From an optimization exercise on the open Yosys and OpenROAD flow, aimed at a short achievable clock period and few clock cycles; shortcuts taken in it are not production practice.
At most, simulation tests tie the RTL to the original design; equivalence was not proved.
Some runs may be left out. An edit can pass the tests and still lose a function that they never use.
The RTL of run 2 was laid out without a check of its function.

### flow/config.mk
export PLATFORM = sky130hd
export DESIGN_NAME = CPU_wrapper
export DESIGN_NICKNAME = CPU_wrapper
export VERILOG_FILES = /design/flow/design.v
export SDC_FILE = /design/flow/constraint.sdc
export NUM_CORES = 4
export LEC_CHECK = 0
export CAP_MARGIN = 20
export CORE_MARGIN = 2
export CORE_UTILIZATION = 30
export SLEW_MARGIN = 20
### flow/constraint.sdc
create_clock -name core_clock -period 11.0 [get_ports {clk}]
set_input_delay 2.2000 -clock core_clock [delete_from_list [all_inputs] [get_ports {clk}]]
set_output_delay 2.2000 -clock core_clock [all_outputs]
set_load 0.01 [all_outputs]
### flow/design.v
module CPU_wrapper (
    input clk,   
    input rst,  
    output logic [4-1:0] AWID_M0,
    output logic [32-1:0] AWADDR_M0,
    output logic [4-1:0] AWLEN_M0,
    output logic [3-1:0] AWSIZE_M0,
    output logic [1:0] AWBURST_M0,
    output logic AWVALID_M0,
    input AWREADY_M0,
    output logic [32-1:0] WDATA_M0,
    output logic [4-1:0] WSTRB_M0,
    output logic WLAST_M0,
    output logic WVALID_M0,
    input WREADY_M0,
    input [4-1:0] BID_M0,
    input [1:0] BRESP_M0,
    input BVALID_M0,
    output logic BREADY_M0,
    output logic [4-1:0] AWID_M1,
    output logic [32-1:0] AWADDR_M1,
    output logic [4-1:0] AWLEN_M1,
    output logic [3-1:0] AWSIZE_M1,
    output logic [1:0] AWBURST_M1,
    output logic AWVALID_M1,
    input AWREADY_M1,
    output logic [32-1:0] WDATA_M1,
    output logic [4-1:0] WSTRB_M1,
    output logic WLAST_M1,
    output logic WVALID_M1,
    input WREADY_M1,
    input [4-1:0] BID_M1,
    input [1:0] BRESP_M1,
    input BVALID_M1,
    output logic BREADY_M1,
    output logic [4-1:0] ARID_M0,
    output logic [32-1:0] ARADDR_M0,
    output logic [4-1:0] ARLEN_M0,
    output logic [3-1:0] ARSIZE_M0,
    output logic [1:0] ARBURST_M0,
    output logic ARVALID_M0,
    input ARREADY_M0,
    input [4-1:0] RID_M0,
    input [32-1:0] RDATA_M0,
    input [1:0] RRESP_M0,
    input RLAST_M0,
    input RVALID_M0,
    output logic RREADY_M0,
    output logic [4-1:0] ARID_M1,
    output logic [32-1:0] ARADDR_M1,
    output logic [4-1:0] ARLEN_M1,
    output logic [3-1:0] ARSIZE_M1,
    output logic [1:0] ARBURST_M1,
    output logic ARVALID_M1,
    input ARREADY_M1,
    input [4-1:0] RID_M1,
    input [32-1:0] RDATA_M1,
    input [1:0] RRESP_M1,
    input RLAST_M1,
    input RVALID_M1,
    output logic RREADY_M1
);
    assign AWID_M0    = 4'b0;
    assign AWADDR_M0  = 32'b0;
    assign AWLEN_M0   = 4'b0;
    assign AWSIZE_M0  = 3'b0;
    assign AWBURST_M0 = 2'b0;
    assign AWVALID_M0 = 1'b0;
    assign WDATA_M0   = 32'b0;
    assign WSTRB_M0   = 4'b0;
    assign WLAST_M0   = 1'b0;
    assign WVALID_M0  = 1'b0;
    assign BREADY_M0  = 1'b0;
    assign ARID_M0    = 4'b0;
    assign ARLEN_M0   = 4'b0;
    assign ARSIZE_M0  = 3'b010;
    assign ARBURST_M0 = 2'h1;
    assign RREADY_M0  = 1'b1;
    assign ARID_M1    = 4'b0;
    assign ARLEN_M1   = 4'b0;
    assign ARSIZE_M1  = 3'b010;
    assign ARBURST_M1 = 2'h1;
    assign RREADY_M1  = 1'b1;
    assign AWID_M1    = 4'b0;
    assign AWLEN_M1   = 4'b0;
    assign AWSIZE_M1  = 3'b010;
    assign AWBURST_M1 = 2'h1;
    assign WLAST_M1   = 1'b1;
    assign BREADY_M1  = 1'b1;
    logic        e_valid, e_fixed;
    logic [31:0] e_pc4, e_pcimm, e_imm, e_a, e_b, e_pre;
    logic        e_fa_m, e_fa_w, e_fb_m, e_fb_w;
    logic [4:0]  e_rd;
    logic        e_rw, e_ld, e_st, e_br, e_jal, e_jalr, e_bimm, e_usepre, e_alt, e_pt;
    logic [2:0]  e_f3;
    logic [29:0] e_pcw;     
    logic        m_valid, m_rw, m_ld, m_st, m_ar_done, m_aw_done, m_w_done;
    logic [4:0]  m_rd;
    logic [2:0]  m_f3;
    logic [31:0] m_result, m_addr, m_wdata;
    logic [3:0]  m_strb;
    logic        w_valid, w_rw, w_ld, w_got;
    logic [4:0]  w_rd;
    logic [2:0]  w_f3;
    logic [1:0]  w_off;
    logic [31:0] w_result, w_ldbuf;
    logic        mem_stall;
    logic        redirect_e, redirect_d;
    logic [31:0] e_tgt, d_tgt;
    logic        f_arvalid, f_junk;
    logic [31:0] f_addr, f_redir;
    logic [3:0]  f_inflight, f_drop;
    logic [2:0]  ib_alloc, ib_fill, ib_head;
    logic [31:0] ib_ins [0:3];
    logic [31:0] ib_pc  [0:3];
    logic [3:0]  ib_pt;
    logic [7:0]  bt_v;
    logic [26:0] bt_tag [0:7];
    logic [31:0] bt_tgt [0:7];
    assign ARVALID_M0 = f_arvalid;
    assign ARADDR_M0  = f_addr;
    logic        f_ar_hs, f_r_hs, f_r_junk, flush;
    logic [31:0] flush_tgt;
    logic        bt_hit;
    logic [31:0] bt_pred;
    logic [2:0]  ib_count;
    logic        d_adv;
    assign f_ar_hs  = f_arvalid & ARREADY_M0;
    assign f_r_hs   = RVALID_M0;
    assign f_r_junk = (f_drop != 4'd0);
    assign flush    = redirect_e | redirect_d;
    assign flush_tgt = redirect_e ? e_tgt : d_tgt;
    assign bt_hit   = bt_v[f_addr[4:2]] & (bt_tag[f_addr[4:2]] == f_addr[31:5]);
    assign bt_pred  = bt_hit ? bt_tgt[f_addr[4:2]] : (f_addr + 32'd4);
    assign ib_count = ib_alloc - ib_head;
    logic [3:0] f_inflight_n;
    assign f_inflight_n = f_inflight + {3'b0, f_ar_hs} - {3'b0, f_r_hs};
    always_ff @(posedge clk or negedge rst) begin
        if (!rst) begin
            f_arvalid  <= 1'b0;
            f_junk     <= 1'b0;
            f_addr     <= 32'd0;
            f_redir    <= 32'd0;
            f_inflight <= 4'd0;
            f_drop     <= 4'd0;
            ib_alloc   <= 3'd0;
            ib_fill    <= 3'd0;
            ib_head    <= 3'd0;
        end else begin
            f_inflight <= f_inflight_n;
            if (flush) begin
                f_drop <= f_inflight_n;
                if (redirect_e) begin
                    ib_alloc <= 3'd0;
                    ib_fill  <= 3'd0;
                    ib_head  <= 3'd0;
                end else begin
                    ib_alloc <= ib_head + 3'd1;
                    ib_fill  <= ib_head + 3'd1;
                    ib_head  <= ib_head + {2'b0, d_adv};
                end
                if (f_arvalid & ~ARREADY_M0) begin
                    f_junk  <= 1'b1;
                    f_redir <= flush_tgt;
                end else begin
                    f_junk    <= 1'b0;
                    f_addr    <= flush_tgt;
                    f_arvalid <= 1'b1;
                end
            end else begin
                f_drop <= f_drop - {3'b0, f_r_hs & f_r_junk} + {3'b0, f_ar_hs & f_junk};
                if (f_r_hs & ~f_r_junk) ib_fill <= ib_fill + 3'd1;
                if (d_adv) ib_head <= ib_head + 3'd1;
                if (f_ar_hs) begin
                    if (f_junk) begin
                        f_junk    <= 1'b0;
                        f_addr    <= f_redir;
                        f_arvalid <= 1'b1;
                    end else begin
                        ib_alloc  <= ib_alloc + 3'd1;
                        f_addr    <= bt_pred;
                        f_arvalid <= (ib_count < 3'd3);
                    end
                end else if (!f_arvalid) begin
                    f_arvalid <= (ib_count < 3'd4);
                end
            end
        end
    end
    always_ff @(posedge clk) begin
        if (f_ar_hs & ~f_junk & ~flush) begin
            ib_pc[ib_alloc[1:0]] <= f_addr;
        end
        if (f_r_hs & ~f_r_junk & ~flush) begin
            ib_ins[ib_fill[1:0]] <= RDATA_M0;
        end
    end
    always_ff @(posedge clk or negedge rst) begin
        if (!rst) begin
            ib_pt <= 4'b0;
        end else begin
            if (f_ar_hs & ~f_junk & ~flush)
                ib_pt[ib_alloc[1:0]] <= bt_hit;
            if (redirect_d & ~redirect_e)
                ib_pt[ib_head[1:0]] <= ~ib_pt[ib_head[1:0]];
        end
    end
    logic        d_valid;
    logic [31:0] d_ins, d_pc;
    logic        d_pt;
    assign d_valid = (ib_fill != ib_head);
    assign d_ins   = ib_ins[ib_head[1:0]];
    assign d_pc    = ib_pc[ib_head[1:0]];
    assign d_pt    = ib_pt[ib_head[1:0]];
    logic [6:0] d_op;
    logic [4:0] d_rd, d_rs1, d_rs2;
    logic [2:0] d_f3;
    assign d_op  = d_ins[6:0];
    assign d_rd  = d_ins[11:7];
    assign d_f3  = d_ins[14:12];
    assign d_rs1 = d_ins[19:15];
    assign d_rs2 = d_ins[24:20];
    logic d_lui, d_auipc, d_jal, d_jalr, d_br, d_ld, d_st, d_opi, d_opr;
    assign d_lui   = (d_op == 7'b0110111);
    assign d_auipc = (d_op == 7'b0010111);
    assign d_jal   = (d_op == 7'b1101111);
    assign d_jalr  = (d_op == 7'b1100111);
    assign d_br    = (d_op == 7'b1100011);
    assign d_ld    = (d_op == 7'b0000011);
    assign d_st    = (d_op == 7'b0100011);
    assign d_opi   = (d_op == 7'b0010011);
    assign d_opr   = (d_op == 7'b0110011);
    logic d_use1, d_use2, d_rw;
    assign d_use1 = d_jalr | d_br | d_ld | d_st | d_opi | d_opr;
    assign d_use2 = d_br | d_st | d_opr;
    assign d_rw   = (d_lui | d_auipc | d_jal | d_jalr | d_ld | d_opi | d_opr) & (d_rd != 5'd0);
    logic [31:0] d_imm;
    always_comb begin
        if (d_lui | d_auipc)
            d_imm = {d_ins[31:12], 12'b0};
        else if (d_jal)
            d_imm = {{12{d_ins[31]}}, d_ins[19:12], d_ins[20], d_ins[30:21], 1'b0};
        else if (d_br)
            d_imm = {{20{d_ins[31]}}, d_ins[7], d_ins[30:25], d_ins[11:8], 1'b0};
        else if (d_st)
            d_imm = {{21{d_ins[31]}}, d_ins[30:25], d_ins[11:7]};
        else
            d_imm = {{21{d_ins[31]}}, d_ins[30:20]};
    end
    logic [31:0] d_pcimm, d_pc4;
    assign d_pcimm = d_pc + d_imm;
    assign d_pc4   = d_pc + 32'd4;
    logic d_taken;
    assign d_taken    = d_jal | (d_br & (d_pt | d_ins[31]));
    assign redirect_d = d_valid & ~redirect_e & (d_taken != d_pt);
    assign d_tgt      = d_taken ? d_pcimm : d_pc4;
    logic d_haz;
    assign d_haz = (e_valid & e_ld & e_rw & ((d_use1 & (d_rs1 == e_rd)) | (d_use2 & (d_rs2 == e_rd)))) |
                   (m_valid & m_ld & m_rw & ((d_use1 & (d_rs1 == m_rd)) | (d_use2 & (d_rs2 == m_rd))));
    assign d_adv = d_valid & ~d_haz & ~mem_stall & ~redirect_e;
    logic [31:0] rf [1:31];
    logic        w_we;
    logic [31:0] w_wdata;
    logic [31:0] d_a, d_b;
    assign d_a = (d_rs1 == 5'd0) ? 32'd0 : ((w_we & (w_rd == d_rs1)) ? w_wdata : rf[d_rs1]);
    assign d_b = (d_rs2 == 5'd0) ? 32'd0 : ((w_we & (w_rd == d_rs2)) ? w_wdata : rf[d_rs2]);
    logic [31:0] e_ra, e_rb, e_op2;
    assign e_ra  = e_fa_m ? m_result : (e_fa_w ? w_result : e_a);
    assign e_rb  = e_fb_m ? m_result : (e_fb_w ? w_result : e_b);
    assign e_op2 = e_bimm ? e_imm : e_rb;
    logic [31:0] e_sum, e_diff;
    logic        e_borrow, e_eq, e_ltu, e_lt;
    assign e_sum = e_ra + e_op2;
    assign {e_borrow, e_diff} = {1'b0, e_ra} - {1'b0, e_op2};
    assign e_eq  = (e_ra == e_op2);
    assign e_ltu = e_borrow;
    assign e_lt  = (e_ra[31] ^ e_op2[31]) ? e_ra[31] : e_diff[31];
    logic signed [31:0] e_ra_s;
    logic [31:0] e_sra;
    assign e_ra_s = e_ra;
    assign e_sra = e_ra_s >>> e_op2[4:0];
    logic [31:0] e_alu;
    always_comb begin
        case (e_f3)
            3'b000: e_alu = e_alt ? e_diff : e_sum;
            3'b001: e_alu = e_ra << e_op2[4:0];
            3'b010: e_alu = {31'b0, e_lt};
            3'b011: e_alu = {31'b0, e_ltu};
            3'b100: e_alu = e_ra ^ e_op2;
            3'b101: e_alu = e_alt ? e_sra : (e_ra >> e_op2[4:0]);
            3'b110: e_alu = e_ra | e_op2;
            default: e_alu = e_ra & e_op2;
        endcase
    end
    logic e_cond;
    always_comb begin
        case (e_f3)
            3'b000: e_cond = e_eq;
            3'b001: e_cond = ~e_eq;
            3'b100: e_cond = e_lt;
            3'b101: e_cond = ~e_lt;
            3'b110: e_cond = e_ltu;
            default: e_cond = ~e_ltu;
        endcase
    end
    logic e_br_mis, e_jalr_mis;
    assign e_br_mis   = e_br & (e_cond != e_pt);
    assign e_jalr_mis = e_jalr & (e_sum[31:1] != e_pc4[31:1]);
    assign redirect_e = e_valid & ~e_fixed & (e_br_mis | e_jalr_mis);
    assign e_tgt      = e_jalr ? {e_sum[31:1], 1'b0} : (e_cond ? e_pcimm : e_pc4);
    logic [31:0] e_result;
    assign e_result = e_usepre ? e_pre : e_alu;
    logic [3:0]  e_strb;
    logic [31:0] e_wdata;
    always_comb begin
        case (e_f3[1:0])
            2'b00: begin
                e_strb  = 4'b0001 << e_sum[1:0];
                e_wdata = {4{e_rb[7:0]}};
            end
            2'b01: begin
                e_strb  = e_sum[1] ? 4'b1100 : 4'b0011;
                e_wdata = {2{e_rb[15:0]}};
            end
            default: begin
                e_strb  = 4'b1111;
                e_wdata = e_rb;
            end
        endcase
    end
    always_ff @(posedge clk or negedge rst) begin
        if (!rst) bt_v <= 8'b0;
        else if (e_valid & ((e_br & e_cond) | e_jal)) bt_v[e_pcw[2:0]] <= 1'b1;
    end
    always_ff @(posedge clk) begin
        if (e_valid & ((e_br & e_cond) | e_jal)) begin
            bt_tag[e_pcw[2:0]] <= e_pcw[29:3];
            bt_tgt[e_pcw[2:0]] <= e_pcimm;
        end
    end
    logic [2:0] wr_out;
    logic       m_ar_hs, m_aw_hs, m_w_hs, m_wait;
    assign ARVALID_M1 = m_valid & m_ld & ~m_ar_done;
    assign ARADDR_M1  = m_addr;
    assign AWVALID_M1 = m_valid & m_st & ~m_aw_done & (wr_out != 3'd4);
    assign AWADDR_M1  = m_addr;
    assign WVALID_M1  = m_valid & m_st & ~m_w_done;
    assign WDATA_M1   = m_wdata;
    assign WSTRB_M1   = m_strb;
    assign m_ar_hs = ARVALID_M1 & ARREADY_M1;
    assign m_aw_hs = AWVALID_M1 & AWREADY_M1;
    assign m_w_hs  = WVALID_M1 & WREADY_M1;
    assign m_wait  = m_valid & ((m_ld & ~m_ar_done & ~ARREADY_M1) |
                                (m_st & (~(m_aw_done | m_aw_hs) | ~(m_w_done | WREADY_M1))));
    always_ff @(posedge clk or negedge rst) begin
        if (!rst) wr_out <= 3'd0;
        else wr_out <= wr_out + {2'b0, m_aw_hs} - {2'b0, BVALID_M1};
    end
    logic        w_wait;
    logic [31:0] w_raw, w_sh, w_lval;
    assign w_wait = w_valid & w_ld & ~w_got & ~RVALID_M1;
    assign w_raw  = w_got ? w_ldbuf : RDATA_M1;
    assign w_sh   = w_raw >> {w_off, 3'b000};
    always_comb begin
        case (w_f3)
            3'b000: w_lval = {{24{w_sh[7]}}, w_sh[7:0]};
            3'b001: w_lval = {{16{w_sh[15]}}, w_sh[15:0]};
            3'b100: w_lval = {24'b0, w_sh[7:0]};
            3'b101: w_lval = {16'b0, w_sh[15:0]};
            default: w_lval = w_raw;
        endcase
    end
    assign w_wdata = w_ld ? w_lval : w_result;
    assign w_we    = w_valid & w_rw;
    assign mem_stall = w_wait | m_wait;
    always_ff @(posedge clk) begin
        if (w_we & ~w_wait) rf[w_rd] <= w_wdata;
    end
    always_ff @(posedge clk or negedge rst) begin
        if (!rst) begin
            e_valid <= 1'b0;
            e_fixed <= 1'b0;
            m_valid <= 1'b0;
            m_ar_done <= 1'b0;
            m_aw_done <= 1'b0;
            m_w_done  <= 1'b0;
            w_valid <= 1'b0;
            w_got   <= 1'b0;
        end else if (mem_stall) begin
            if (redirect_e) e_fixed <= 1'b1;
            if (m_ar_hs) m_ar_done <= 1'b1;
            if (m_aw_hs) m_aw_done <= 1'b1;
            if (m_w_hs)  m_w_done  <= 1'b1;
            if (w_valid & w_ld & ~w_got & RVALID_M1) w_got <= 1'b1;
        end else begin
            e_valid <= d_adv;
            e_fixed <= 1'b0;
            m_valid <= e_valid;
            m_ar_done <= 1'b0;
            m_aw_done <= 1'b0;
            m_w_done  <= 1'b0;
            w_valid <= m_valid;
            w_got   <= 1'b0;
        end
    end
    always_ff @(posedge clk) begin
        if (mem_stall) begin
            if (~w_got) w_ldbuf <= RDATA_M1;
        end else begin
            e_pc4   <= d_pc4;
            e_pcimm <= d_pcimm;
            e_imm   <= d_imm;
            e_a     <= d_a;
            e_b     <= d_b;
            e_pre   <= d_lui ? d_imm : (d_auipc ? d_pcimm : d_pc4);
            e_usepre <= d_lui | d_auipc | d_jal | d_jalr;
            e_fa_m  <= e_valid & e_rw & (e_rd == d_rs1);
            e_fa_w  <= ~(e_valid & e_rw & (e_rd == d_rs1)) & m_valid & m_rw & (m_rd == d_rs1);
            e_fb_m  <= e_valid & e_rw & (e_rd == d_rs2);
            e_fb_w  <= ~(e_valid & e_rw & (e_rd == d_rs2)) & m_valid & m_rw & (m_rd == d_rs2);
            e_rd    <= d_rd;
            e_rw    <= d_rw;
            e_ld    <= d_ld;
            e_st    <= d_st;
            e_br    <= d_br;
            e_jal   <= d_jal;
            e_jalr  <= d_jalr;
            e_bimm  <= ~(d_br | d_opr);
            e_alt   <= d_ins[30] & (d_opr | (d_opi & (d_f3 == 3'b101)));
            e_f3    <= d_f3;
            e_pt    <= d_taken;
            e_pcw   <= d_pc[31:2];
            m_rw     <= e_rw;
            m_ld     <= e_ld;
            m_st     <= e_st;
            m_rd     <= e_rd;
            m_f3     <= e_f3;
            m_result <= e_result;
            m_addr   <= e_sum;
            m_wdata  <= e_wdata;
            m_strb   <= e_strb;
            w_rw     <= m_rw;
            w_ld     <= m_ld;
            w_rd     <= m_rd;
            w_f3     <= m_f3;
            w_off    <= m_addr[1:0];
            w_result <= m_result;
        end
    end
endmodule
### flow/run.sh
#!/bin/bash
# synth_recipe.tcl (not shown) runs the flow's synth.tcl, then flattens the netlist and writes it again
# the make line also repeats each setting of config.mk as NAME=value (left out here)
make -C /OpenROAD-flow-scripts/flow DESIGN_CONFIG=/design/flow/config.mk WORK_HOME=/design/flow/orfs CLKGATE_MAP_FILE= SYNTH_SCRIPT=/design/flow/synth_recipe.tcl finish
### Cell classes on the final placement, run 1

(1 px per µm) Fill, decap, tap and diode cells in grey.
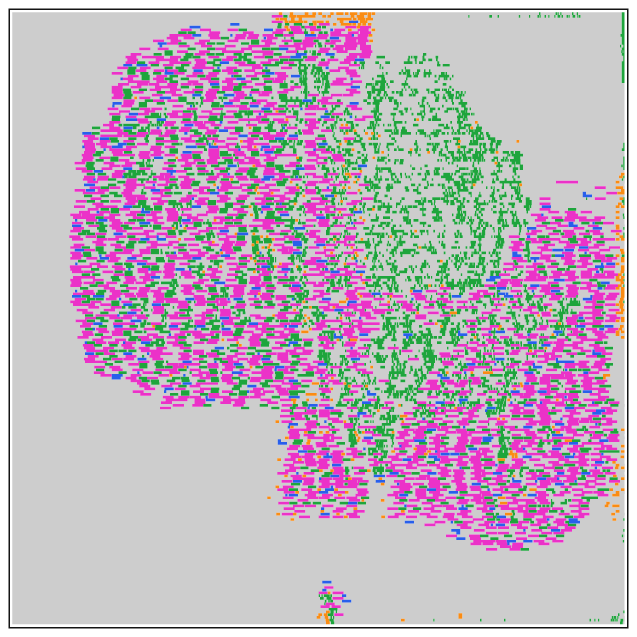
[magenta] registers | cells: 2257
[green] remaining logic cells | cells: 4939
[blue] clock drivers and dummy loads | cells: 438
[orange] remaining buffers and delay cells | cells: 413
total core area: 0.3747 mm²
design area: 0.1282 mm²

### M1 wires, run 1

(1 px per µm)
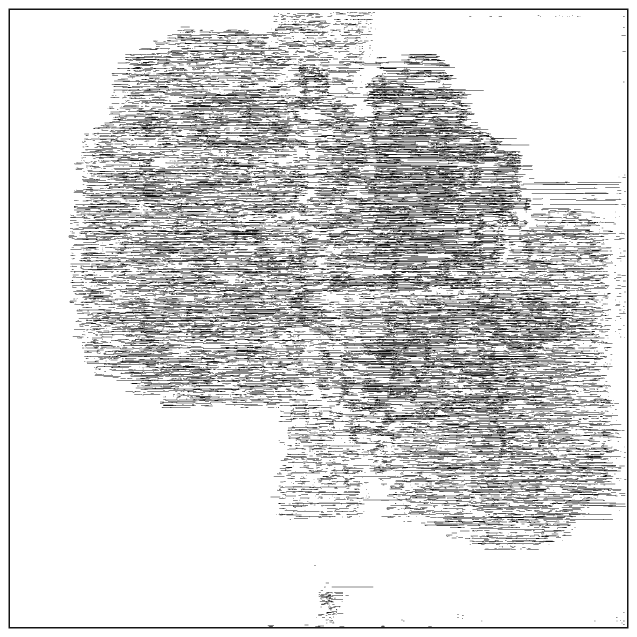
share of all routed wire: 38%
nets with wire on the layer: 7609
wire length on this layer: 146 mm
longest straight run: 103 µm
main direction: horizontal
Final Routed Wirelength: 381900 µm
GR Layer Usage met1: 0.2497

### Critical path on the layout, run 1

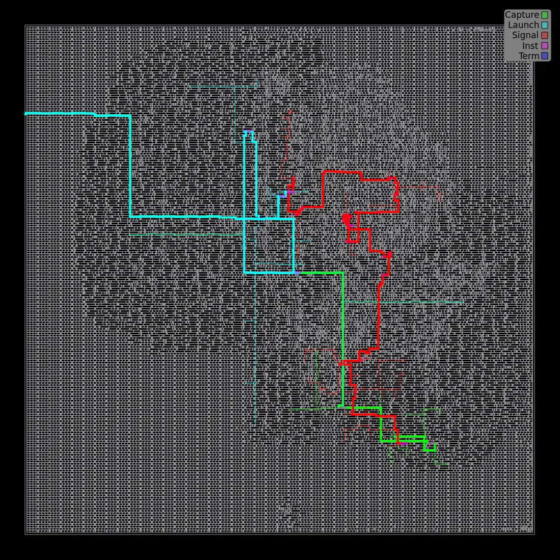
final worst path period need: 9.630 ns
post-layout util: 0.3420

### Signal wires on met2, run 1

(1 px per µm) Cells faint in the background.
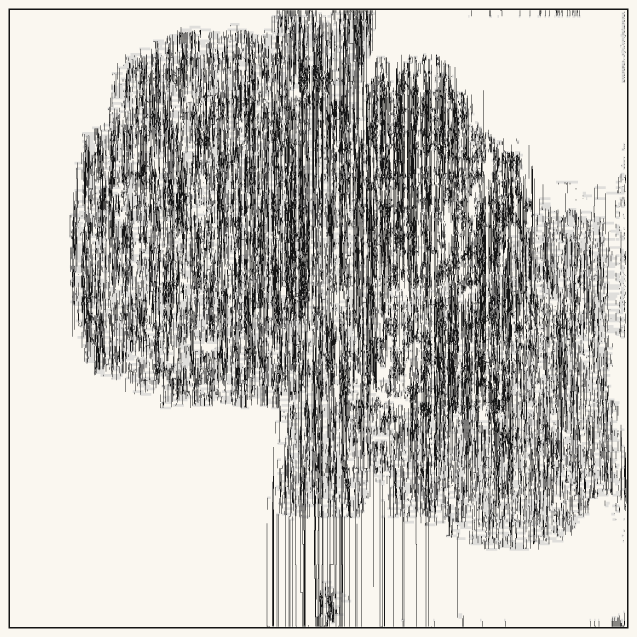
share of all routed wire: 48%
main direction: vertical
nets with wire on the layer: 7002
longest straight run: 187 µm
vias post-DR: 72120
GR Util met2: 0.3201

[run 1: through the flow]
| step | std cells | util |
|---|---|---|
| floorplan | 7873 | - |
| global placement | 12600 | 0.3215 |
| detailed placement | 12600 | 0.3215 |
| CTS | 13040 | 0.3418 |
| global route | 13040 | 0.3420 |
| finish | 13050 | 0.3420 |
[run 1: worst paths after layout]
kind	endpoint	slack (ns)	cells past startpoint
max	ib_pc[0][16]	1.37	26
min	w_f3[2]	0.43	0
max reg2reg	ib_pc[0][16]	1.37	26
min reg2reg	w_f3[2]	0.43	0
max in group asynchronous	ib_head[0]	8.36	2
min in group asynchronous	bt_v[5]	1.22	1
[run 1: logic make-up (layout without fill, tap and decap cells)]
kind of cell             Yosys count  after routing  share of synthesized area
adder cells (fa/ha/maj)          168            168                    0.01918
AO/OA/AOI/OAI                   1464           1464                    0.08096
other                              2            140                 0.00006663
AND/OR/NAND/NOR                 1474           1474                    0.05773
buffers and inverters            920           1094                    0.03689
XOR/XNOR                         237            237                    0.01866
multiplexers                    1225           1225                     0.1899
flip-flops                      2257           2257                     0.5966
[run 1: metal layers]
| layer | global-route usage | vias to the layer above | wire [µm] |
|---|---|---|---|
| li1 | - | 30250 | - |
| met1 | 0.2497 | 37150 | 146300 |
| met3 | 0.03117 | 786 | 31850 |
| met5 | 0 | - | 69 |
| met4 | 0.09587 | 10 | 21580 |
| met2 | 0.3201 | 3930 | 182100 |
[run 1: cell usage after synthesis, drive strengths merged (9+ instances only)]
cell	number	share of area
edfxtp	2151	0.57
mux4	724	0.14
nand2	577	0.019
nor2	468	0.016
o21ai	435	0.019
mux2i	434	0.039
a21oi	390	0.017
clkbuf	353	0.012
buf	324	0.017
inv	235	0.0078
xnor2	164	0.013
ha	160	0.018
a211oi	121	0.0081
dfrtp	106	0.024
o211ai	98	0.0065
nand3	93	0.0041
xor2	71	0.0055
nor3	68	0.0030
mux2	67	0.0067
nor2b	57	0.0032
a31oi	55	0.0032
o21a	55	0.0037
a22oi	50	0.0033
and3	45	0.0025
a21o	38	0.0025
nand2b	32	0.0018
nor4	30	0.0018
o22ai	29	0.0016
and2	24	0.0013
nand4	22	0.0012
o31ai	22	0.0015
o221ai	18	0.0014
o21bai	15	0.0010
or3	15	0.00083
a211o	11	0.00085
a21boi	11	0.00073
a221o	11	0.00098
a221oi	10	0.00078
o2111ai	10	0.00078
o311a	9	0.00090
[run 1: sequential cells by signal, indices dropped and copies added (netlist names), 128 cells and up]
signal,cells
bt_tag,216
bt_tgt,256
ib_ins,128
ib_pc,128
rf,992
[run 1: placed cells by master, fill, tap and decap left out, types with 67 or more instances in the layout]
cell / instances
a211oi_1: 119
a21oi_1: 389
buf_4: 188
clkbuf_16: 237
clkdlybuf4s50_1: 207
conb_1: 128
dfrtp_1: 99
edfxtp_1: 2151
ha_1: 160
inv_1: 232
mux2_2: 67
mux2i_1: 432
mux4_2: 720
nand2_1: 575
nand3_1: 93
nor2_1: 430
o211ai_1: 98
o21ai_0: 424
xnor2_1: 163
xor2_1: 71
[run 1: layout make-up]
class	count	share of cell area
diodes	12	0.0002343
clock buffers	292	0.04851
inverters	243	0.007146
clock inverters	146	0.01080
multi-input cells	4696	0.3299
flip-flops and latches	2257	0.5248
repair buffers	413	0.02982
well taps	4994	0.04875
==> impl_results.md, run 1 <==
- Setup ws final: 1.370 ns
- Critical Path Max Stage Delay: 0.92 ns
- Worst rel slew slack: 0.1443
- Fillcell total: 35760
- Tcrit/Tclk final: 0.8755
- Die Span Y: 616.9 µm
- DRT antenna net count: 0
- H-tree depth: 4
- Crit path max fanout: 32
- Worst Max-Slew Pin Slew: 1.276 ns
- Sink Count: 2257
- Slowest cell on the critical path: edfxtp_1
- Max-cap violations: 0
- Initial antenna violation count: 51
- Largest net degree at the start of global routing: 174
- Final Skew: 0.09566 ns
- First-pass GRT wire length: 535100 µm
- Reg area: 0.06727 mm²
- Worst EP required: 11.48 ns
- Postcts setup bufs: 0
- Worst EP arrival: 10.11 ns
- TritonRoute pass-1 iters: 7
- Area after DPL: 0.1205 mm²
- Ys async rst share: 0.04696
- Mapped Area: 0.1127 mm²
- FP Rows: 225
- GR Util All Layers: 0.1946
- CTS buffer count: 235
- IO Port Bufs: 208
- Placement Setup Slack: 1.602 ns
- Post-synth top flop: edfxtp_1
- Layout net count: 8116
- Hold Violations, Final: 0
- Initial Util: 0.3008
- Clock transition at path regs: 0.07 ns
- CP top delay family: compound AO/OA/AOI/OAI gates
- Distinct cell type count after synthesis: 91
- Post-cts resize count: 0
- DR DRC count: 0
- Iteration-0 DRC Markers: 9497
- Die width: 616.9 µm
- Worst Path Class, Setup: flop to flop
- Setup violators final: 0
- Setup TNS: 0 ns
- RSZ-0062 raised after global routing: no
- Hold_sp: m_f3[2]
- Drt wl/cell: 29.26 µm
- Hold-fix buffers, CTS: 0
- Congestion Overflow GR: 0
- Worst-Skew Late Latency: 0.94 ns
- Worst Setup SP: e_fa_w
- Number of flops mapped to enable cells by yosys: 2151
- Slew Viols, Final: 0
- Fmax: 103.8 MHz
- IO Pins: 366
- Crit start category: flop
- Register bit total from synthesis: 2257
- Clock root cell: clkbuf_16
- Vias in the first global route: 70610
- WP buf/inv: 2
- Vias per cell: 5.525
- Die area: 0.3806 mm²
- Synthesized area per cell: 14.55 µm²
- Hold Crit Class: flop to flop
- TritonCTS clock tree: built
- Area of the multi-input gates: 0.04228 mm²
- Mapped Cells: 7747
- Gpl congestion: 0.9618
- Register area share after synthesis: 0.5966
- Status: finished clean
- Dpl hpwl: 257400 µm
- Endpoint type of the worst setup path: flop
- Hold Slack: 0.4270 ns
- Clock buffer depth: 4
- R2r startpoint: e_fa_w
- Synth warn: 1
- P&R area growth vs syn: 13.71%
- Layout cell share with drive strength beyond 1: 0.1808
Testbench counts for the RTL of run 1, summed over its fixed seeds: cycles 65,946.
==> run 2: a larger rewrite; changed files in full <==
removed: flow/run.sh
==> flow/design.v <==
module ks_add32 (
    input  logic [31:0] a,
    input  logic [31:0] b,
    input  logic        cin,
    output logic [31:0] s
);
    logic [31:0] p0, g0;
    logic [31:0] p1, g1, p2, g2, p3, g3, p4, g4, g5;
    assign p0 = a ^ b;
    assign g0 = {a[31:1] & b[31:1], (a[0] & b[0]) | (p0[0] & cin)};
    genvar i;
    generate
        for (i = 0; i < 32; i = i + 1) begin : g_l1
            if (i >= 1) begin : g_c
                assign g1[i] = g0[i] | (p0[i] & g0[i-1]);
                assign p1[i] = p0[i] & p0[i-1];
            end else begin : g_p
                assign g1[i] = g0[i];
                assign p1[i] = p0[i];
            end
        end
        for (i = 0; i < 32; i = i + 1) begin : g_l2
            if (i >= 2) begin : g_c
                assign g2[i] = g1[i] | (p1[i] & g1[i-2]);
                assign p2[i] = p1[i] & p1[i-2];
            end else begin : g_p
                assign g2[i] = g1[i];
                assign p2[i] = p1[i];
            end
        end
        for (i = 0; i < 32; i = i + 1) begin : g_l3
            if (i >= 4) begin : g_c
                assign g3[i] = g2[i] | (p2[i] & g2[i-4]);
                assign p3[i] = p2[i] & p2[i-4];
            end else begin : g_p
                assign g3[i] = g2[i];
                assign p3[i] = p2[i];
            end
        end
        for (i = 0; i < 32; i = i + 1) begin : g_l4
            if (i >= 8) begin : g_c
                assign g4[i] = g3[i] | (p3[i] & g3[i-8]);
                assign p4[i] = p3[i] & p3[i-8];
            end else begin : g_p
                assign g4[i] = g3[i];
                assign p4[i] = p3[i];
            end
        end
        for (i = 0; i < 32; i = i + 1) begin : g_l5
            if (i >= 16) begin : g_c
                assign g5[i] = g4[i] | (p4[i] & g4[i-16]);
            end else begin : g_p
                assign g5[i] = g4[i];
            end
        end
    endgenerate
    assign s = p0 ^ {g5[30:0], cin};
endmodule
module CPU_wrapper (
    input clk,   
    input rst,  
    output logic [4-1:0] AWID_M0,
    output logic [32-1:0] AWADDR_M0,
    output logic [4-1:0] AWLEN_M0,
    output logic [3-1:0] AWSIZE_M0,
    output logic [1:0] AWBURST_M0,
    output logic AWVALID_M0,
    input AWREADY_M0,
    output logic [32-1:0] WDATA_M0,
    output logic [4-1:0] WSTRB_M0,
    output logic WLAST_M0,
    output logic WVALID_M0,
    input WREADY_M0,
    input [4-1:0] BID_M0,
    input [1:0] BRESP_M0,
    input BVALID_M0,
    output logic BREADY_M0,
    output logic [4-1:0] AWID_M1,
    output logic [32-1:0] AWADDR_M1,
    output logic [4-1:0] AWLEN_M1,
    output logic [3-1:0] AWSIZE_M1,
    output logic [1:0] AWBURST_M1,
    output logic AWVALID_M1,
    input AWREADY_M1,
    output logic [32-1:0] WDATA_M1,
    output logic [4-1:0] WSTRB_M1,
    output logic WLAST_M1,
    output logic WVALID_M1,
    input WREADY_M1,
    input [4-1:0] BID_M1,
    input [1:0] BRESP_M1,
    input BVALID_M1,
    output logic BREADY_M1,
    output logic [4-1:0] ARID_M0,
    output logic [32-1:0] ARADDR_M0,
    output logic [4-1:0] ARLEN_M0,
    output logic [3-1:0] ARSIZE_M0,
    output logic [1:0] ARBURST_M0,
    output logic ARVALID_M0,
    input ARREADY_M0,
    input [4-1:0] RID_M0,
    input [32-1:0] RDATA_M0,
    input [1:0] RRESP_M0,
    input RLAST_M0,
    input RVALID_M0,
    output logic RREADY_M0,
    output logic [4-1:0] ARID_M1,
    output logic [32-1:0] ARADDR_M1,
    output logic [4-1:0] ARLEN_M1,
    output logic [3-1:0] ARSIZE_M1,
    output logic [1:0] ARBURST_M1,
    output logic ARVALID_M1,
    input ARREADY_M1,
    input [4-1:0] RID_M1,
    input [32-1:0] RDATA_M1,
    input [1:0] RRESP_M1,
    input RLAST_M1,
    input RVALID_M1,
    output logic RREADY_M1
);
    assign AWID_M0    = 4'b0;
    assign AWADDR_M0  = 32'b0;
    assign AWLEN_M0   = 4'b0;
    assign AWSIZE_M0  = 3'b0;
    assign AWBURST_M0 = 2'b0;
    assign AWVALID_M0 = 1'b0;
    assign WDATA_M0   = 32'b0;
    assign WSTRB_M0   = 4'b0;
    assign WLAST_M0   = 1'b0;
    assign WVALID_M0  = 1'b0;
    assign BREADY_M0  = 1'b0;
    assign ARID_M0    = 4'b0;
    assign ARLEN_M0   = 4'b0;
    assign ARSIZE_M0  = 3'b010;
    assign ARBURST_M0 = 2'h1;
    assign RREADY_M0  = 1'b1;
    assign ARID_M1    = 4'b0;
    assign ARLEN_M1   = 4'b0;
    assign ARSIZE_M1  = 3'b010;
    assign ARBURST_M1 = 2'h1;
    assign RREADY_M1  = 1'b1;
    assign AWID_M1    = 4'b0;
    assign AWLEN_M1   = 4'b0;
    assign AWSIZE_M1  = 3'b010;
    assign AWBURST_M1 = 2'h1;
    assign WLAST_M1   = 1'b1;
    assign BREADY_M1  = 1'b1;
    logic        e_valid, e_fixed;
    logic [1:0]  e_skip;         
    logic [31:0] e_pc4, e_pcimm, e_pre;
    logic [31:0] e_a, e_b, e_s;  
    logic        e_fa_m, e_fa_w, e_fb_m, e_fb_w, e_fs_m, e_fs_w;
    logic [4:0]  e_rd;
    logic        e_rw, e_ld, e_st, e_jal, e_jalr, e_pt, e_short;
    logic [1:0]  e_k;
    logic [1:0]  e_sz;           
    logic        e_uns;          
    logic [29:0] e_pcw;          
    logic        e_s_add, e_s_sub, e_s_sll, e_s_slt, e_s_sltu, e_s_xor, e_s_srl, e_s_sra,
                 e_s_or, e_s_and, e_s_pre;
    logic        e_b_eq, e_b_ne, e_b_lt, e_b_ge, e_b_ltu, e_b_geu;
    logic        m_valid, m_rw, m_ld, m_jalr, m_jmis, m_fixed;
    logic        m_arv, m_need_aw, m_awv, m_wv;
    logic [4:0]  m_rd;
    logic [2:0]  m_f3;
    logic [31:0] m_result, m_addr, m_wdata;
    logic [3:0]  m_strb;
    logic        w_valid, w_rw, w_ld, w_needr, w_got;
    logic [4:0]  w_rd;
    logic [2:0]  w_f3;
    logic [1:0]  w_off;
    logic [31:0] w_result, w_ldbuf;
    logic        mem_stall;
    logic        redirect_m, redirect_e, redirect_d;
    logic [31:0] e_tgt, d_tgt;
    logic        e_live;
    logic        f_arvalid, f_junk;
    logic [31:0] f_addr, f_redir;
    logic [3:0]  f_inflight, f_drop;
    logic [2:0]  ib_na, ib_nf;   
    logic [31:0] ib_ins [0:3];
    logic [31:0] ib_pc  [0:3];
    logic [3:0]  ib_pt;          
    logic [7:0]  bt_v;
    logic [26:0] bt_tag [0:7];
    logic [31:0] bt_tgt [0:7];
    assign ARVALID_M0 = f_arvalid;
    assign ARADDR_M0  = f_addr;
    logic        f_ar_hs, f_r_hs, f_r_junk, flush, flush_me;
    logic [31:0] flush_tgt;
    logic        bt_hit;
    logic [31:0] f_addr4, bt_pred;
    logic        d_adv, d_taken;
    logic [2:0]  ib_na_p, ib_nf_p;
    logic        ib_alloc, ib_fillw;
    assign f_ar_hs   = f_arvalid & ARREADY_M0;
    assign f_r_hs    = RVALID_M0;
    assign f_r_junk  = (f_drop != 4'd0);
    assign flush_me  = redirect_m | redirect_e;
    assign flush     = flush_me | redirect_d;
    assign flush_tgt = redirect_m ? {m_addr[31:1], 1'b0} : (redirect_e ? e_tgt : d_tgt);
    assign bt_hit    = bt_v[f_addr[4:2]] & (bt_tag[f_addr[4:2]] == f_addr[31:5]);
    ks_add32 u_fadd (.a(f_addr), .b(32'd4), .cin(1'b0), .s(f_addr4));
    assign bt_pred   = bt_hit ? bt_tgt[f_addr[4:2]] : f_addr4;
    logic d_pop;
    assign ib_na_p  = d_pop ? ib_na - 3'd1 : ib_na;
    assign ib_nf_p  = d_pop ? ib_nf - 3'd1 : ib_nf;
    assign ib_alloc = f_ar_hs & ~f_junk;
    assign ib_fillw = f_r_hs & ~f_r_junk;
    logic [3:0] f_inflight_n;
    assign f_inflight_n = f_inflight + {3'b0, f_ar_hs} - {3'b0, f_r_hs};
    always_ff @(posedge clk or negedge rst) begin
        if (!rst) begin
            f_arvalid  <= 1'b0;
            f_junk     <= 1'b0;
            f_addr     <= 32'd0;
            f_redir    <= 32'd0;
            f_inflight <= 4'd0;
            f_drop     <= 4'd0;
            ib_na      <= 3'd0;
            ib_nf      <= 3'd0;
        end else begin
            f_inflight <= f_inflight_n;
            if (flush) begin
                f_drop <= f_inflight_n;
                if (flush_me | d_pop) begin
                    ib_na <= 3'd0;
                    ib_nf <= 3'd0;
                end else begin
                    ib_na <= 3'd1;
                    ib_nf <= 3'd1;
                end
                if (f_arvalid & ~ARREADY_M0) begin
                    f_junk  <= 1'b1;
                    f_redir <= flush_tgt;
                end else begin
                    f_junk    <= 1'b0;
                    f_addr    <= flush_tgt;
                    f_arvalid <= 1'b1;
                end
            end else begin
                f_drop <= f_drop - {3'b0, f_r_hs & f_r_junk} + {3'b0, f_ar_hs & f_junk};
                ib_na  <= ib_na_p + {2'b0, ib_alloc};
                ib_nf  <= ib_nf_p + {2'b0, ib_fillw};
                if (f_ar_hs) begin
                    if (f_junk) begin
                        f_junk    <= 1'b0;
                        f_addr    <= f_redir;
                        f_arvalid <= 1'b1;
                    end else begin
                        f_addr    <= bt_pred;
                        f_arvalid <= (ib_na < 3'd3);
                    end
                end else if (!f_arvalid) begin
                    f_arvalid <= (ib_na < 3'd4);
                end
            end
        end
    end
    genvar gq;
    generate
        for (gq = 0; gq < 4; gq = gq + 1) begin : g_ib
            always_ff @(posedge clk) begin
                if (ib_fillw & (d_pop ? (ib_nf == gq + 1) : (ib_nf == gq))) ib_ins[gq] <= RDATA_M0;
                else if (d_pop) ib_ins[gq] <= ib_ins[(gq + 1) % 4];
                if (ib_alloc & (d_pop ? (ib_na == gq + 1) : (ib_na == gq))) ib_pc[gq] <= f_addr;
                else if (d_pop) ib_pc[gq] <= ib_pc[(gq + 1) % 4];
            end
            always_ff @(posedge clk or negedge rst) begin
                if (!rst) ib_pt[gq] <= 1'b0;
                else if (ib_alloc & (d_pop ? (ib_na == gq + 1) : (ib_na == gq))) ib_pt[gq] <= bt_hit;
                else if (d_pop) ib_pt[gq] <= ib_pt[(gq + 1) % 4];
                else if ((gq == 0) & redirect_d) ib_pt[gq] <= d_taken;
            end
        end
    endgenerate
    logic        d_valid;
    logic [31:0] d_ins, d_pc;
    logic        d_pt;
    assign d_valid = (ib_nf != 3'd0);
    assign d_ins   = ib_ins[0];
    assign d_pc    = ib_pc[0];
    assign d_pt    = ib_pt[0];
    logic [6:0] d_op;
    logic [4:0] d_rd, d_rs1, d_rs2;
    logic [2:0] d_f3;
    assign d_op  = d_ins[6:0];
    assign d_rd  = d_ins[11:7];
    assign d_f3  = d_ins[14:12];
    assign d_rs1 = d_ins[19:15];
    assign d_rs2 = d_ins[24:20];
    logic d_lui, d_auipc, d_jal, d_jalr, d_br, d_ld, d_st, d_opi, d_opr;
    assign d_lui   = (d_op == 7'b0110111);
    assign d_auipc = (d_op == 7'b0010111);
    assign d_jal   = (d_op == 7'b1101111);
    assign d_jalr  = (d_op == 7'b1100111);
    assign d_br    = (d_op == 7'b1100011);
    assign d_ld    = (d_op == 7'b0000011);
    assign d_st    = (d_op == 7'b0100011);
    assign d_opi   = (d_op == 7'b0010011);
    assign d_opr   = (d_op == 7'b0110011);
    logic d_use1, d_use2, d_rw;
    assign d_use1 = d_jalr | d_br | d_ld | d_st | d_opi | d_opr;
    assign d_use2 = d_br | d_st | d_opr;
    assign d_rw   = (d_lui | d_auipc | d_jal | d_jalr | d_ld | d_opi | d_opr) & (d_rd != 5'd0);
    logic [31:0] d_imm;
    always_comb begin
        if (d_lui | d_auipc)
            d_imm = {d_ins[31:12], 12'b0};
        else if (d_jal)
            d_imm = {{12{d_ins[31]}}, d_ins[19:12], d_ins[20], d_ins[30:21], 1'b0};
        else if (d_br)
            d_imm = {{20{d_ins[31]}}, d_ins[7], d_ins[30:25], d_ins[11:8], 1'b0};
        else if (d_st)
            d_imm = {{21{d_ins[31]}}, d_ins[30:25], d_ins[11:7]};
        else
            d_imm = {{21{d_ins[31]}}, d_ins[30:20]};
    end
    logic [31:0] d_pcimm, d_pc4;
    ks_add32 u_dadd (.a(d_pc), .b(d_imm), .cin(1'b0), .s(d_pcimm));
    ks_add32 u_dinc (.a(d_pc), .b(32'd4), .cin(1'b0), .s(d_pc4));
    logic       d_fwd_small;
    logic [2:0] d_offs;
    logic       d_short;
    assign d_offs      = d_imm[4:2];
    assign d_fwd_small = (d_imm[31:5] == 27'd0) & (d_imm[1:0] == 2'd0);
    assign d_short     = d_fwd_small & ((d_offs == 3'd1) | (d_offs == 3'd2) | (d_offs == 3'd3) |
                                        ((d_offs == 3'd4) & d_br));
    assign d_taken    = (d_jal & (~d_short | d_pt)) | (d_br & (d_pt | d_ins[31]));
    assign redirect_d = d_valid & (d_taken != d_pt);
    assign d_tgt      = d_taken ? d_pcimm : d_pc4;
    logic d_haz;
    assign d_haz = (e_live & e_ld & e_rw & ((d_use1 & (d_rs1 == e_rd)) | (d_use2 & (d_rs2 == e_rd)))) |
                   (m_valid & m_ld & m_rw & ((d_use1 & (d_rs1 == m_rd)) | (d_use2 & (d_rs2 == m_rd))));
    assign d_pop = d_valid & ~d_haz & ~mem_stall;
    assign d_adv = d_pop & ~flush_me;
    logic [31:0] rf [1:31];
    logic        w_we;
    logic [31:0] w_wdata;
    logic [31:0] d_a, d_b;
    assign d_a = (d_rs1 == 5'd0) ? 32'd0 : ((w_we & (w_rd == d_rs1)) ? w_wdata : rf[d_rs1]);
    assign d_b = (d_rs2 == 5'd0) ? 32'd0 : ((w_we & (w_rd == d_rs2)) ? w_wdata : rf[d_rs2]);
    logic d_bimm;
    assign d_bimm = ~(d_br | d_opr);
    logic d_fm1, d_fw1, d_fm2, d_fw2;
    assign d_fm1 = e_live & e_rw & (e_rd == d_rs1);
    assign d_fw1 = ~d_fm1 & m_valid & m_rw & (m_rd == d_rs1);
    assign d_fm2 = e_live & e_rw & (e_rd == d_rs2);
    assign d_fw2 = ~d_fm2 & m_valid & m_rw & (m_rd == d_rs2);
    logic [31:0] e_ra, e_op2, e_rs;
    assign e_ra  = e_fa_m ? m_result : (e_fa_w ? w_result : e_a);
    assign e_op2 = e_fb_m ? m_result : (e_fb_w ? w_result : e_b);
    assign e_rs  = e_fs_m ? m_result : (e_fs_w ? w_result : e_s);
    logic [31:0] e_sum, e_diff;
    ks_add32 u_eadd (.a(e_ra), .b(e_op2), .cin(1'b0), .s(e_sum));
    ks_add32 u_esub (.a(e_ra), .b(~e_op2), .cin(1'b1), .s(e_diff));
    logic        e_eq, e_ltu, e_lt;
    logic [30:0] c0_lt, c0_eq;
    logic [15:0] c1_lt, c1_eq;
    logic [7:0]  c2_lt, c2_eq;
    logic [3:0]  c3_lt, c3_eq;
    logic [1:0]  c4_lt, c4_eq;
    logic        c5_lt, c5_eq;
    assign c0_lt = ~e_ra[30:0] & e_op2[30:0];
    assign c0_eq = ~(e_ra[30:0] ^ e_op2[30:0]);
    genvar gi;
    generate
        for (gi = 0; gi < 15; gi = gi + 1) begin : g_c1
            assign c1_lt[gi] = c0_lt[2*gi+1] | (c0_eq[2*gi+1] & c0_lt[2*gi]);
            assign c1_eq[gi] = c0_eq[2*gi+1] & c0_eq[2*gi];
        end
        for (gi = 0; gi < 8; gi = gi + 1) begin : g_c2
            assign c2_lt[gi] = c1_lt[2*gi+1] | (c1_eq[2*gi+1] & c1_lt[2*gi]);
            assign c2_eq[gi] = c1_eq[2*gi+1] & c1_eq[2*gi];
        end
        for (gi = 0; gi < 4; gi = gi + 1) begin : g_c3
            assign c3_lt[gi] = c2_lt[2*gi+1] | (c2_eq[2*gi+1] & c2_lt[2*gi]);
            assign c3_eq[gi] = c2_eq[2*gi+1] & c2_eq[2*gi];
        end
        for (gi = 0; gi < 2; gi = gi + 1) begin : g_c4
            assign c4_lt[gi] = c3_lt[2*gi+1] | (c3_eq[2*gi+1] & c3_lt[2*gi]);
            assign c4_eq[gi] = c3_eq[2*gi+1] & c3_eq[2*gi];
        end
    endgenerate
    assign c1_lt[15] = c0_lt[30];
    assign c1_eq[15] = c0_eq[30];
    assign c5_lt = c4_lt[1] | (c4_eq[1] & c4_lt[0]);
    assign c5_eq = c4_eq[1] & c4_eq[0];
    assign e_eq  = c5_eq & ~(e_ra[31] ^ e_op2[31]);
    assign e_ltu = (~e_ra[31] & e_op2[31]) | (~(e_ra[31] ^ e_op2[31]) & c5_lt);
    assign e_lt  = (e_ra[31] & ~e_op2[31]) | (~(e_ra[31] ^ e_op2[31]) & c5_lt);
    logic signed [31:0] e_ra_s;
    logic [31:0] e_sll, e_srl, e_sra;
    assign e_ra_s = e_ra;
    assign e_sll  = e_ra << e_op2[4:0];
    assign e_srl  = e_ra >> e_op2[4:0];
    assign e_sra  = e_ra_s >>> e_op2[4:0];
    logic [31:0] e_result;
    assign e_result = ({32{e_s_add}}  & e_sum) |
                      ({32{e_s_sub}}  & e_diff) |
                      ({32{e_s_sll}}  & e_sll) |
                      ({32{e_s_slt}}  & {31'b0, e_lt}) |
                      ({32{e_s_sltu}} & {31'b0, e_ltu}) |
                      ({32{e_s_xor}}  & (e_ra ^ e_op2)) |
                      ({32{e_s_srl}}  & e_srl) |
                      ({32{e_s_sra}}  & e_sra) |
                      ({32{e_s_or}}   & (e_ra | e_op2)) |
                      ({32{e_s_and}}  & (e_ra & e_op2)) |
                      ({32{e_s_pre}}  & e_pre);
    logic e_killed, e_taken;
    assign e_live     = e_valid & (e_skip == 2'd0);
    assign e_killed   = e_valid & (e_skip != 2'd0);
    assign e_taken    = (e_b_eq & e_eq) | (e_b_ne & ~e_eq) | (e_b_lt & e_lt) | (e_b_ge & ~e_lt) |
                        (e_b_ltu & e_ltu) | (e_b_geu & ~e_ltu) | e_jal;
    assign redirect_e = e_valid & ~e_fixed & ~redirect_m &
                        (e_killed ? e_pt : (e_pt ? ~e_taken : (e_taken & ~e_short)));
    assign e_tgt      = (e_killed | e_pt) ? e_pc4 : e_pcimm;
    logic [3:0]  e_strb;
    logic [31:0] e_wdata;
    always_comb begin
        case (e_sz)
            2'b00: begin
                e_strb  = 4'b0001 << e_sum[1:0];
                e_wdata = {4{e_rs[7:0]}};
            end
            2'b01: begin
                e_strb  = e_sum[1] ? 4'b1100 : 4'b0011;
                e_wdata = {2{e_rs[15:0]}};
            end
            default: begin
                e_strb  = 4'b1111;
                e_wdata = e_rs;
            end
        endcase
    end
    always_ff @(posedge clk or negedge rst) begin
        if (!rst) bt_v <= 8'b0;
        else if (e_live & e_taken) bt_v[e_pcw[2:0]] <= 1'b1;
    end
    always_ff @(posedge clk) begin
        if (e_live & e_taken) begin
            bt_tag[e_pcw[2:0]] <= e_pcw[29:3];
            bt_tgt[e_pcw[2:0]] <= e_pcimm;
        end
    end
    logic [2:0] wr_out, wr_out_n;
    logic       m_aw_hs;
    assign ARVALID_M1 = m_arv;
    assign ARADDR_M1  = m_addr;
    assign AWVALID_M1 = m_awv;
    assign AWADDR_M1  = m_addr;
    assign WVALID_M1  = m_wv;
    assign WDATA_M1   = m_wdata;
    assign WSTRB_M1   = m_strb;
    assign m_aw_hs    = m_awv & AWREADY_M1;
    assign wr_out_n   = wr_out + {2'b0, m_aw_hs} - {2'b0, BVALID_M1};
    assign redirect_m = m_valid & m_jalr & m_jmis & ~m_fixed;
    always_ff @(posedge clk or negedge rst) begin
        if (!rst) wr_out <= 3'd0;
        else wr_out <= wr_out_n;
    end
    logic        w_wait;
    logic [31:0] w_raw, w_sh, w_lval;
    assign w_wait = w_needr & ~RVALID_M1;
    assign w_raw  = w_got ? w_ldbuf : RDATA_M1;
    assign w_sh   = w_raw >> {w_off, 3'b000};
    always_comb begin
        case (w_f3)
            3'b000: w_lval = {{24{w_sh[7]}}, w_sh[7:0]};
            3'b001: w_lval = {{16{w_sh[15]}}, w_sh[15:0]};
            3'b100: w_lval = {24'b0, w_sh[7:0]};
            3'b101: w_lval = {16'b0, w_sh[15:0]};
            default: w_lval = w_raw;
        endcase
    end
    assign w_wdata = w_ld ? w_lval : w_result;
    assign w_we    = w_valid & w_rw;
    assign mem_stall = (m_arv & ~ARREADY_M1) | (m_need_aw & ~m_aw_hs) | (m_wv & ~WREADY_M1) | w_wait;
    always_ff @(posedge clk) begin
        if (w_we & ~w_wait) rf[w_rd] <= w_wdata;
    end
    logic e_go;      
    assign e_go = e_live & ~redirect_m;
    always_ff @(posedge clk or negedge rst) begin
        if (!rst) begin
            e_valid   <= 1'b0;
            e_fixed   <= 1'b0;
            e_skip    <= 2'd0;
            m_valid   <= 1'b0;
            m_fixed   <= 1'b0;
            m_arv     <= 1'b0;
            m_need_aw <= 1'b0;
            m_awv     <= 1'b0;
            m_wv      <= 1'b0;
            w_valid   <= 1'b0;
            w_needr   <= 1'b0;
            w_got     <= 1'b0;
        end else if (mem_stall) begin
            if (redirect_e) e_fixed <= 1'b1;
            if (redirect_m) begin
                m_fixed <= 1'b1;
                e_valid <= 1'b0;
                e_skip  <= 2'd0;
            end
            m_arv     <= m_arv & ~ARREADY_M1;
            m_need_aw <= m_need_aw & ~m_aw_hs;
            m_awv     <= m_need_aw & ~m_aw_hs & (wr_out_n != 3'd4);
            m_wv      <= m_wv & ~WREADY_M1;
            if (w_needr & RVALID_M1) begin
                w_needr <= 1'b0;
                w_got   <= 1'b1;
            end
        end else begin
            e_valid <= d_adv;
            e_fixed <= 1'b0;
            if (redirect_m)
                e_skip <= 2'd0;
            else if (e_killed)
                e_skip <= e_skip - 2'd1;
            else if (e_live & ~e_pt & e_taken & e_short)
                e_skip <= e_k;
            m_valid   <= e_go;
            m_fixed   <= 1'b0;
            m_arv     <= e_go & e_ld;
            m_need_aw <= e_go & e_st;
            m_awv     <= e_go & e_st & (wr_out_n != 3'd4);
            m_wv      <= e_go & e_st;
            w_valid   <= m_valid;
            w_needr   <= m_valid & m_ld;
            w_got     <= 1'b0;
        end
    end
    always_ff @(posedge clk) begin
        if (mem_stall) begin
            if (~w_got) w_ldbuf <= RDATA_M1;
        end else begin
            e_pc4    <= d_pc4;
            e_pcimm  <= d_pcimm;
            e_a      <= d_a;
            e_b      <= d_bimm ? d_imm : d_b;
            e_s      <= d_b;
            e_pre    <= d_lui ? d_imm : (d_auipc ? d_pcimm : d_pc4);
            e_fa_m   <= d_fm1;
            e_fa_w   <= d_fw1;
            e_fb_m   <= d_fm2 & ~d_bimm;
            e_fb_w   <= d_fw2 & ~d_bimm;
            e_fs_m   <= d_fm2;
            e_fs_w   <= d_fw2;
            e_rd     <= d_rd;
            e_rw     <= d_rw;
            e_ld     <= d_ld;
            e_st     <= d_st;
            e_jal    <= d_jal;
            e_jalr   <= d_jalr;
            e_pt     <= d_taken;
            e_short  <= d_short;
            e_k      <= d_offs[1:0] - 2'd1;
            e_sz     <= d_f3[1:0];
            e_uns    <= d_f3[2];
            e_pcw    <= d_pc[31:2];
            e_s_add  <= (d_opr & (d_f3 == 3'b000) & ~d_ins[30]) | (d_opi & (d_f3 == 3'b000));
            e_s_sub  <= d_opr & (d_f3 == 3'b000) & d_ins[30];
            e_s_sll  <= (d_opr | d_opi) & (d_f3 == 3'b001);
            e_s_slt  <= (d_opr | d_opi) & (d_f3 == 3'b010);
            e_s_sltu <= (d_opr | d_opi) & (d_f3 == 3'b011);
            e_s_xor  <= (d_opr | d_opi) & (d_f3 == 3'b100);
            e_s_srl  <= (d_opr | d_opi) & (d_f3 == 3'b101) & ~d_ins[30];
            e_s_sra  <= (d_opr | d_opi) & (d_f3 == 3'b101) & d_ins[30];
            e_s_or   <= (d_opr | d_opi) & (d_f3 == 3'b110);
            e_s_and  <= (d_opr | d_opi) & (d_f3 == 3'b111);
            e_s_pre  <= d_lui | d_auipc | d_jal | d_jalr;
            e_b_eq   <= d_br & (d_f3 == 3'b000);
            e_b_ne   <= d_br & (d_f3 == 3'b001);
            e_b_lt   <= d_br & (d_f3 == 3'b100);
            e_b_ge   <= d_br & (d_f3 == 3'b101);
            e_b_ltu  <= d_br & (d_f3 == 3'b110);
            e_b_geu  <= d_br & (d_f3 == 3'b111);
            m_rw     <= e_rw;
            m_ld     <= e_ld;
            m_jalr   <= e_jalr;
            m_jmis   <= (e_sum[31:1] != e_pc4[31:1]);
            m_rd     <= e_rd;
            m_f3     <= {e_uns, e_sz};
            m_result <= e_result;
            m_addr   <= e_sum;
            m_wdata  <= e_wdata;
            m_strb   <= e_strb;
            w_rw     <= m_rw;
            w_ld     <= m_ld;
            w_rd     <= m_rd;
            w_f3     <= m_f3;
            w_off    <= m_addr[1:0];
            w_result <= m_result;
        end
    end
endmodule
==> flow/flow/run.sh <==
#!/bin/bash
set -euo pipefail
sed 's/SETUP_SLACK_MARGIN=[0-9.]*/SETUP_SLACK_MARGIN=7/' standard.sh > standard_margin.sh
bash standard_margin.sh > standard_margin.log 2>&1
==> flow/standard.sh <==
#!/bin/bash
# synth_recipe.tcl (not shown) runs the flow's synth.tcl, then flattens the netlist and writes it again
# the make line also repeats each setting of config.mk as NAME=value (left out here)
make -C /OpenROAD-flow-scripts/flow DESIGN_CONFIG=/design/flow/config.mk WORK_HOME=/design/flow/orfs CLKGATE_MAP_FILE= SYNTH_SCRIPT=/design/flow/synth_recipe.tcl "${@:-finish}"
==> flow/config.mk <==
export PLATFORM = sky130hd
export DESIGN_NAME = CPU_wrapper
export DESIGN_NICKNAME = CPU_wrapper
export VERILOG_FILES = /design/flow/design.v
export SDC_FILE = /design/flow/constraint.sdc
export NUM_CORES = 4
export LEC_CHECK = 0
export CAP_MARGIN = 20
export CORE_MARGIN = 2
export CORE_UTILIZATION = 30
export SETUP_SLACK_MARGIN = 5
export SLEW_MARGIN = 20
export TNS_END_PERCENT = 100
### Critical path on the layout, run 2

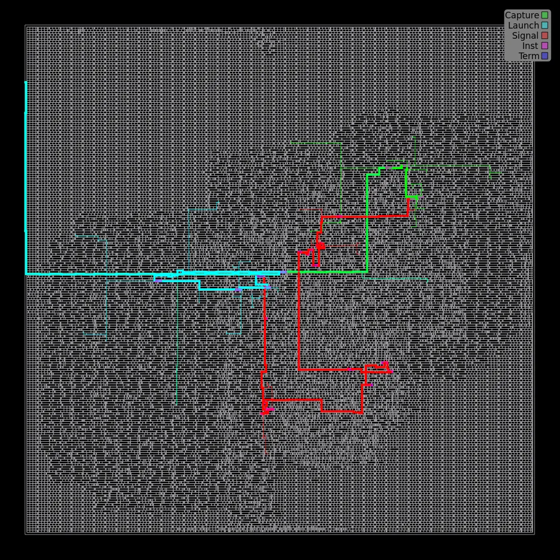
setup ws final: 5.714 ns
Layout Cells excl Fill: 14040
final worst path period need: 5.286 ns
post-layout util: 0.3807
setup TNS: 0 ns

### M1 wires, run 2

(1 px per µm)
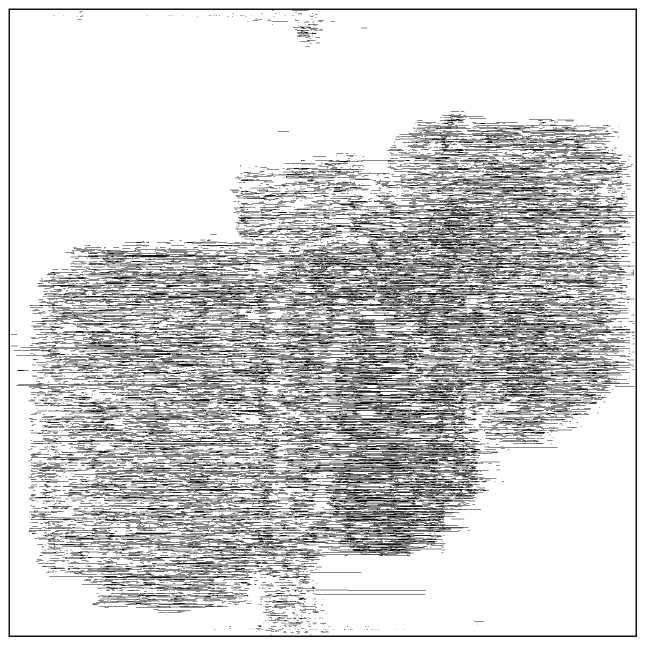
Final Routed Wirelength: 450100 µm
GR Layer Usage met1: 0.2834
vias post-DR: 80790

==> run 2 against run 1 <==
Against the previous run: routed wire length is 18% higher; fmax is 82% higher; critical path type unchanged; critical endpoint is now f_redir[28]; synthesized cell count is 2.7% higher; register-to-register slack better by 4.3 ns; first-iteration DRC count is 15% higher; critical path depth is 6 lower; cell count is 7.5% higher.
==> impl_results.md, run 2 <==
- Clock transition at path regs: 0.06 ns (about the same)
- Worst EP required: 11.72 ns (+0.24 ns)
- Vias per cell: 5.755 (+4.2%)
- Mapped Area: 0.1159 mm² (+2.8%)
- IO Pins: 366 (unchanged)
- Distinct cell type count after synthesis: 94 (+3.3%)
- Tcrit/Tclk final: 0.4805 (-0.3949)
- Critical Path Max Stage Delay: 0.56 ns (-0.36 ns)
- Dpl hpwl: 261500 µm (+1.6%)
- Hold Crit Depth: 0 (unchanged)
- Worst-Skew Late Latency: 0.96 ns (+0.02 ns)
- Synthesized area per cell: 14.57 µm² (+0.14%)
- Total core area: 0.3851 mm² (+2.8%)
- Worst-path cell chain: buf_6 -> bufbuf_16 -> mux2i_1 -> o21a_2 -> ha_4 -> nor4_4 -> nand4_1 -> buf_6 -> nor4_4 -> mux2i_2 -> nand3_2 -> or4_4 -> a31oi_4 -> or2_4 -> buf_4 -> buf_6 -> buf_6 -> o21ai_1 -> o22ai_2 -> o21ai_1
- Clock buffer depth: 4 (unchanged)
- Synth top cells by count: edfxtp_1 (2170), mux4_2 (668), nand2_1 (505)
- Number of flip-flops in the largest register: 992 (unchanged)
- Slowest cell on the critical path: nor4_4
- GR Util All Layers: 0.2195 (+0.02487)
- Register bit total from synthesis: 2283 (+1.2%)
- Final Skew: 0.1162 ns (+0.02053 ns)
- Endpoint type of the worst setup path: flop
- Initial antenna violation count: 62 (+22%)
- Drt wl/cell: 32.06 µm (+9.6%)
- Worst rel slew slack: 0.2246 (+0.08024)
- Post-synth top flop: edfxtp_1
- Iteration-0 DRC Markers: 10930 (+15%)
- Crit start category: flop
- Layout cell share with drive strength beyond 1: 0.3459 (+0.1650)
- R2r startpoint: e_fa_w
- CP top delay family: simple AND/OR/NAND/NOR gates
- Largest net degree at the start of global routing: 136 (-22%)
- Initial Util: 0.3009 (about the same)
- Worst EP arrival: 6.01 ns (-4.10 ns)
- Clock root cell: clkbuf_16
- DRT antenna net count: 0 (unchanged)
- First-pass GRT wire length: 611700 µm (+14%)
- Fmax: 189.2 MHz (+82%)
- Die Span Y: 625.5 µm (+1.4%)
- IO Port Bufs: 208 (unchanged)
- Gpl congestion: 0.9673 (+0.57%)
- P&R area growth vs syn: 26.51%
- Vias in the first global route: 77710 (+10%)
- R2R setup slack: 5.71 ns (+4.34 ns)
- TritonCTS clock tree: built
- Commonest non-fill, non-tap cells in the layout: edfxtp_1 (2170), mux4_2 (668), buf_4 (504)
- Worst Max-Slew Pin Slew: 1.151 ns (-0.1248 ns)
- Most area-hungry cell type in the Yosys netlist: edfxtp_1
- GR Util met2: 0.3496 (+0.02953)
- CTS buffer count: 263 (+12%)
- Crit path max fanout: 7 (-78%)
- Congestion Overflow GR: 0 (unchanged)
- Reg2reg end: f_redir[28]
- Slew Viols, Final: 0 (unchanged)
- Number of flops mapped to enable cells by yosys: 2170 (+0.88%)
- Leading cell type in the layout, fill and taps excluded: edfxtp_1
- H-tree depth: 5 (+1)
- Layout net count: 9079 (+12%)
- Sink Count: 2283 (+1.2%)
- Most frequent cell after synthesis: edfxtp_1
- Worst Hold End: m_jalr
- Setup violators final: 0 (unchanged)
- Mapped Cells: 7954 (+2.7%)
- Status: finished clean
- Die area: 0.3913 mm² (+2.8%)
- DR DRC count: 0 (unchanged)
- Die width: 625.5 µm (+1.4%)
- Hold Crit Class: flop to flop
- Ranking of synthesized cells by area: edfxtp_1 (56%), mux4_2 (13%), mux2i_1 (3.9%), mux2_2 (3.4%), dfrtp_1 (2.3%)
- Top cell type's share of synthesized area: 0.5623 (-0.01075)
- Register area share after synthesis: 0.5865 (-0.01010)
- Reg2reg path depth: 20 (-23%)
- Synth warn: 3 (+2)
- Max-cap violations: 0 (unchanged)
- CP most frequent cell: buf_6
- Met3 Track Usage GR: 0.04330 (+0.01213)
- Hold_sp: e_jalr
- Hold Slack: 0.4182 ns (-0.008880 ns)
- Most Used Layer, Global Route: met2
- RSZ-0062 raised after global routing: yes
- Worst Path Class, Setup: flop to flop
- Ys async rst share: 0.04731 (+0.0003412)
- Fillcell total: 35280 (-1.3%)
- Biggest register: rf
- TritonRoute pass-1 iters: 8 (+1)
- Hold Violations, Final: 0 (unchanged)
- FP Rows: 228 (+1.3%)
- WP buf/inv: 6 (+4)
[run 2: cell count changes in the layout (fill, tap and decap cells not counted), sizes merged, moves of 40 or more]
cell | before | now
buf | 206 | 868
mux2 | 67 | 353
clkdlybuf4s50 | 207 | 51
o21ai | 435 | 314
dlygate4sd2 | 0 | 117
nand2 | 577 | 506
mux4 | 724 | 668
a21oi | 390 | 346
o211ai | 98 | 55
clkbuf | 292 | 332
[run 2: timing repair]
action / 4_1_cts / 5_1_grt
setup endpoints to repair: 3187 / 1479
gates resized for setup: 1167 / 381
hold buffers: 0 / 0
pin swaps: 194 / 200
buffers inserted: 422 / 176
cloned: 121 / 20
[run 2: cells by family after synthesis]
group | Yosys count | share of synthesized area
buf+inv | 927 | 0.03613
compound gates | 1395 | 0.07907
mux | 1473 | 0.2032
fa+ha+maj | 201 | 0.02209
flops | 2283 | 0.5865
simple gates | 1454 | 0.05641
other cells | 2 | 0.00006481
xor+xnor | 219 | 0.01655
[run 2: area by class of cell]
cell class	count	area (µm²)	area share
Clock buffer	311	6908	0.04712
Inverter	219	935.9	0.006384
Clock inverter	144	1520	0.01037
Sequential cell	2283	68040	0.4641
Timing Repair Buffer	1106	13400	0.09141
Tap cell	5060	6331	0.04319
Timing Repair inverter	9	65.06	0.0004438
Antenna cell	12	30.03	0.0002048
Multi-Input combinational cell	4894	49370	0.3368
[run 2: stage by stage]
step,setup WS [ns],cell area (µm²),utilization,cells
after global routing,5.641,146600,0.3806,14030
after global placement,3.175,123900,0.3216,12830
after floorplan,1.514,117000,-,8080
final,5.714,146600,0.3807,14040
after CTS,5.865,143000,0.3714,13830
after detailed placement,3.064,123900,0.3218,12830
[run 2: per-layer routing]
layer / share of wire / routed length (µm)
met5: 0.00020 / 88
met4: 0.066 / 29480
met3: 0.10 / 45520
met2: 0.46 / 207000
met1: 0.37 / 168100
[run 2: worst max path at each step]
| stage | start | end | slack (ns) | depth (start not counted) |
|---|---|---|---|---|
| 6_report | e_fa_w | f_redir[28] | 5.71 | 20 |
| 5_1_grt | e_fb_w | f_redir[12] | 5.64 | 21 |
| 4_1_cts | e_fa_w | f_addr[8] | 5.86 | 21 |
| 3_5_place_dp | e_fa_w | f_addr[5] | 3.06 | 17 |
| 3_3_place_gp | e_fa_w | f_addr[5] | 3.17 | 17 |
| 2_1_floorplan | WREADY_M1 | e_a[0] | 1.51 | 4 |
==> run 3: changes to the inputs <==
--- a/flow/design.v
+++ b/flow/design.v
@@ -145,11 +145,11 @@
     assign AWBURST_M1 = 2'h1;
     assign WLAST_M1   = 1'b1;
     assign BREADY_M1  = 1'b1;
-    logic        e_valid, e_fixed;
+    logic        e_valid;
     logic [1:0]  e_skip;         
     logic [31:0] e_pc4, e_pcimm, e_pre;
     logic [31:0] e_a, e_b, e_s;  
-    logic        e_fa_m, e_fa_w, e_fb_m, e_fb_w, e_fs_m, e_fs_w;
+    logic        e_fa_m, e_fb_m, e_fs_m;
     logic [4:0]  e_rd;
     logic        e_rw, e_ld, e_st, e_jal, e_jalr, e_pt, e_short;
     logic [1:0]  e_k;
@@ -159,7 +159,9 @@
     logic        e_s_add, e_s_sub, e_s_sll, e_s_slt, e_s_sltu, e_s_xor, e_s_srl, e_s_sra,
                  e_s_or, e_s_and, e_s_pre;
     logic        e_b_eq, e_b_ne, e_b_lt, e_b_ge, e_b_ltu, e_b_geu;
-    logic        m_valid, m_rw, m_ld, m_jalr, m_jmis, m_fixed;
+    logic        m_valid, m_rw, m_ld, m_mis, m_fixed, m_btw, m_jt;
+    logic [31:0] m_tgt, m_btt;
+    logic [29:0] m_pcw;
     logic        m_arv, m_need_aw, m_awv, m_wv;
     logic [4:0]  m_rd;
     logic [2:0]  m_f3;
@@ -171,7 +173,7 @@
     logic [1:0]  w_off;
     logic [31:0] w_result, w_ldbuf;
     logic        mem_stall;
-    logic        redirect_m, redirect_e, redirect_d;
+    logic        redirect_m, redirect_d;
     logic [31:0] e_tgt, d_tgt;
     logic        e_live;
     logic        f_arvalid, f_junk;
@@ -180,7 +182,30 @@
     logic [2:0]  ib_na, ib_nf;   
     logic [31:0] ib_ins [0:3];
     logic [31:0] ib_pc  [0:3];
+    logic [31:0] ib_imm [0:3];   
+    logic [8:0]  ib_cls [0:3];   
     logic [3:0]  ib_pt;          
+    logic [6:0]  r_op;
+    logic [8:0]  r_cls;
+    logic [31:0] r_imm;
+    logic [31:0] r_ins;
+    assign r_ins = RDATA_M0;
+    assign r_op  = r_ins[6:0];
+    assign r_cls = {(r_op == 7'b0110011), (r_op == 7'b0010011), (r_op == 7'b0100011),
+                    (r_op == 7'b0000011), (r_op == 7'b1100011), (r_op == 7'b1100111),
+                    (r_op == 7'b1101111), (r_op == 7'b0010111), (r_op == 7'b0110111)};
+    always_comb begin
+        if (r_cls[0] | r_cls[1])
+            r_imm = {r_ins[31:12], 12'b0};
+        else if (r_cls[2])
+            r_imm = {{12{r_ins[31]}}, r_ins[19:12], r_ins[20], r_ins[30:21], 1'b0};
+        else if (r_cls[4])
+            r_imm = {{20{r_ins[31]}}, r_ins[7], r_ins[30:25], r_ins[11:8], 1'b0};
+        else if (r_cls[6])
+            r_imm = {{21{r_ins[31]}}, r_ins[30:25], r_ins[11:7]};
+        else
+            r_imm = {{21{r_ins[31]}}, r_ins[30:20]};
+    end
     logic [7:0]  bt_v;
     logic [26:0] bt_tag [0:7];
     logic [31:0] bt_tgt [0:7];
@@ -196,9 +221,9 @@
     assign f_ar_hs   = f_arvalid & ARREADY_M0;
     assign f_r_hs    = RVALID_M0;
     assign f_r_junk  = (f_drop != 4'd0);
-    assign flush_me  = redirect_m | redirect_e;
+    assign flush_me  = redirect_m;
     assign flush     = flush_me | redirect_d;
-    assign flush_tgt = redirect_m ? {m_addr[31:1], 1'b0} : (redirect_e ? e_tgt : d_tgt);
+    assign flush_tgt = redirect_m ? (m_jt ? {m_addr[31:1], 1'b0} : m_tgt) : d_tgt;
     assign bt_hit    = bt_v[f_addr[4:2]] & (bt_tag[f_addr[4:2]] == f_addr[31:5]);
     ks_add32 u_fadd (.a(f_addr), .b(32'd4), .cin(1'b0), .s(f_addr4));
     assign bt_pred   = bt_hit ? bt_tgt[f_addr[4:2]] : f_addr4;
@@ -261,8 +286,15 @@
     generate
         for (gq = 0; gq < 4; gq = gq + 1) begin : g_ib
             always_ff @(posedge clk) begin
-                if (ib_fillw & (d_pop ? (ib_nf == gq + 1) : (ib_nf == gq))) ib_ins[gq] <= RDATA_M0;
-                else if (d_pop) ib_ins[gq] <= ib_ins[(gq + 1) % 4];
+                if (ib_fillw & (d_pop ? (ib_nf == gq + 1) : (ib_nf == gq))) begin
+                    ib_ins[gq] <= r_ins;
+                    ib_imm[gq] <= r_imm;
+                    ib_cls[gq] <= r_cls;
+                end else if (d_pop) begin
+                    ib_ins[gq] <= ib_ins[(gq + 1) % 4];
+                    ib_imm[gq] <= ib_imm[(gq + 1) % 4];
+                    ib_cls[gq] <= ib_cls[(gq + 1) % 4];
+                end
                 if (ib_alloc & (d_pop ? (ib_na == gq + 1) : (ib_na == gq))) ib_pc[gq] <= f_addr;
                 else if (d_pop) ib_pc[gq] <= ib_pc[(gq + 1) % 4];
             end
@@ -290,32 +322,13 @@
     assign d_rs1 = d_ins[19:15];
     assign d_rs2 = d_ins[24:20];
     logic d_lui, d_auipc, d_jal, d_jalr, d_br, d_ld, d_st, d_opi, d_opr;
-    assign d_lui   = (d_op == 7'b0110111);
-    assign d_auipc = (d_op == 7'b0010111);
-    assign d_jal   = (d_op == 7'b1101111);
-    assign d_jalr  = (d_op == 7'b1100111);
-    assign d_br    = (d_op == 7'b1100011);
-    assign d_ld    = (d_op == 7'b0000011);
-    assign d_st    = (d_op == 7'b0100011);
-    assign d_opi   = (d_op == 7'b0010011);
-    assign d_opr   = (d_op == 7'b0110011);
+    assign {d_opr, d_opi, d_st, d_ld, d_br, d_jalr, d_jal, d_auipc, d_lui} = ib_cls[0];
     logic d_use1, d_use2, d_rw;
     assign d_use1 = d_jalr | d_br | d_ld | d_st | d_opi | d_opr;
     assign d_use2 = d_br | d_st | d_opr;
     assign d_rw   = (d_lui | d_auipc | d_jal | d_jalr | d_ld | d_opi | d_opr) & (d_rd != 5'd0);
     logic [31:0] d_imm;
-    always_comb begin
-        if (d_lui | d_auipc)
-            d_imm = {d_ins[31:12], 12'b0};
-        else if (d_jal)
-            d_imm = {{12{d_ins[31]}}, d_ins[19:12], d_ins[20], d_ins[30:21], 1'b0};
-        else if (d_br)
-            d_imm = {{20{d_ins[31]}}, d_ins[7], d_ins[30:25], d_ins[11:8], 1'b0};
-        else if (d_st)
-            d_imm = {{21{d_ins[31]}}, d_ins[30:25], d_ins[11:7]};
-        else
-            d_imm = {{21{d_ins[31]}}, d_ins[30:20]};
-    end
+    assign d_imm = ib_imm[0];
     logic [31:0] d_pcimm, d_pc4;
     ks_add32 u_dadd (.a(d_pc), .b(d_imm), .cin(1'b0), .s(d_pcimm));
     ks_add32 u_dinc (.a(d_pc), .b(32'd4), .cin(1'b0), .s(d_pc4));
@@ -338,19 +351,22 @@
     logic        w_we;
     logic [31:0] w_wdata;
     logic [31:0] d_a, d_b;
-    assign d_a = (d_rs1 == 5'd0) ? 32'd0 : ((w_we & (w_rd == d_rs1)) ? w_wdata : rf[d_rs1]);
-    assign d_b = (d_rs2 == 5'd0) ? 32'd0 : ((w_we & (w_rd == d_rs2)) ? w_wdata : rf[d_rs2]);
+    logic        d_mf1, d_mf2;    
+    assign d_mf1 = m_valid & m_rw & (m_rd == d_rs1);
+    assign d_mf2 = m_valid & m_rw & (m_rd == d_rs2);
+    assign d_a = (d_rs1 == 5'd0) ? 32'd0 : (d_mf1 ? m_result :
+                 ((w_we & (w_rd == d_rs1)) ? w_wdata : rf[d_rs1]));
+    assign d_b = (d_rs2 == 5'd0) ? 32'd0 : (d_mf2 ? m_result :
+                 ((w_we & (w_rd == d_rs2)) ? w_wdata : rf[d_rs2]));
     logic d_bimm;
     assign d_bimm = ~(d_br | d_opr);
-    logic d_fm1, d_fw1, d_fm2, d_fw2;
+    logic d_fm1, d_fm2;
     assign d_fm1 = e_live & e_rw & (e_rd == d_rs1);
-    assign d_fw1 = ~d_fm1 & m_valid & m_rw & (m_rd == d_rs1);
     assign d_fm2 = e_live & e_rw & (e_rd == d_rs2);
-    assign d_fw2 = ~d_fm2 & m_valid & m_rw & (m_rd == d_rs2);
     logic [31:0] e_ra, e_op2, e_rs;
-    assign e_ra  = e_fa_m ? m_result : (e_fa_w ? w_result : e_a);
-    assign e_op2 = e_fb_m ? m_result : (e_fb_w ? w_result : e_b);
-    assign e_rs  = e_fs_m ? m_result : (e_fs_w ? w_result : e_s);
+    assign e_ra  = e_fa_m ? m_result : e_a;
+    assign e_op2 = e_fb_m ? m_result : e_b;
+    assign e_rs  = e_fs_m ? m_result : e_s;
     logic [31:0] e_sum, e_diff;
     ks_add32 u_eadd (.a(e_ra), .b(e_op2), .cin(1'b0), .s(e_sum));
     ks_add32 u_esub (.a(e_ra), .b(~e_op2), .cin(1'b1), .s(e_diff));
@@ -407,13 +423,20 @@
                       ({32{e_s_or}}   & (e_ra | e_op2)) |
                       ({32{e_s_and}}  & (e_ra & e_op2)) |
                       ({32{e_s_pre}}  & e_pre);
-    logic e_killed, e_taken;
+    logic e_killed, e_taken, e_mis;
     assign e_live     = e_valid & (e_skip == 2'd0);
     assign e_killed   = e_valid & (e_skip != 2'd0);
     assign e_taken    = (e_b_eq & e_eq) | (e_b_ne & ~e_eq) | (e_b_lt & e_lt) | (e_b_ge & ~e_lt) |
                         (e_b_ltu & e_ltu) | (e_b_geu & ~e_ltu) | e_jal;
-    assign redirect_e = e_valid & ~e_fixed & ~redirect_m &
-                        (e_killed ? e_pt : (e_pt ? ~e_taken : (e_taken & ~e_short)));
+    logic [31:0] e_jc, e_jx, e_jk;
+    logic        e_jhit;
+    assign e_jc   = {e_pc4[31:1], e_ra[0] ^ e_op2[0]};
+    assign e_jx   = e_ra ^ e_op2 ^ e_jc;
+    assign e_jk   = (e_ra & e_op2) | ((e_ra | e_op2) & ~e_jc);
+    assign e_jhit = (e_jx == {e_jk[30:0], 1'b0});
+    assign e_mis      = e_valid & (e_killed ? e_pt :
+                                   (e_jalr ? ~e_jhit :
+                                    (e_pt ? ~e_taken : (e_taken & ~e_short))));
     assign e_tgt      = (e_killed | e_pt) ? e_pc4 : e_pcimm;
     logic [3:0]  e_strb;
     logic [31:0] e_wdata;
@@ -435,12 +458,12 @@
     end
     always_ff @(posedge clk or negedge rst) begin
         if (!rst) bt_v <= 8'b0;
-        else if (e_live & e_taken) bt_v[e_pcw[2:0]] <= 1'b1;
+        else if (m_btw) bt_v[m_pcw[2:0]] <= 1'b1;
     end
     always_ff @(posedge clk) begin
-        if (e_live & e_taken) begin
-            bt_tag[e_pcw[2:0]] <= e_pcw[29:3];
-            bt_tgt[e_pcw[2:0]] <= e_pcimm;
+        if (m_btw) begin
+            bt_tag[m_pcw[2:0]] <= m_pcw[29:3];
+            bt_tgt[m_pcw[2:0]] <= m_btt;
         end
     end
     logic [2:0] wr_out, wr_out_n;
@@ -454,7 +477,7 @@
     assign WSTRB_M1   = m_strb;
     assign m_aw_hs    = m_awv & AWREADY_M1;
     assign wr_out_n   = wr_out + {2'b0, m_aw_hs} - {2'b0, BVALID_M1};
-    assign redirect_m = m_valid & m_jalr & m_jmis & ~m_fixed;
+    assign redirect_m = m_mis & ~m_fixed;
     always_ff @(posedge clk or negedge rst) begin
         if (!rst) wr_out <= 3'd0;
         else wr_out <= wr_out_n;
@@ -484,10 +507,11 @@
     always_ff @(posedge clk or negedge rst) begin
         if (!rst) begin
             e_valid   <= 1'b0;
-            e_fixed   <= 1'b0;
             e_skip    <= 2'd0;
             m_valid   <= 1'b0;
+            m_mis     <= 1'b0;
             m_fixed   <= 1'b0;
+            m_btw     <= 1'b0;
             m_arv     <= 1'b0;
             m_need_aw <= 1'b0;
             m_awv     <= 1'b0;
@@ -496,11 +520,10 @@
             w_needr   <= 1'b0;
             w_got     <= 1'b0;
         end else if (mem_stall) begin
-            if (redirect_e) e_fixed <= 1'b1;
+            m_btw <= 1'b0;
             if (redirect_m) begin
                 m_fixed <= 1'b1;
                 e_valid <= 1'b0;
-                e_skip  <= 2'd0;
             end
             m_arv     <= m_arv & ~ARREADY_M1;
             m_need_aw <= m_need_aw & ~m_aw_hs;
@@ -512,15 +535,16 @@
             end
         end else begin
             e_valid <= d_adv;
-            e_fixed <= 1'b0;
             if (redirect_m)
-                e_skip <= 2'd0;
+                e_skip <= e_skip;
             else if (e_killed)
                 e_skip <= e_skip - 2'd1;
             else if (e_live & ~e_pt & e_taken & e_short)
                 e_skip <= e_k;
             m_valid   <= e_go;
+            m_mis     <= e_mis & ~redirect_m;
             m_fixed   <= 1'b0;
+            m_btw     <= e_go & e_taken;
             m_arv     <= e_go & e_ld;
             m_need_aw <= e_go & e_st;
             m_awv     <= e_go & e_st & (wr_out_n != 3'd4);
@@ -541,11 +565,8 @@
             e_s      <= d_b;
             e_pre    <= d_lui ? d_imm : (d_auipc ? d_pcimm : d_pc4);
             e_fa_m   <= d_fm1;
-            e_fa_w   <= d_fw1;
             e_fb_m   <= d_fm2 & ~d_bimm;
-            e_fb_w   <= d_fw2 & ~d_bimm;
             e_fs_m   <= d_fm2;
-            e_fs_w   <= d_fw2;
             e_rd     <= d_rd;
             e_rw     <= d_rw;
             e_ld     <= d_ld;
@@ -577,8 +598,10 @@
             e_b_geu  <= d_br & (d_f3 == 3'b111);
             m_rw     <= e_rw;
             m_ld     <= e_ld;
-            m_jalr   <= e_jalr;
-            m_jmis   <= (e_sum[31:1] != e_pc4[31:1]);
+            m_tgt    <= e_tgt;
+            m_jt     <= e_jalr & ~e_killed;
+            m_btt    <= e_pcimm;
+            m_pcw    <= e_pcw;
             m_rd     <= e_rd;
             m_f3     <= {e_uns, e_sz};
             m_result <= e_result;
### Signal wires on met2, run 3

(1 px per µm) Cells faint in the background.
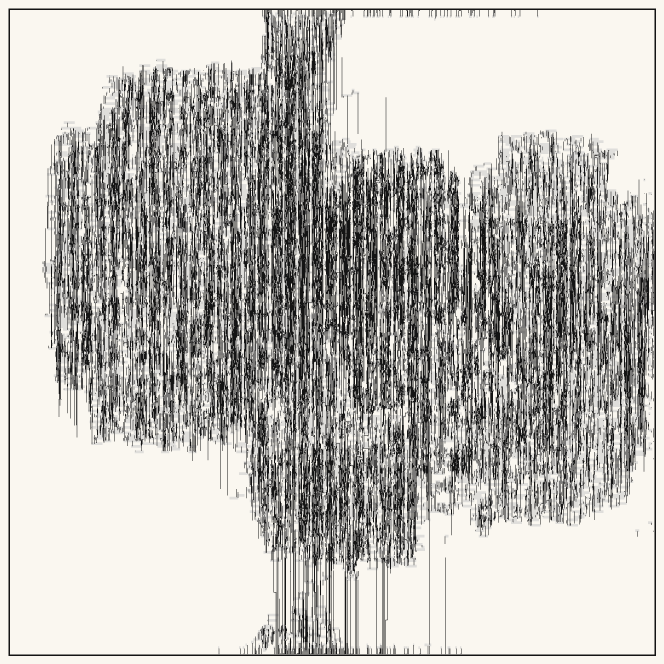
nets with wire on the layer: 8210
wire length on this layer: 216 mm
longest straight run: 192 µm
share of all routed wire: 48%
main direction: vertical
GR Util met2: 0.3425
vias post-DR: 82350
Final Routed Wirelength: 452600 µm

### Cell classes on the final placement, run 3

(1 px per µm) Fill, decap, tap and diode cells in grey.
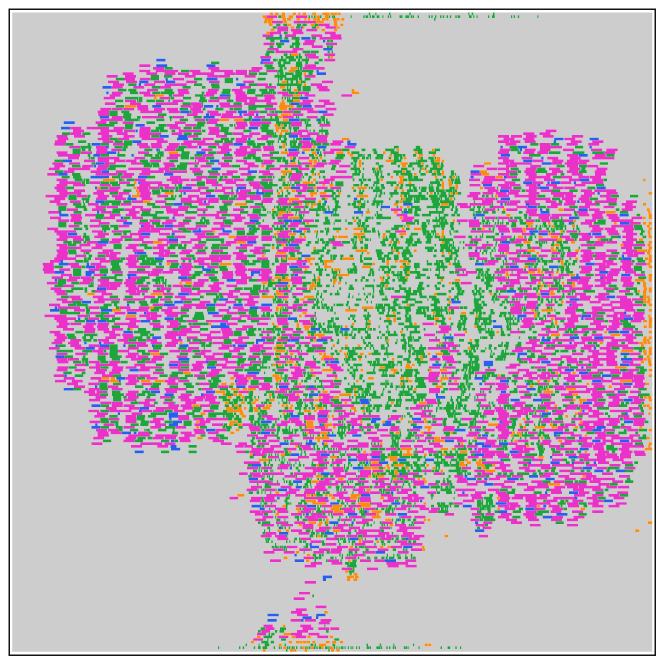
[magenta] registers | cells: 2495
[green] remaining logic cells | cells: 5461
[blue] clock drivers and dummy loads | cells: 509
[orange] remaining buffers and delay cells | cells: 927
total core area: 0.4090 mm²
FP Rows: 235
post-layout util: 0.3665
fraction of area in registers: 0.4962

==> run 3 against run 2 <==
Against the previous run: flip-flop and latch count rose by 212; register-to-register slack improved by 0.80 ns; non-clock buffer count fell by 179; sequential share of layout area rose by 3.2 points; core utilization fell by 1.4 points; cell area rose by 2.2%; synthesized cell count rose by 7.4%; largest cell class unchanged; highest routed layer unchanged.
==> impl_results.md, run 3 <==
- Status: finished clean
- Die width: 644.5 µm (+3.0%)
- Clock root cell: clkbuf_16
- Initial antenna violation count: 57 (-8.1%)
- Iteration-0 DRC Markers: 10810 (-1.1%)
- Largest net degree at the start of global routing: 162 (+19%)
- Clock buffer depth: 4 (unchanged)
- Biggest register: rf
- IO Port Bufs: 208 (unchanged)
- Synth Area in Compound Gates: 0.07496 (-0.004111)
- Fmax: 222.7 MHz (+18%)
- Setup violators final: 0 (unchanged)
- Gpl congestion: 0.9693 (+0.21%)
- Max-cap violations: 0 (unchanged)
- Worst EP required: 11.60 ns (-0.12 ns)
- Distinct cell type count after synthesis: 89 (-5.3%)
- Congestion Overflow GR: 0 (unchanged)
- Layout cell share with drive strength beyond 1: 0.2798 (-0.06605)
- Crit start category: flop
- DR DRC count: 0 (unchanged)
- Vias per cell: 5.543 (-3.7%)
- Final Skew: 0.07756 ns (-0.03863 ns)
- IO Pins: 366 (unchanged)
- Hold Violations, Final: 0 (unchanged)
- H-tree depth: 5 (unchanged)
- CTS buffer count: 281 (+6.8%)
- Register bit total from synthesis: 2495 (+9.3%)
- Mapped Cells: 8540 (+7.4%)
- RSZ-0062 raised after global routing: yes
- Simple-Gate Fraction of Synth Area: 0.06254 (+0.006138)
- Hold Crit Class: flop to flop
- Worst rel slew slack: 0.2088 (-0.01583)
- Most area-hungry cell type in the Yosys netlist: edfxtp_1
- Ranking of synthesized cells by area: edfxtp_1 (58%), mux4_2 (13%), mux2i_1 (3.2%), nand2_1 (3.0%), mux2_2 (2.3%)
- Final worst path period need: 4.490 ns (-0.7963 ns)
- Worst-Skew Late Latency: 0.94 ns (-0.02 ns)
- Synthesized area per cell: 14.41 µm² (-1.1%)
- Worst Path Class, Setup: flop to flop
- Commonest non-fill, non-tap cells in the layout: edfxtp_1 (2376), nand2_1 (952), mux4_2 (689)
- Post-synth top flop: edfxtp_1
- GR Util All Layers: 0.2085 (-0.01100)
- Vias in the first global route: 79340 (+2.1%)
- Leading cell type in the layout, fill and taps excluded: edfxtp_1
- Register area share after synthesis: 0.6036 (+0.01710)
- Most frequent cell after synthesis: edfxtp_1
- P&R area growth vs syn: 21.81%
- Hold Slack: 0.4108 ns (-0.007304 ns)
- Synth top cells by count: edfxtp_1 (2376), nand2_1 (975), mux4_2 (689)
- Post-Synth XOR/XNOR Area: 0.01601 (-0.0005378)
- Clock transition at path regs: 0.06 ns (about the same)
- Layout net count: 9501 (+4.6%)
- Post-synthesis adder-cell area fraction: 0.02589 (+0.003796)
- DRT antenna net count: 0 (unchanged)
- Drt wl/cell: 30.47 µm (-5.0%)
- Die area: 0.4153 mm² (+6.1%)
- Mapped Area: 0.1231 mm² (+6.2%)
- Endpoint type of the worst setup path: flop
- First-pass GRT wire length: 619800 µm (+1.3%)
- Mux cell area share after synthesis: 0.1809 (-0.02223)
- Setup TNS: 0 ns (unchanged)
- Top cell type's share of synthesized area: 0.5798 (+0.01749)
- Worst Max-Slew Pin Slew: 1.183 ns (+0.03154 ns)
- Die Span Y: 644.5 µm (+3.0%)
- Slew Viols, Final: 0 (unchanged)
- Worst EP arrival: 5.09 ns (-0.92 ns)
- Initial Util: 0.3009 (about the same)
- Number of flops mapped to enable cells by yosys: 2376 (+9.5%)
- Tcrit/Tclk final: 0.4082 (-0.07239)
- Crit path max fanout: 7 (unchanged)
- Largest family of logic cells by synthesized area: multiplexers
- Dpl hpwl: 269200 µm (+3.0%)
- Synth warn: 5 (+2)
- TritonRoute pass-1 iters: 6 (-2)
- Ys async rst share: 0.04369 (-0.003619)
- Hold-fix buffers, CTS: 0 (unchanged)
- TritonCTS clock tree: built
- Sink Count: 2495 (+9.3%)
- Number of flip-flops in the largest register: 992 (unchanged)
Testbench counts for the RTL of run 3, summed over its fixed seeds: cycles 65,807.
## run 3: repair_timing
| item | 4_1_cts | 5_1_grt |
|---|---|---|
| setup buffers | 294 | 144 |
| endpoints found under the setup margin | 3313 | 1347 |
| gates resized for setup | 831 | 241 |
| cloned | 64 | 18 |
| pin swaps | 89 | 120 |
| hold endpoints to repair | 0 | 0 |
## run 3: cells by family (layout without fill, tap and decap cells)
kind of cell               after synthesis  in the layout
DFF                                   2495           2495
and+or+nand+nor                       1815           1819
AOI/OAI and AO/OA                     1475           1487
muxes                                 1332           1332
buffers and inverters                  963           1673
adders and majority gates              233            233
xor gates and xnor gates               225            225
other                                    2            141
## run 3: critical path: stages, from the launching register on
cell and delay, ns:
edfxtp_1 0.41, buf_12 0.16, buf_12 0.14, buf_4 0.15, mux2i_4 0.32, inv_1 0.29
mux2i_2 0.41, mux2i_1 0.32, mux2_2 0.37, nor2_1 0.62, a211oi_2 0.24, a221o_1 0.42
a221o_1 0.35
## run 3: final cells by class
| cell class | instances | area (µm²) |
|---|---|---|
| fillers | 38130 | 259100 |
| flip-flops and latches | 2495 | 74380 |
| multi-input cells | 5224 | 48420 |
| repair buffers | 927 | 10370 |
| clock buffers | 353 | 7501 |
| well taps | 5451 | 6820 |
| clock inverters | 156 | 1371 |
| inverters | 228 | 948.4 |
| repair inverters | 9 | 60.06 |
| diodes | 13 | 32.53 |
## run 3: path summary, 6_finish.rpt
check / from / end / slack [ns] / cells past startpoint
worst max-delay path: e_fa_m / m_result[22] / 6.51 / 12
min in group asynchronous: rst / bt_v[2] / 1.33 / 1
max in group asynchronous: rst / f_addr[3] / 8.18 / 2
worst min register to register: e_pcw[15] / m_pcw[15] / 0.41 / 0
worst min-delay path: e_pcw[15] / m_pcw[15] / 0.41 / 0
worst max register to register: e_fa_m / m_result[22] / 6.51 / 12
## run 3: per-stage QoR
stage,setup WS [ns],utilization,cells,instance area (µm²)
after CTS,6.717,0.3599,14680,147200
after global routing,6.563,0.3664,14850,149900
final,6.510,0.3665,14860,149900
after detailed placement,3.953,0.3213,13810,131400
after global placement,4.248,0.3213,13810,131400
after floorplan,-0.7983,-,8666,123800
## run 3: per-layer routing
metal  GRT usage  up-vias  wire length [µm]
met3     0.03652     1002             39570
met1      0.2593    42710            167000
met4      0.1195       14             30160
met2      0.3425     4553            215800
met5           0        -                81
li1            -    34070                 -
==> run 4: changes to the inputs <==
--- a/flow/design.v
+++ b/flow/design.v
@@ -152,6 +152,7 @@
     logic        e_fa_m, e_fb_m, e_fs_m;
     logic [4:0]  e_rd;
     logic        e_rw, e_ld, e_st, e_jal, e_jalr, e_pt, e_short;
+    logic        e_zv, e_zf;     
     logic [1:0]  e_k;
     logic [1:0]  e_sz;           
     logic        e_uns;          
@@ -339,7 +340,12 @@
     assign d_fwd_small = (d_imm[31:5] == 27'd0) & (d_imm[1:0] == 2'd0);
     assign d_short     = d_fwd_small & ((d_offs == 3'd1) | (d_offs == 3'd2) | (d_offs == 3'd3) |
                                         ((d_offs == 3'd4) & d_br));
-    assign d_taken    = (d_jal & (~d_short | d_pt)) | (d_br & (d_pt | d_ins[31]));
+    logic       d_ez, d_ez_taken;
+    assign d_ez   = d_br & (d_f3[2:1] == 2'b00) & e_live & e_rw & e_zv &
+                    (((d_rs2 == 5'd0) & (d_rs1 == e_rd)) | ((d_rs1 == 5'd0) & (d_rs2 == e_rd)));
+    assign d_ez_taken = d_f3[0] ^ e_zf;
+    assign d_taken    = (d_jal & (~d_short | d_pt)) |
+                        (d_br & (d_ez ? d_ez_taken : (d_pt | d_ins[31])));
     assign redirect_d = d_valid & (d_taken != d_pt);
     assign d_tgt      = d_taken ? d_pcimm : d_pc4;
     logic d_haz;
@@ -360,9 +366,21 @@
                  ((w_we & (w_rd == d_rs2)) ? w_wdata : rf[d_rs2]));
     logic d_bimm;
     assign d_bimm = ~(d_br | d_opr);
+    logic [31:0] d_za, d_zb;
+    logic        d_zero, d_zv, d_wl1, d_wl2;
+    assign d_wl1  = w_we & w_ld & (w_rd == d_rs1);
+    assign d_wl2  = w_we & w_ld & (w_rd == d_rs2);
+    assign d_za   = (d_rs1 == 5'd0) ? 32'd0 : (d_mf1 ? m_result :
+                    ((w_we & (w_rd == d_rs1)) ? w_result : rf[d_rs1]));
+    assign d_zb   = d_bimm ? d_imm : ((d_rs2 == 5'd0) ? 32'd0 : (d_mf2 ? m_result :
+                    ((w_we & (w_rd == d_rs2)) ? w_result : rf[d_rs2])));
+    assign d_zero = ((d_za ^ d_zb) == {d_za[30:0] | d_zb[30:0], 1'b0});
     logic d_fm1, d_fm2;
     assign d_fm1 = e_live & e_rw & (e_rd == d_rs1);
     assign d_fm2 = e_live & e_rw & (e_rd == d_rs2);
+    assign d_zv  = (d_f3 == 3'b000) & (d_opi | (d_opr & ~d_ins[30])) &
+                   ~d_fm1 & ~(d_wl1 & ~d_mf1 & (d_rs1 != 5'd0)) &
+                   (d_opi | (~d_fm2 & ~(d_wl2 & ~d_mf2 & (d_rs2 != 5'd0))));
     logic [31:0] e_ra, e_op2, e_rs;
     assign e_ra  = e_fa_m ? m_result : e_a;
     assign e_op2 = e_fb_m ? m_result : e_b;
@@ -564,6 +582,8 @@
             e_b      <= d_bimm ? d_imm : d_b;
             e_s      <= d_b;
             e_pre    <= d_lui ? d_imm : (d_auipc ? d_pcimm : d_pc4);
+            e_zv     <= d_zv;
+            e_zf     <= d_zero;
             e_fa_m   <= d_fm1;
             e_fb_m   <= d_fm2 & ~d_bimm;
             e_fs_m   <= d_fm2;
### Critical path on the layout, run 4

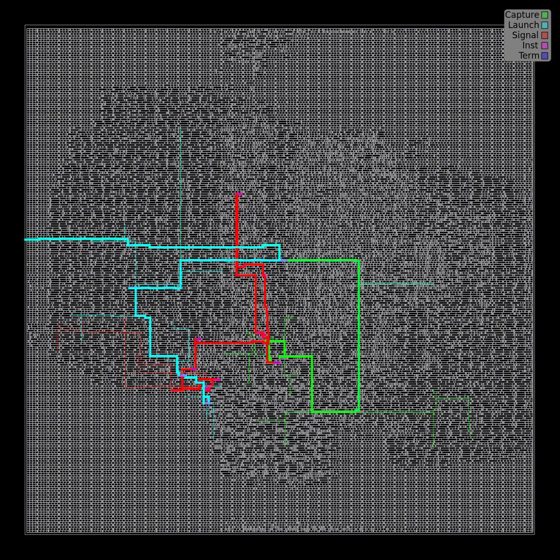
final worst path period need: 4.457 ns
post-layout util: 0.3740
setup ws final: 6.543 ns

### M1 wires, run 4

(1 px per µm)
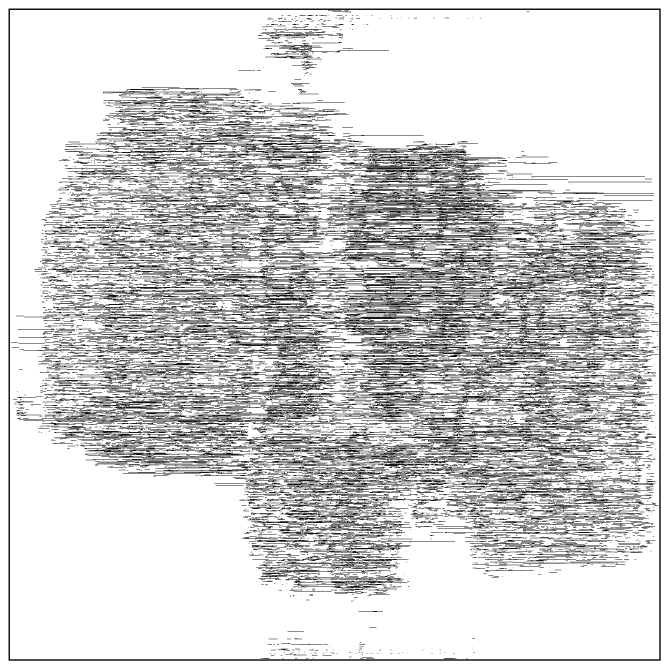
Final Routed Wirelength: 483700 µm
vias post-DR: 85640
GR Layer Usage met1: 0.2737

==> run 4 against run 3 <==
Against the previous run: core utilization grew 0.75 points; first-iteration DRC count grew 4.1%; highest routed layer unchanged; worst setup slack gained 0.033 ns; cell count grew 2.2%.
==> impl_results.md, run 4 <==
- Initial Util: 0.3018 (+0.0008869)
- Gpl congestion: 0.9453 (-2.5%)
- Area after DPL: 0.1337 mm² (+1.8%)
- Tcrit/Tclk final: 0.4052 (-0.002989)
- Final Skew: 0.07588 ns (-0.001685 ns)
- Iteration-0 DRC Markers: 11250 (+4.1%)
- Synth top cells by count: edfxtp_1 (2378), nand2_1 (837), mux4_2 (699)
- Initial antenna violation count: 41 (-28%)
- Crit start category: flop
- H-tree depth: 5 (unchanged)
- Commonest non-fill, non-tap cells in the layout: edfxtp_1 (2378), nand2_1 (819), mux4_2 (699)
- Total core area: 0.4140 mm² (+1.2%)
- Max-cap violations: 0 (unchanged)
- TritonCTS clock tree: built
- Vias per cell: 5.638 (+1.7%)
- Congestion Overflow GR: 0 (unchanged)
- Fmax: 224.4 MHz (+0.74%)
- Layout cell share with drive strength beyond 1: 0.3013 (+0.02151)
- Post-synth top flop: edfxtp_1
- Status: finished clean
- FP Rows: 236 (+0.43%)
- Placement Setup Slack: 3.878 ns (-0.07507 ns)
- Most area-hungry cell type in the Yosys netlist: edfxtp_1
- Crit path max fanout: 11 (+4)
- Clock root cell: clkbuf_16
- Worst Hold End: m_pcw[28]
- Endpoint type of the worst setup path: flop
- Drt wl/cell: 31.85 µm (+4.5%)
- Layout net count: 9837 (+3.5%)
- Clock buffer depth: 4 (unchanged)
- P&R area growth vs syn: 23.94%
- GR Util All Layers: 0.2183 (+0.009748)
- Most frequent cell after synthesis: edfxtp_1
- Worst Max-Slew Pin Slew: 1.198 ns (+0.01531 ns)
- Hold Crit Class: flop to flop
- Worst-Skew Late Latency: 0.94 ns (about the same)
- Hold Violations, Final: 0 (unchanged)
- Leading cell type in the layout, fill and taps excluded: edfxtp_1
- Slew Viols, Final: 0 (unchanged)
- Hold-fix buffers, CTS: 0 (unchanged)
- IO Port Bufs: 208 (unchanged)
- Mapped Cells: 8743 (+2.4%)
- Register area share after synthesis: 0.5951 (-0.008546)
- Vias in the first global route: 82650 (+4.2%)
- Worst EP arrival: 5.19 ns (+0.10 ns)
- Clock transition at path regs: 0.06 ns (about the same)
- Synth warn: 5 (unchanged)
- DRT antenna net count: 0 (unchanged)
- Worst EP required: 11.74 ns (+0.14 ns)
- Hold_sp: e_pcw[28]
- Dpl hpwl: 287800 µm (+6.9%)
- Distinct cell type count after synthesis: 100 (+12%)
- Setup violators final: 0 (unchanged)
- Design area: 0.1548 mm² (+3.3%)
- CTS buffer count: 278 (-1.1%)
- Largest net degree at the start of global routing: 81 (-50%)
- IO Pins: 366 (unchanged)
- First-pass GRT wire length: 657900 µm (+6.2%)
- Number of flip-flops in the largest register: 992 (unchanged)
- Sink Count: 2497 (+0.080%)
- Top cell type's share of synthesized area: 0.5716 (-0.008190)
- Reg2reg end: e_zf
- Synthesized area per cell: 14.29 µm² (-0.84%)
- Ranking of synthesized cells by area: edfxtp_1 (57%), mux4_2 (13%), mux2i_1 (3.3%), nand2_1 (2.5%), mux2_2 (2.4%)
- Die area: 0.4216 mm² (+1.5%)
- Register bit total from synthesis: 2497 (+0.080%)
- Hold Crit Depth: 0 (unchanged)
- TritonRoute pass-1 iters: 8 (+2)
- Die width: 649.3 µm (+0.75%)
- R2R setup slack: 6.54 ns (+0.03 ns)
- Die Span Y: 649.3 µm (+0.75%)
- Ys async rst share: 0.04365 (about the same)
- Biggest register: rf
- Mapped Area: 0.1249 mm² (+1.5%)
- RSZ-0062 raised after global routing: yes
- DR DRC count: 0 (unchanged)
- Number of flops mapped to enable cells by yosys: 2378 (+0.084%)
- Reg2reg path depth: 14 (+2)
- Worst Path Class, Setup: flop to flop
- Worst rel slew slack: 0.1786 (-0.03014)
Testbench counts for the RTL of run 4, summed over its fixed seeds: cycles 62,779.
==> run 4: cell count changes in the layout (fill, tap and decap cells not counted), moves of 34 or more <==
cell	change
o21ai_0	+68
mux2i_4	+46
buf_4	+34
nor2_1	+51
nor3_1	+34
or2_2	+37
a211oi_1	-49
nand2_1	-133
o211ai_1	-34
mux2i_1	-37
a21oi_1	+88
==> run 4: logic make-up after synthesis <==
family / synth area share
other cells: 0.00006012
simple gates: 0.06362
fa+ha+maj: 0.02861
flops: 0.5951
buf+inv: 0.03557
xor+xnor: 0.01809
compound gates: 0.07482
mux: 0.1842
==> run 4: what timing repair did <==
action	CTS	global route
pin swaps	125	123
cloned	95	27
setup endpoints to repair	2832	949
gates resized for setup	1102	307
buffers inserted	346	122
endpoints found under the hold margin	0	0
==> run 4: worst max path at each step <==
| stage | endpoint | slack, ns | cells after the start |
|---|---|---|---|
| floorplan | ib_pc[1][10] | -0.02 | 11 |
| CTS | m_result[28] | 6.61 | 20 |
| global route | e_skip[1] | 6.51 | 17 |
| detailed placement | ib_cls[3][8] | 3.88 | 12 |
| global placement | ib_imm[2][16] | 3.97 | 12 |
| finish | e_zf | 6.54 | 14 |
==> run 4: layout make-up <==
type | count | area (µm²)
Sequential cell | 2497 | 74430
Antenna cell | 20 | 50.05
Clock buffer | 346 | 7380
Multi-Input combinational cell | 5429 | 51290
Timing Repair Buffer | 1025 | 12320
Tap cell | 5474 | 6849
Timing Repair inverter | 6 | 45.04
Clock inverter | 157 | 1475
Fill cell | 38660 | 259200
Inverter | 234 | 985.9
==> run 4: critical path, stage by stage, from the launching register on <==
cell     delay (ns)
dfxtp_4        0.37
buf_12         0.14
buf_4          0.20
buf_16         0.19
mux4_2         0.54
mux4_2         0.53
mux2i_4        0.22
o21ai_0        0.18
a21oi_1        0.21
o21a_1         0.14
ha_1           0.28
xnor2_4        0.23
nor4_4         0.42
nand4_1        0.26
nor3_4         0.34
==> run 4: metal layers <==
metal,GRT usage,part of all wire
met4,0.1277,0.071
met3,0.03592,0.086
met1,0.2737,0.37
met2,0.3565,0.47
met5,0,0.00016
==> run 4: metrics by stage <==
| stage | util | TNS [ns] | cells | hold WS (ns) |
|---|---|---|---|---|
| CTS | 0.3667 | 0 | 15020 | 0.4174 |
| floorplan | - | -1.496 | 8869 | 0.4003 |
| finish | 0.3740 | 0 | 15190 | 0.4152 |
| global route | 0.3739 | 0 | 15170 | 0.4237 |
| global placement | 0.3227 | 0 | 14070 | 0.4012 |
| detailed placement | 0.3231 | 0 | 14080 | 0.4045 |
==> run 5: changes to the inputs <==
--- a/flow/design.v
+++ b/flow/design.v
@@ -235,6 +235,19 @@
     assign ib_fillw = f_r_hs & ~f_r_junk;
     logic [3:0] f_inflight_n;
     assign f_inflight_n = f_inflight + {3'b0, f_ar_hs} - {3'b0, f_r_hs};
+    logic [31:0] r_pc, r_immj, r_immb, r_tgtj, r_tgtb, r_tgt, f_tgt;
+    logic        r_ptk, r_take, redirect_r, f_redirect;
+    assign r_pc   = ib_pc[ib_nf[1:0]];
+    assign r_ptk  = ib_pt[ib_nf[1:0]];
+    assign r_immj = {{12{r_ins[31]}}, r_ins[19:12], r_ins[20], r_ins[30:21], 1'b0};
+    assign r_immb = {{20{r_ins[31]}}, r_ins[7], r_ins[30:25], r_ins[11:8], 1'b0};
+    ks_add32 u_raddj (.a(r_pc), .b(r_immj), .cin(1'b0), .s(r_tgtj));
+    ks_add32 u_raddb (.a(r_pc), .b(r_immb), .cin(1'b0), .s(r_tgtb));
+    assign r_tgt  = r_cls[2] ? r_tgtj : r_tgtb;
+    assign r_take = (r_cls[2] & (r_immj != 32'd4)) | (r_cls[4] & r_ins[31]);
+    assign redirect_r = ib_fillw & ~r_ptk & r_take & ~flush;
+    assign f_redirect = flush | redirect_r;
+    assign f_tgt      = flush ? flush_tgt : r_tgt;
     always_ff @(posedge clk or negedge rst) begin
         if (!rst) begin
             f_arvalid  <= 1'b0;
@@ -247,9 +260,12 @@
             ib_nf      <= 3'd0;
         end else begin
             f_inflight <= f_inflight_n;
-            if (flush) begin
+            if (f_redirect) begin
                 f_drop <= f_inflight_n;
-                if (flush_me | d_pop) begin
+                if (~flush) begin
+                    ib_na <= ib_nf_p + 3'd1;
+                    ib_nf <= ib_nf_p + 3'd1;
+                end else if (flush_me | d_pop) begin
                     ib_na <= 3'd0;
                     ib_nf <= 3'd0;
                 end else begin
@@ -258,11 +274,11 @@
                 end
                 if (f_arvalid & ~ARREADY_M0) begin
                     f_junk  <= 1'b1;
-                    f_redir <= flush_tgt;
+                    f_redir <= f_tgt;
                 end else begin
                     f_junk    <= 1'b0;
-                    f_addr    <= flush_tgt;
-                    f_arvalid <= 1'b1;
+                    f_addr    <= f_tgt;
+                    f_arvalid <= flush | (ib_nf < 3'd3);
                 end
             end else begin
                 f_drop <= f_drop - {3'b0, f_r_hs & f_r_junk} + {3'b0, f_ar_hs & f_junk};
@@ -272,7 +288,7 @@
                     if (f_junk) begin
                         f_junk    <= 1'b0;
                         f_addr    <= f_redir;
-                        f_arvalid <= 1'b1;
+                        f_arvalid <= (ib_na < 3'd4);
                     end else begin
                         f_addr    <= bt_pred;
                         f_arvalid <= (ib_na < 3'd3);
@@ -302,6 +318,7 @@
             always_ff @(posedge clk or negedge rst) begin
                 if (!rst) ib_pt[gq] <= 1'b0;
                 else if (ib_alloc & (d_pop ? (ib_na == gq + 1) : (ib_na == gq))) ib_pt[gq] <= bt_hit;
+                else if (redirect_r & (d_pop ? (ib_nf == gq + 1) : (ib_nf == gq))) ib_pt[gq] <= 1'b1;
                 else if (d_pop) ib_pt[gq] <= ib_pt[(gq + 1) % 4];
                 else if ((gq == 0) & redirect_d) ib_pt[gq] <= d_taken;
             end
--- a/flow/config.mk
+++ b/flow/config.mk
@@ -7,7 +7,7 @@
 export LEC_CHECK = 0
 export CAP_MARGIN = 20
 export CORE_MARGIN = 2
-export CORE_UTILIZATION = 30
+export CORE_UTILIZATION = 50
 export SETUP_SLACK_MARGIN = 5
 export SLEW_MARGIN = 20
 export TNS_END_PERCENT = 100
### Cell classes on the final placement, run 5

(1 px per µm) Fill, decap, tap and diode cells in grey.
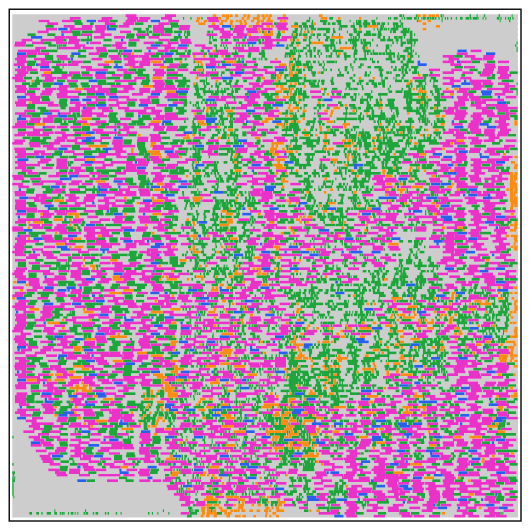
[green] remaining logic cells | cells: 6156
[orange] remaining buffers and delay cells | cells: 1163
[magenta] registers | cells: 2497
[blue] clock drivers and dummy loads | cells: 489
FP Rows: 185
total core area: 0.2544 mm²
fraction of area in registers: 0.4733
post-layout util: 0.6182

### Signal wires on met2, run 5

(1 px per µm) Cells faint in the background.
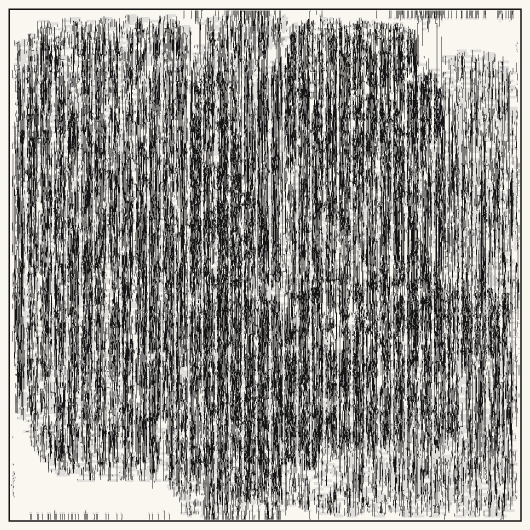
vias post-DR: 90590
Final Routed Wirelength: 493600 µm
GR Util met2: 0.5848

==> run 5 against run 4 <==
Against the previous run: flip-flop and latch count did not move; register-to-register slack improved by 0.10 ns; clock skew is essentially flat; via count is 5.8% higher; core utilization is 24 points higher; sequential share of layout area is 0.74 points lower; hold slack got worse by 0.012 ns; largest cell class unchanged.
==> impl_results.md, run 5 <==
- Sink Count: 2497 (unchanged)
- Hold Crit Class: flop to flop
- Max-cap violations: 0 (unchanged)
- Tcrit/Tclk final: 0.3958 (-0.009324)
- Number of flip-flops in the largest register: 992 (unchanged)
- Crit path max fanout: 6 (-5)
- Leading cell type in the layout, fill and taps excluded: edfxtp_1
- TritonCTS clock tree: built
- Slew Viols, Final: 0 (unchanged)
- RSZ-0062 raised after global routing: yes
- Synthesized area per cell: 13.82 µm² (-3.3%)
- Gpl congestion: 1.025 (+8.5%)
- Dpl hpwl: 295600 µm (+2.7%)
- Congestion Overflow GR: 0 (unchanged)
- Status: finished clean
- Vias per cell: 6.620 (+17%)
- Worst Max-Slew Pin Slew: 1.248 ns (+0.05047 ns)
- Synth top cells by count: edfxtp_1 (2378), nand2_1 (926), mux4_2 (697)
- Drt wl/cell: 36.07 µm (+13%)
- Worst EP required: 11.71 ns (-0.03 ns)
- Hold Violations, Final: 0 (unchanged)
- IO Port Bufs: 208 (unchanged)
- P&R area growth vs syn: 22.78%
- Largest net degree at the start of global routing: 132 (+63%)
- Distinct cell type count after synthesis: 100 (unchanged)
- Synth warn: 5 (unchanged)
- Commonest non-fill, non-tap cells in the layout: edfxtp_1 (2378), nand2_1 (905), mux4_2 (697)
- Fmax: 229.7 MHz (+2.4%)
- Clock transition at path regs: 0.06 ns (about the same)
- Post-synth top flop: edfxtp_1
- H-tree depth: 5 (unchanged)
- Top cell type's share of synthesized area: 0.5575 (-0.01412)
- Clock buffer depth: 4 (unchanged)
- Mapped Area: 0.1281 mm² (+2.5%)
- Register bit total from synthesis: 2497 (unchanged)
- Setup TNS: 0 ns (unchanged)
- Crit start category: flop
- Endpoint type of the worst setup path: flop
- Number of flops mapped to enable cells by yosys: 2378 (unchanged)
- Ys async rst share: 0.04365 (unchanged)
- IO Pins: 366 (unchanged)
- TritonRoute pass-1 iters: 8 (unchanged)
- Iteration-0 DRC Markers: 12310 (+9.5%)
- Worst EP arrival: 5.06 ns (-0.13 ns)
- Die width: 510.1 µm (-21%)
- Fillcell total: 19140 (-50%)
- Worst Path Class, Setup: flop to flop
- Ranking of synthesized cells by area: edfxtp_1 (56%), mux4_2 (12%), mux2i_1 (3.4%), nand2_1 (2.7%), ha_1 (2.6%)
- Initial Util: 0.5035 (+0.2017)
- Worst rel slew slack: 0.1440 (-0.03461)
- Die Span Y: 510.1 µm (-21%)
- Final worst path period need: 4.354 ns (-0.1026 ns)
- Clock root cell: clkbuf_16
- Hold-fix buffers, CTS: 0 (unchanged)
- Layout net count: 10520 (+6.9%)
- First-pass GRT wire length: 671700 µm (+2.1%)
- Biggest register: rf
- Layout cell share with drive strength beyond 1: 0.3082 (+0.006879)
- GR Util All Layers: 0.3699 (+0.1516)
- CTS buffer count: 289 (+4.0%)
- Most frequent cell after synthesis: edfxtp_1
- Worst-Skew Late Latency: 0.95 ns (about the same)
- DR DRC count: 0 (unchanged)
- Mapped Cells: 9270 (+6.0%)
- Most area-hungry cell type in the Yosys netlist: edfxtp_1
- Die area: 0.2602 mm² (-38%)
- DRT antenna net count: 0 (unchanged)
- Register area share after synthesis: 0.5804 (-0.01470)
- Initial antenna violation count: 30 (-27%)
- Setup violators final: 0 (unchanged)
- Final Skew: 0.07568 ns (-0.0001936 ns)
- Vias in the first global route: 86940 (+5.2%)
Testbench counts for the RTL of run 5, summed over its fixed seeds: cycles 61,637.
[run 5: critical path, stage by stage (launching register included)]
cell and delay, ns:
edfxtp_1 0.45, buf_6 0.15, buf_8 0.13, buf_16 0.15, mux2i_2 0.18, buf_6 0.19
buf_6 0.12, ha_4 0.13, fa_2 0.21, o21bai_1 0.08, a21oi_2 0.27, o21ai_2 0.13
a311o_1 0.46, a2111oi_4 0.47, o41ai_2 0.13, a21oi_2 0.22, o21ai_2 0.10, nand2b_4 0.16
a32oi_4 0.40
[run 5: final timing paths]
check,slack [ns],from,to,cells after the start
min in group asynchronous,1.21,rst,m_wv,1
worst min-delay path,0.40,e_uns,m_f3[2],0
worst min register to register,0.40,e_uns,m_f3[2],0
worst max-delay path,6.65,e_fa_m,m_result[30],18
max in group asynchronous,8.30,rst,f_addr[2],2
worst max register to register,6.65,e_fa_m,m_result[30],18
[run 5: layout make-up]
class                           instances  area (µm²)  share of cell area
Tap cell                             3366        4212             0.02678
Timing Repair inverter                  5       37.54           0.0002387
Multi-Input combinational cell       5907       55370              0.3521
Inverter                              244       982.2            0.006245
Sequential cell                      2497       74440              0.4733
Clock buffer                          346        7550             0.04801
Clock inverter                        143        1451            0.009229
Timing Repair Buffer                 1163       13190             0.08388
Antenna cell                           13       32.53           0.0002069
[run 5: logic make-up (layout without fill, tap and decap cells)]
group           Yosys count  in the layout  synth area share
flops                  2497           2497            0.5804
simple gates           1999           2009           0.06798
compound gates         1779           1784           0.08591
mux                    1378           1382            0.1781
buf+inv                1011           1901           0.03496
fa+ha+maj               309            309           0.03241
xor+xnor                295            295           0.02017
other cells               2            141        0.00005863
[run 5: repair_timing]
| action | CTS | global route |
|---|---|---|
| resized for setup | 1348 | 402 |
| hold endpoints to repair | 0 | 0 |
| setup endpoints to repair | 2946 | 492 |
| pin swaps | 198 | 197 |
| cloned | 80 | 21 |
| buffers inserted | 412 | 200 |
[run 5: routing by layer]
| metal | routed length, µm | track usage |
|---|---|---|
| met1 | 175200 | 0.4595 |
| met2 | 229700 | 0.5848 |
| met3 | 46360 | 0.07473 |
| met4 | 42120 | 0.2563 |
| met5 | 157 | 0 |
[run 5: through the flow]
step	std cells	hold slack, ns	area (µm²)	worst slack (ns)
finish	13680	0.4033	157300	6.646
global route	13670	0.4157	157200	6.593
CTS	13450	0.4021	153500	6.677
detailed placement	12470	0.4045	134200	3.247
global placement	12470	0.4033	134100	3.311
floorplan	9396	0.4003	128600	0.2208
==> run 6: changes to the inputs <==
--- a/flow/design.v
+++ b/flow/design.v
@@ -148,6 +148,7 @@
     logic        e_valid;
     logic [1:0]  e_skip;         
     logic [31:0] e_pc4, e_pcimm, e_pre;
+    logic [31:0] e_pc8, e_pc12, e_pc16;
     logic [31:0] e_a, e_b, e_s;  
     logic        e_fa_m, e_fb_m, e_fs_m;
     logic [4:0]  e_rd;
@@ -161,6 +162,7 @@
                  e_s_or, e_s_and, e_s_pre;
     logic        e_b_eq, e_b_ne, e_b_lt, e_b_ge, e_b_ltu, e_b_geu;
     logic        m_valid, m_rw, m_ld, m_mis, m_fixed, m_btw, m_jt;
+    logic [1:0]  m_jsk;          
     logic [31:0] m_tgt, m_btt;
     logic [29:0] m_pcw;
     logic        m_arv, m_need_aw, m_awv, m_wv;
@@ -350,6 +352,10 @@
     logic [31:0] d_pcimm, d_pc4;
     ks_add32 u_dadd (.a(d_pc), .b(d_imm), .cin(1'b0), .s(d_pcimm));
     ks_add32 u_dinc (.a(d_pc), .b(32'd4), .cin(1'b0), .s(d_pc4));
+    logic [31:0] d_pc8, d_pc12, d_pc16;
+    ks_add32 u_dinc8  (.a(d_pc), .b(32'd8),  .cin(1'b0), .s(d_pc8));
+    ks_add32 u_dinc12 (.a(d_pc), .b(32'd12), .cin(1'b0), .s(d_pc12));
+    ks_add32 u_dinc16 (.a(d_pc), .b(32'd16), .cin(1'b0), .s(d_pc16));
     logic       d_fwd_small;
     logic [2:0] d_offs;
     logic       d_short;
@@ -358,7 +364,7 @@
     assign d_short     = d_fwd_small & ((d_offs == 3'd1) | (d_offs == 3'd2) | (d_offs == 3'd3) |
                                         ((d_offs == 3'd4) & d_br));
     logic       d_ez, d_ez_taken;
-    assign d_ez   = d_br & (d_f3[2:1] == 2'b00) & e_live & e_rw & e_zv &
+    assign d_ez   = d_br & (d_f3[2:1] == 2'b00) & e_lived & e_rw & e_zv &
                     (((d_rs2 == 5'd0) & (d_rs1 == e_rd)) | ((d_rs1 == 5'd0) & (d_rs2 == e_rd)));
     assign d_ez_taken = d_f3[0] ^ e_zf;
     assign d_taken    = (d_jal & (~d_short | d_pt)) |
@@ -366,7 +372,8 @@
     assign redirect_d = d_valid & (d_taken != d_pt);
     assign d_tgt      = d_taken ? d_pcimm : d_pc4;
     logic d_haz;
-    assign d_haz = (e_live & e_ld & e_rw & ((d_use1 & (d_rs1 == e_rd)) | (d_use2 & (d_rs2 == e_rd)))) |
+    logic e_lived;
+    assign d_haz = (e_lived & e_ld & e_rw & ((d_use1 & (d_rs1 == e_rd)) | (d_use2 & (d_rs2 == e_rd)))) |
                    (m_valid & m_ld & m_rw & ((d_use1 & (d_rs1 == m_rd)) | (d_use2 & (d_rs2 == m_rd))));
     assign d_pop = d_valid & ~d_haz & ~mem_stall;
     assign d_adv = d_pop & ~flush_me;
@@ -393,8 +400,8 @@
                     ((w_we & (w_rd == d_rs2)) ? w_result : rf[d_rs2])));
     assign d_zero = ((d_za ^ d_zb) == {d_za[30:0] | d_zb[30:0], 1'b0});
     logic d_fm1, d_fm2;
-    assign d_fm1 = e_live & e_rw & (e_rd == d_rs1);
-    assign d_fm2 = e_live & e_rw & (e_rd == d_rs2);
+    assign d_fm1 = e_lived & e_rw & (e_rd == d_rs1);
+    assign d_fm2 = e_lived & e_rw & (e_rd == d_rs2);
     assign d_zv  = (d_f3 == 3'b000) & (d_opi | (d_opr & ~d_ins[30])) &
                    ~d_fm1 & ~(d_wl1 & ~d_mf1 & (d_rs1 != 5'd0)) &
                    (d_opi | (~d_fm2 & ~(d_wl2 & ~d_mf2 & (d_rs2 != 5'd0))));
@@ -469,8 +476,22 @@
     assign e_jx   = e_ra ^ e_op2 ^ e_jc;
     assign e_jk   = (e_ra & e_op2) | ((e_ra | e_op2) & ~e_jc);
     assign e_jhit = (e_jx == {e_jk[30:0], 1'b0});
+    logic [31:0] e_jc1, e_jc2, e_jc3;
+    logic        e_jh1, e_jh2, e_jh3;
+    logic [1:0]  e_jsk;
+    assign e_jc1 = {e_pc8[31:1],  e_ra[0] ^ e_op2[0]};
+    assign e_jc2 = {e_pc12[31:1], e_ra[0] ^ e_op2[0]};
+    assign e_jc3 = {e_pc16[31:1], e_ra[0] ^ e_op2[0]};
+    logic [31:0] e_jk1, e_jk2, e_jk3;
+    assign e_jk1 = (e_ra & e_op2) | ((e_ra | e_op2) & ~e_jc1);
+    assign e_jk2 = (e_ra & e_op2) | ((e_ra | e_op2) & ~e_jc2);
+    assign e_jk3 = (e_ra & e_op2) | ((e_ra | e_op2) & ~e_jc3);
+    assign e_jh1 = ((e_ra ^ e_op2 ^ e_jc1) == {e_jk1[30:0], 1'b0});
+    assign e_jh2 = ((e_ra ^ e_op2 ^ e_jc2) == {e_jk2[30:0], 1'b0});
+    assign e_jh3 = ((e_ra ^ e_op2 ^ e_jc3) == {e_jk3[30:0], 1'b0});
+    assign e_jsk = e_jh1 ? 2'd1 : (e_jh2 ? 2'd2 : (e_jh3 ? 2'd3 : 2'd0));
     assign e_mis      = e_valid & (e_killed ? e_pt :
-                                   (e_jalr ? ~e_jhit :
+                                   (e_jalr ? ~(e_jhit | e_jh1 | e_jh2 | e_jh3) :
                                     (e_pt ? ~e_taken : (e_taken & ~e_short))));
     assign e_tgt      = (e_killed | e_pt) ? e_pc4 : e_pcimm;
     logic [3:0]  e_strb;
@@ -512,7 +533,10 @@
     assign WSTRB_M1   = m_strb;
     assign m_aw_hs    = m_awv & AWREADY_M1;
     assign wr_out_n   = wr_out + {2'b0, m_aw_hs} - {2'b0, BVALID_M1};
-    assign redirect_m = m_mis & ~m_fixed;
+    logic m_jkill, kill_e;
+    assign redirect_m = ~m_fixed & (m_mis | ((m_jsk != 2'd0) & e_valid & e_pt));
+    assign m_jkill    = ~m_fixed & (m_jsk != 2'd0) & ~(e_valid & e_pt);
+    assign kill_e     = redirect_m | m_jkill;
     always_ff @(posedge clk or negedge rst) begin
         if (!rst) wr_out <= 3'd0;
         else wr_out <= wr_out_n;
@@ -538,7 +562,8 @@
         if (w_we & ~w_wait) rf[w_rd] <= w_wdata;
     end
     logic e_go;      
-    assign e_go = e_live & ~redirect_m;
+    assign e_go    = e_live & ~kill_e;
+    assign e_lived = e_live & ~m_jkill;
     always_ff @(posedge clk or negedge rst) begin
         if (!rst) begin
             e_valid   <= 1'b0;
@@ -547,6 +572,7 @@
             m_mis     <= 1'b0;
             m_fixed   <= 1'b0;
             m_btw     <= 1'b0;
+            m_jsk     <= 2'd0;
             m_arv     <= 1'b0;
             m_need_aw <= 1'b0;
             m_awv     <= 1'b0;
@@ -559,6 +585,10 @@
             if (redirect_m) begin
                 m_fixed <= 1'b1;
                 e_valid <= 1'b0;
+            end else if (m_jkill) begin
+                m_fixed <= 1'b1;
+                e_valid <= 1'b0;
+                e_skip  <= e_valid ? m_jsk - 2'd1 : m_jsk;
             end
             m_arv     <= m_arv & ~ARREADY_M1;
             m_need_aw <= m_need_aw & ~m_aw_hs;
@@ -572,12 +602,15 @@
             e_valid <= d_adv;
             if (redirect_m)
                 e_skip <= e_skip;
+            else if (m_jkill)
+                e_skip <= e_valid ? m_jsk - 2'd1 : m_jsk;
             else if (e_killed)
                 e_skip <= e_skip - 2'd1;
             else if (e_live & ~e_pt & e_taken & e_short)
                 e_skip <= e_k;
             m_valid   <= e_go;
-            m_mis     <= e_mis & ~redirect_m;
+            m_mis     <= e_mis & ~kill_e;
+            m_jsk     <= (e_go & e_jalr) ? e_jsk : 2'd0;
             m_fixed   <= 1'b0;
             m_btw     <= e_go & e_taken;
             m_arv     <= e_go & e_ld;
@@ -594,6 +627,9 @@
             if (~w_got) w_ldbuf <= RDATA_M1;
         end else begin
             e_pc4    <= d_pc4;
+            e_pc8    <= d_pc8;
+            e_pc12   <= d_pc12;
+            e_pc16   <= d_pc16;
             e_pcimm  <= d_pcimm;
             e_a      <= d_a;
             e_b      <= d_bimm ? d_imm : d_b;
### Signal wires on met2, run 6

(1 px per µm) Cells faint in the background.
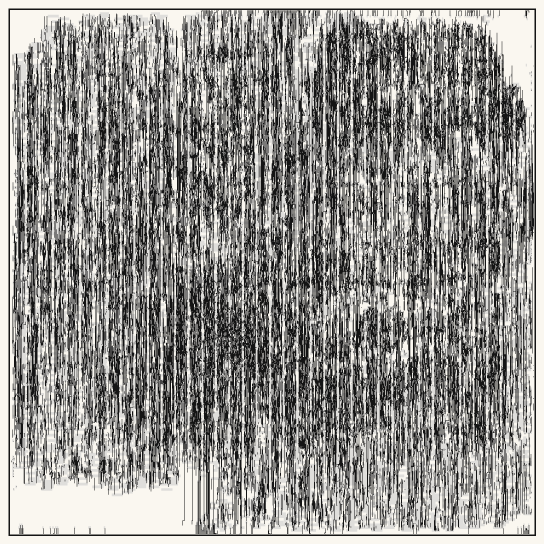
main direction: vertical
wire length on this layer: 246 mm
share of all routed wire: 45%
longest straight run: 158 µm
vias post-DR: 98750
GR Util met2: 0.5904
Final Routed Wirelength: 547800 µm

### Cell classes on the final placement, run 6

(1 px per µm) Fill, decap, tap and diode cells in grey.
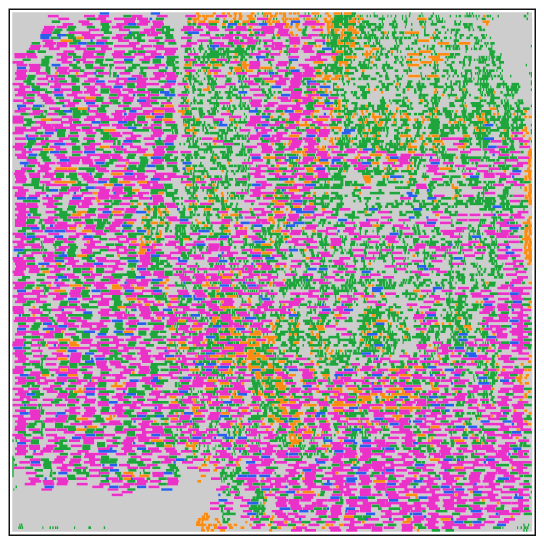
[green] remaining logic cells | cells: 6698
[orange] remaining buffers and delay cells | cells: 1311
[blue] clock drivers and dummy loads | cells: 517
[magenta] registers | cells: 2585
post-layout util: 0.6221
design area: 0.1680 mm²

==> run 6 against run 5 <==
Against the previous run: cell count up 7.5%; first-iteration DRC count up 16%; register-to-register slack worse by 0.37 ns; hold slack better by 0.015 ns; still clean; synthesized area up 5.7%; synthesized cell count up 6.9%; core utilization up 0.39 points; sequential share of layout area down 1.5 points.
==> impl_results.md, run 6 <==
- GR Util All Layers: 0.3844 (+0.01456)
- FP Rows: 191 (+3.2%)
- Ranking of synthesized cells by area: edfxtp_1 (55%), mux4_2 (12%), mux2i_1 (3.2%), nand2_1 (2.6%), ha_1 (2.6%)
- Synthesized area per cell: 13.67 µm² (-1.1%)
- Most area-hungry cell type in the Yosys netlist: edfxtp_1
- Final Skew: 0.07627 ns (+0.0005854 ns)
- CTS buffer count: 285 (-1.4%)
- Status: finished clean
- Placement Setup Slack: 3.246 ns (-0.001190 ns)
- Worst Path Class, Setup: flop to flop
- CP most frequent cell: buf_12
- TritonCTS clock tree: built
- Gpl congestion: 1.008 (-1.7%)
- Setup violators final: 0 (unchanged)
- WP buf/inv: 6 (+1)
- Drt wl/cell: 37.26 µm (+3.3%)
- Congestion Overflow GR: 0 (unchanged)
- Worst rel slew slack: 0.1751 (+0.03113)
- Clock buffer depth: 4 (unchanged)
- Dpl hpwl: 327300 µm (+11%)
- IO Port Bufs: 208 (unchanged)
- Layout Cells excl Fill: 14700 (+7.5%)
- Number of flip-flops in the largest register: 992 (unchanged)
- Post-synthesis adder-cell area fraction: 0.04369 (+0.01128)
- Fmax: 211.6 MHz (-7.8%)
- Biggest register: rf
- Worst-path cell chain: ha_1 -> buf_12 -> a222oi_1 -> mux2i_1 -> ha_4 -> buf_12 -> a21oi_2 -> nor2_4 -> nor4b_4 -> nor4_2 -> buf_4 -> o311ai_4 -> a221oi_4 -> buf_4 -> buf_6 -> buf_12 -> xnor2_4 -> o221ai_4 -> a22oi_1 -> nand2_1
- Worst EP required: 11.80 ns (+0.09 ns)
- Synth top cells by count: edfxtp_1 (2464), nand2_1 (939), mux4_2 (698)
- Initial Util: 0.5014 (-0.002114)
- Initial antenna violation count: 44 (+47%)
- Worst EP arrival: 5.53 ns (+0.47 ns)
- Placed Instances: 13300 (+6.7%)
- Mapped Area: 0.1354 mm² (+5.7%)
- Register area share after synthesis: 0.5685 (-0.01190)
Testbench counts for the RTL of run 6, summed over its fixed seeds: cycles 60,911.
## run 6: path summary, 6_finish.rpt
| path | start | to | slack (ns) | cells past startpoint |
|---|---|---|---|---|
| max in group asynchronous | rst | f_addr[29] | 8.24 | 2 |
| min reg2reg | e_pcw[8] | m_pcw[8] | 0.42 | 0 |
| min in group asynchronous | rst | wr_out[0] | 1.28 | 1 |
| min | e_pcw[8] | m_pcw[8] | 0.42 | 0 |
| max reg2reg | ib_nf[1] | f_addr[23] | 6.27 | 20 |
| max | ib_nf[1] | f_addr[23] | 6.27 | 20 |
## run 6: kinds of logic (layout without fill, tap and decap cells)
group / after synthesis / in the layout
flip-flops: 2585 / 2585
other: 2 / 151
AND/OR/NAND/NOR: 2101 / 2145
XOR/XNOR: 456 / 456
adder cells (fa/ha/maj): 399 / 399
multiplexers: 1383 / 1383
AO/OA/AOI/OAI: 1831 / 1837
buffers and inverters: 1150 / 2178
## run 6: layer usage
layer | wire length [µm] | part of all wire | track usage
met1 | 192400 | 0.35 | 0.4862
met2 | 245800 | 0.45 | 0.5904
met3 | 60610 | 0.11 | 0.08819
met4 | 48890 | 0.089 | 0.2659
met5 | 219 | 0.00040 | 0
## run 6: worst reg2reg max path, stage by stage, from the launching register on
cell and delay [ns]:
dfrtp_2 0.45, ha_1 0.24, buf_12 0.20, a222oi_1 0.71, mux2i_1 0.24, ha_4 0.30
buf_12 0.13, a21oi_2 0.16, nor2_4 0.08, nor4b_4 0.37, nor4_2 0.07, buf_4 0.16
o311ai_4 0.39, a221oi_4 0.15, buf_4 0.18, buf_6 0.11, buf_12 0.12, xnor2_4 0.14
o221ai_4 0.16, a22oi_1 0.17, nand2_1 0.07
## run 6: cell type report
class / instances / area, µm²
fill: 20070 / 102000
sequential: 2585 / 77060
multi-input combinational: 6348 / 60340
timing repair buffer: 1311 / 15130
clock buffer: 350 / 7562
tap: 3570 / 4467
clock inverter: 167 / 1852
inverter: 342 / 1459
timing repair inverter: 8 / 81.33
antenna: 23 / 57.56
## run 6: timing repair
item / in CTS / in global routing
gates resized for setup: 1338 / 545
pin swaps: 243 / 249
hold buffers: 0 / 0
setup buffers: 504 / 194
cloned: 116 / 48
setup endpoints to repair: 2800 / 881
## run 6: through the flow
step             util  hold slack, ns  instance area [µm²]
4_1_cts        0.6047          0.4183               163300
3_3_place_gp   0.5255          0.4059               141900
5_1_grt        0.6219          0.4206               168000
3_5_place_dp   0.5256          0.4045               141900
2_1_floorplan       -          0.4003               136400
6_report       0.6221          0.4182               168000

## static timing again, ports no longer ideal
The results above use ideal ports. As a check the final layouts listed here were re-extracted and re-timed, cells and wires unchanged.
Step 1: set_driving_cell puts a clkbuf_16 on clk and a buf_2 on each other input, an assumption about the parent block.
Step 2 also shifts input and output timing later by t, the mid clock arrival at the registers, as if the neighbouring blocks saw the same clock.
Three values: ideal ports, drivers, drivers and shift; two values: the first two.
run	t (ns)	slack for setup (ns)	worst data-port slew with drivers (ns)
run 1	1.012	1.370 / 1.370 / 1.370	0.17
run 2	1.001	5.714 / 5.714 / 5.714	0.16
run 3	0.998	6.510 / 6.510 / 6.068	0.16
run 4	0.990	6.543 / 6.543 / 5.907	0.16
run 5	1.020	6.646 / 6.646 / 5.781	0.06
run 6	1.026	6.275 / 6.275 / 5.359	0.19
After both steps setup and hold are still met in every run listed. For run 6, which loses most, drivers alone change the setup slack by 0.000 ns; drivers and shift together by -0.916 ns.
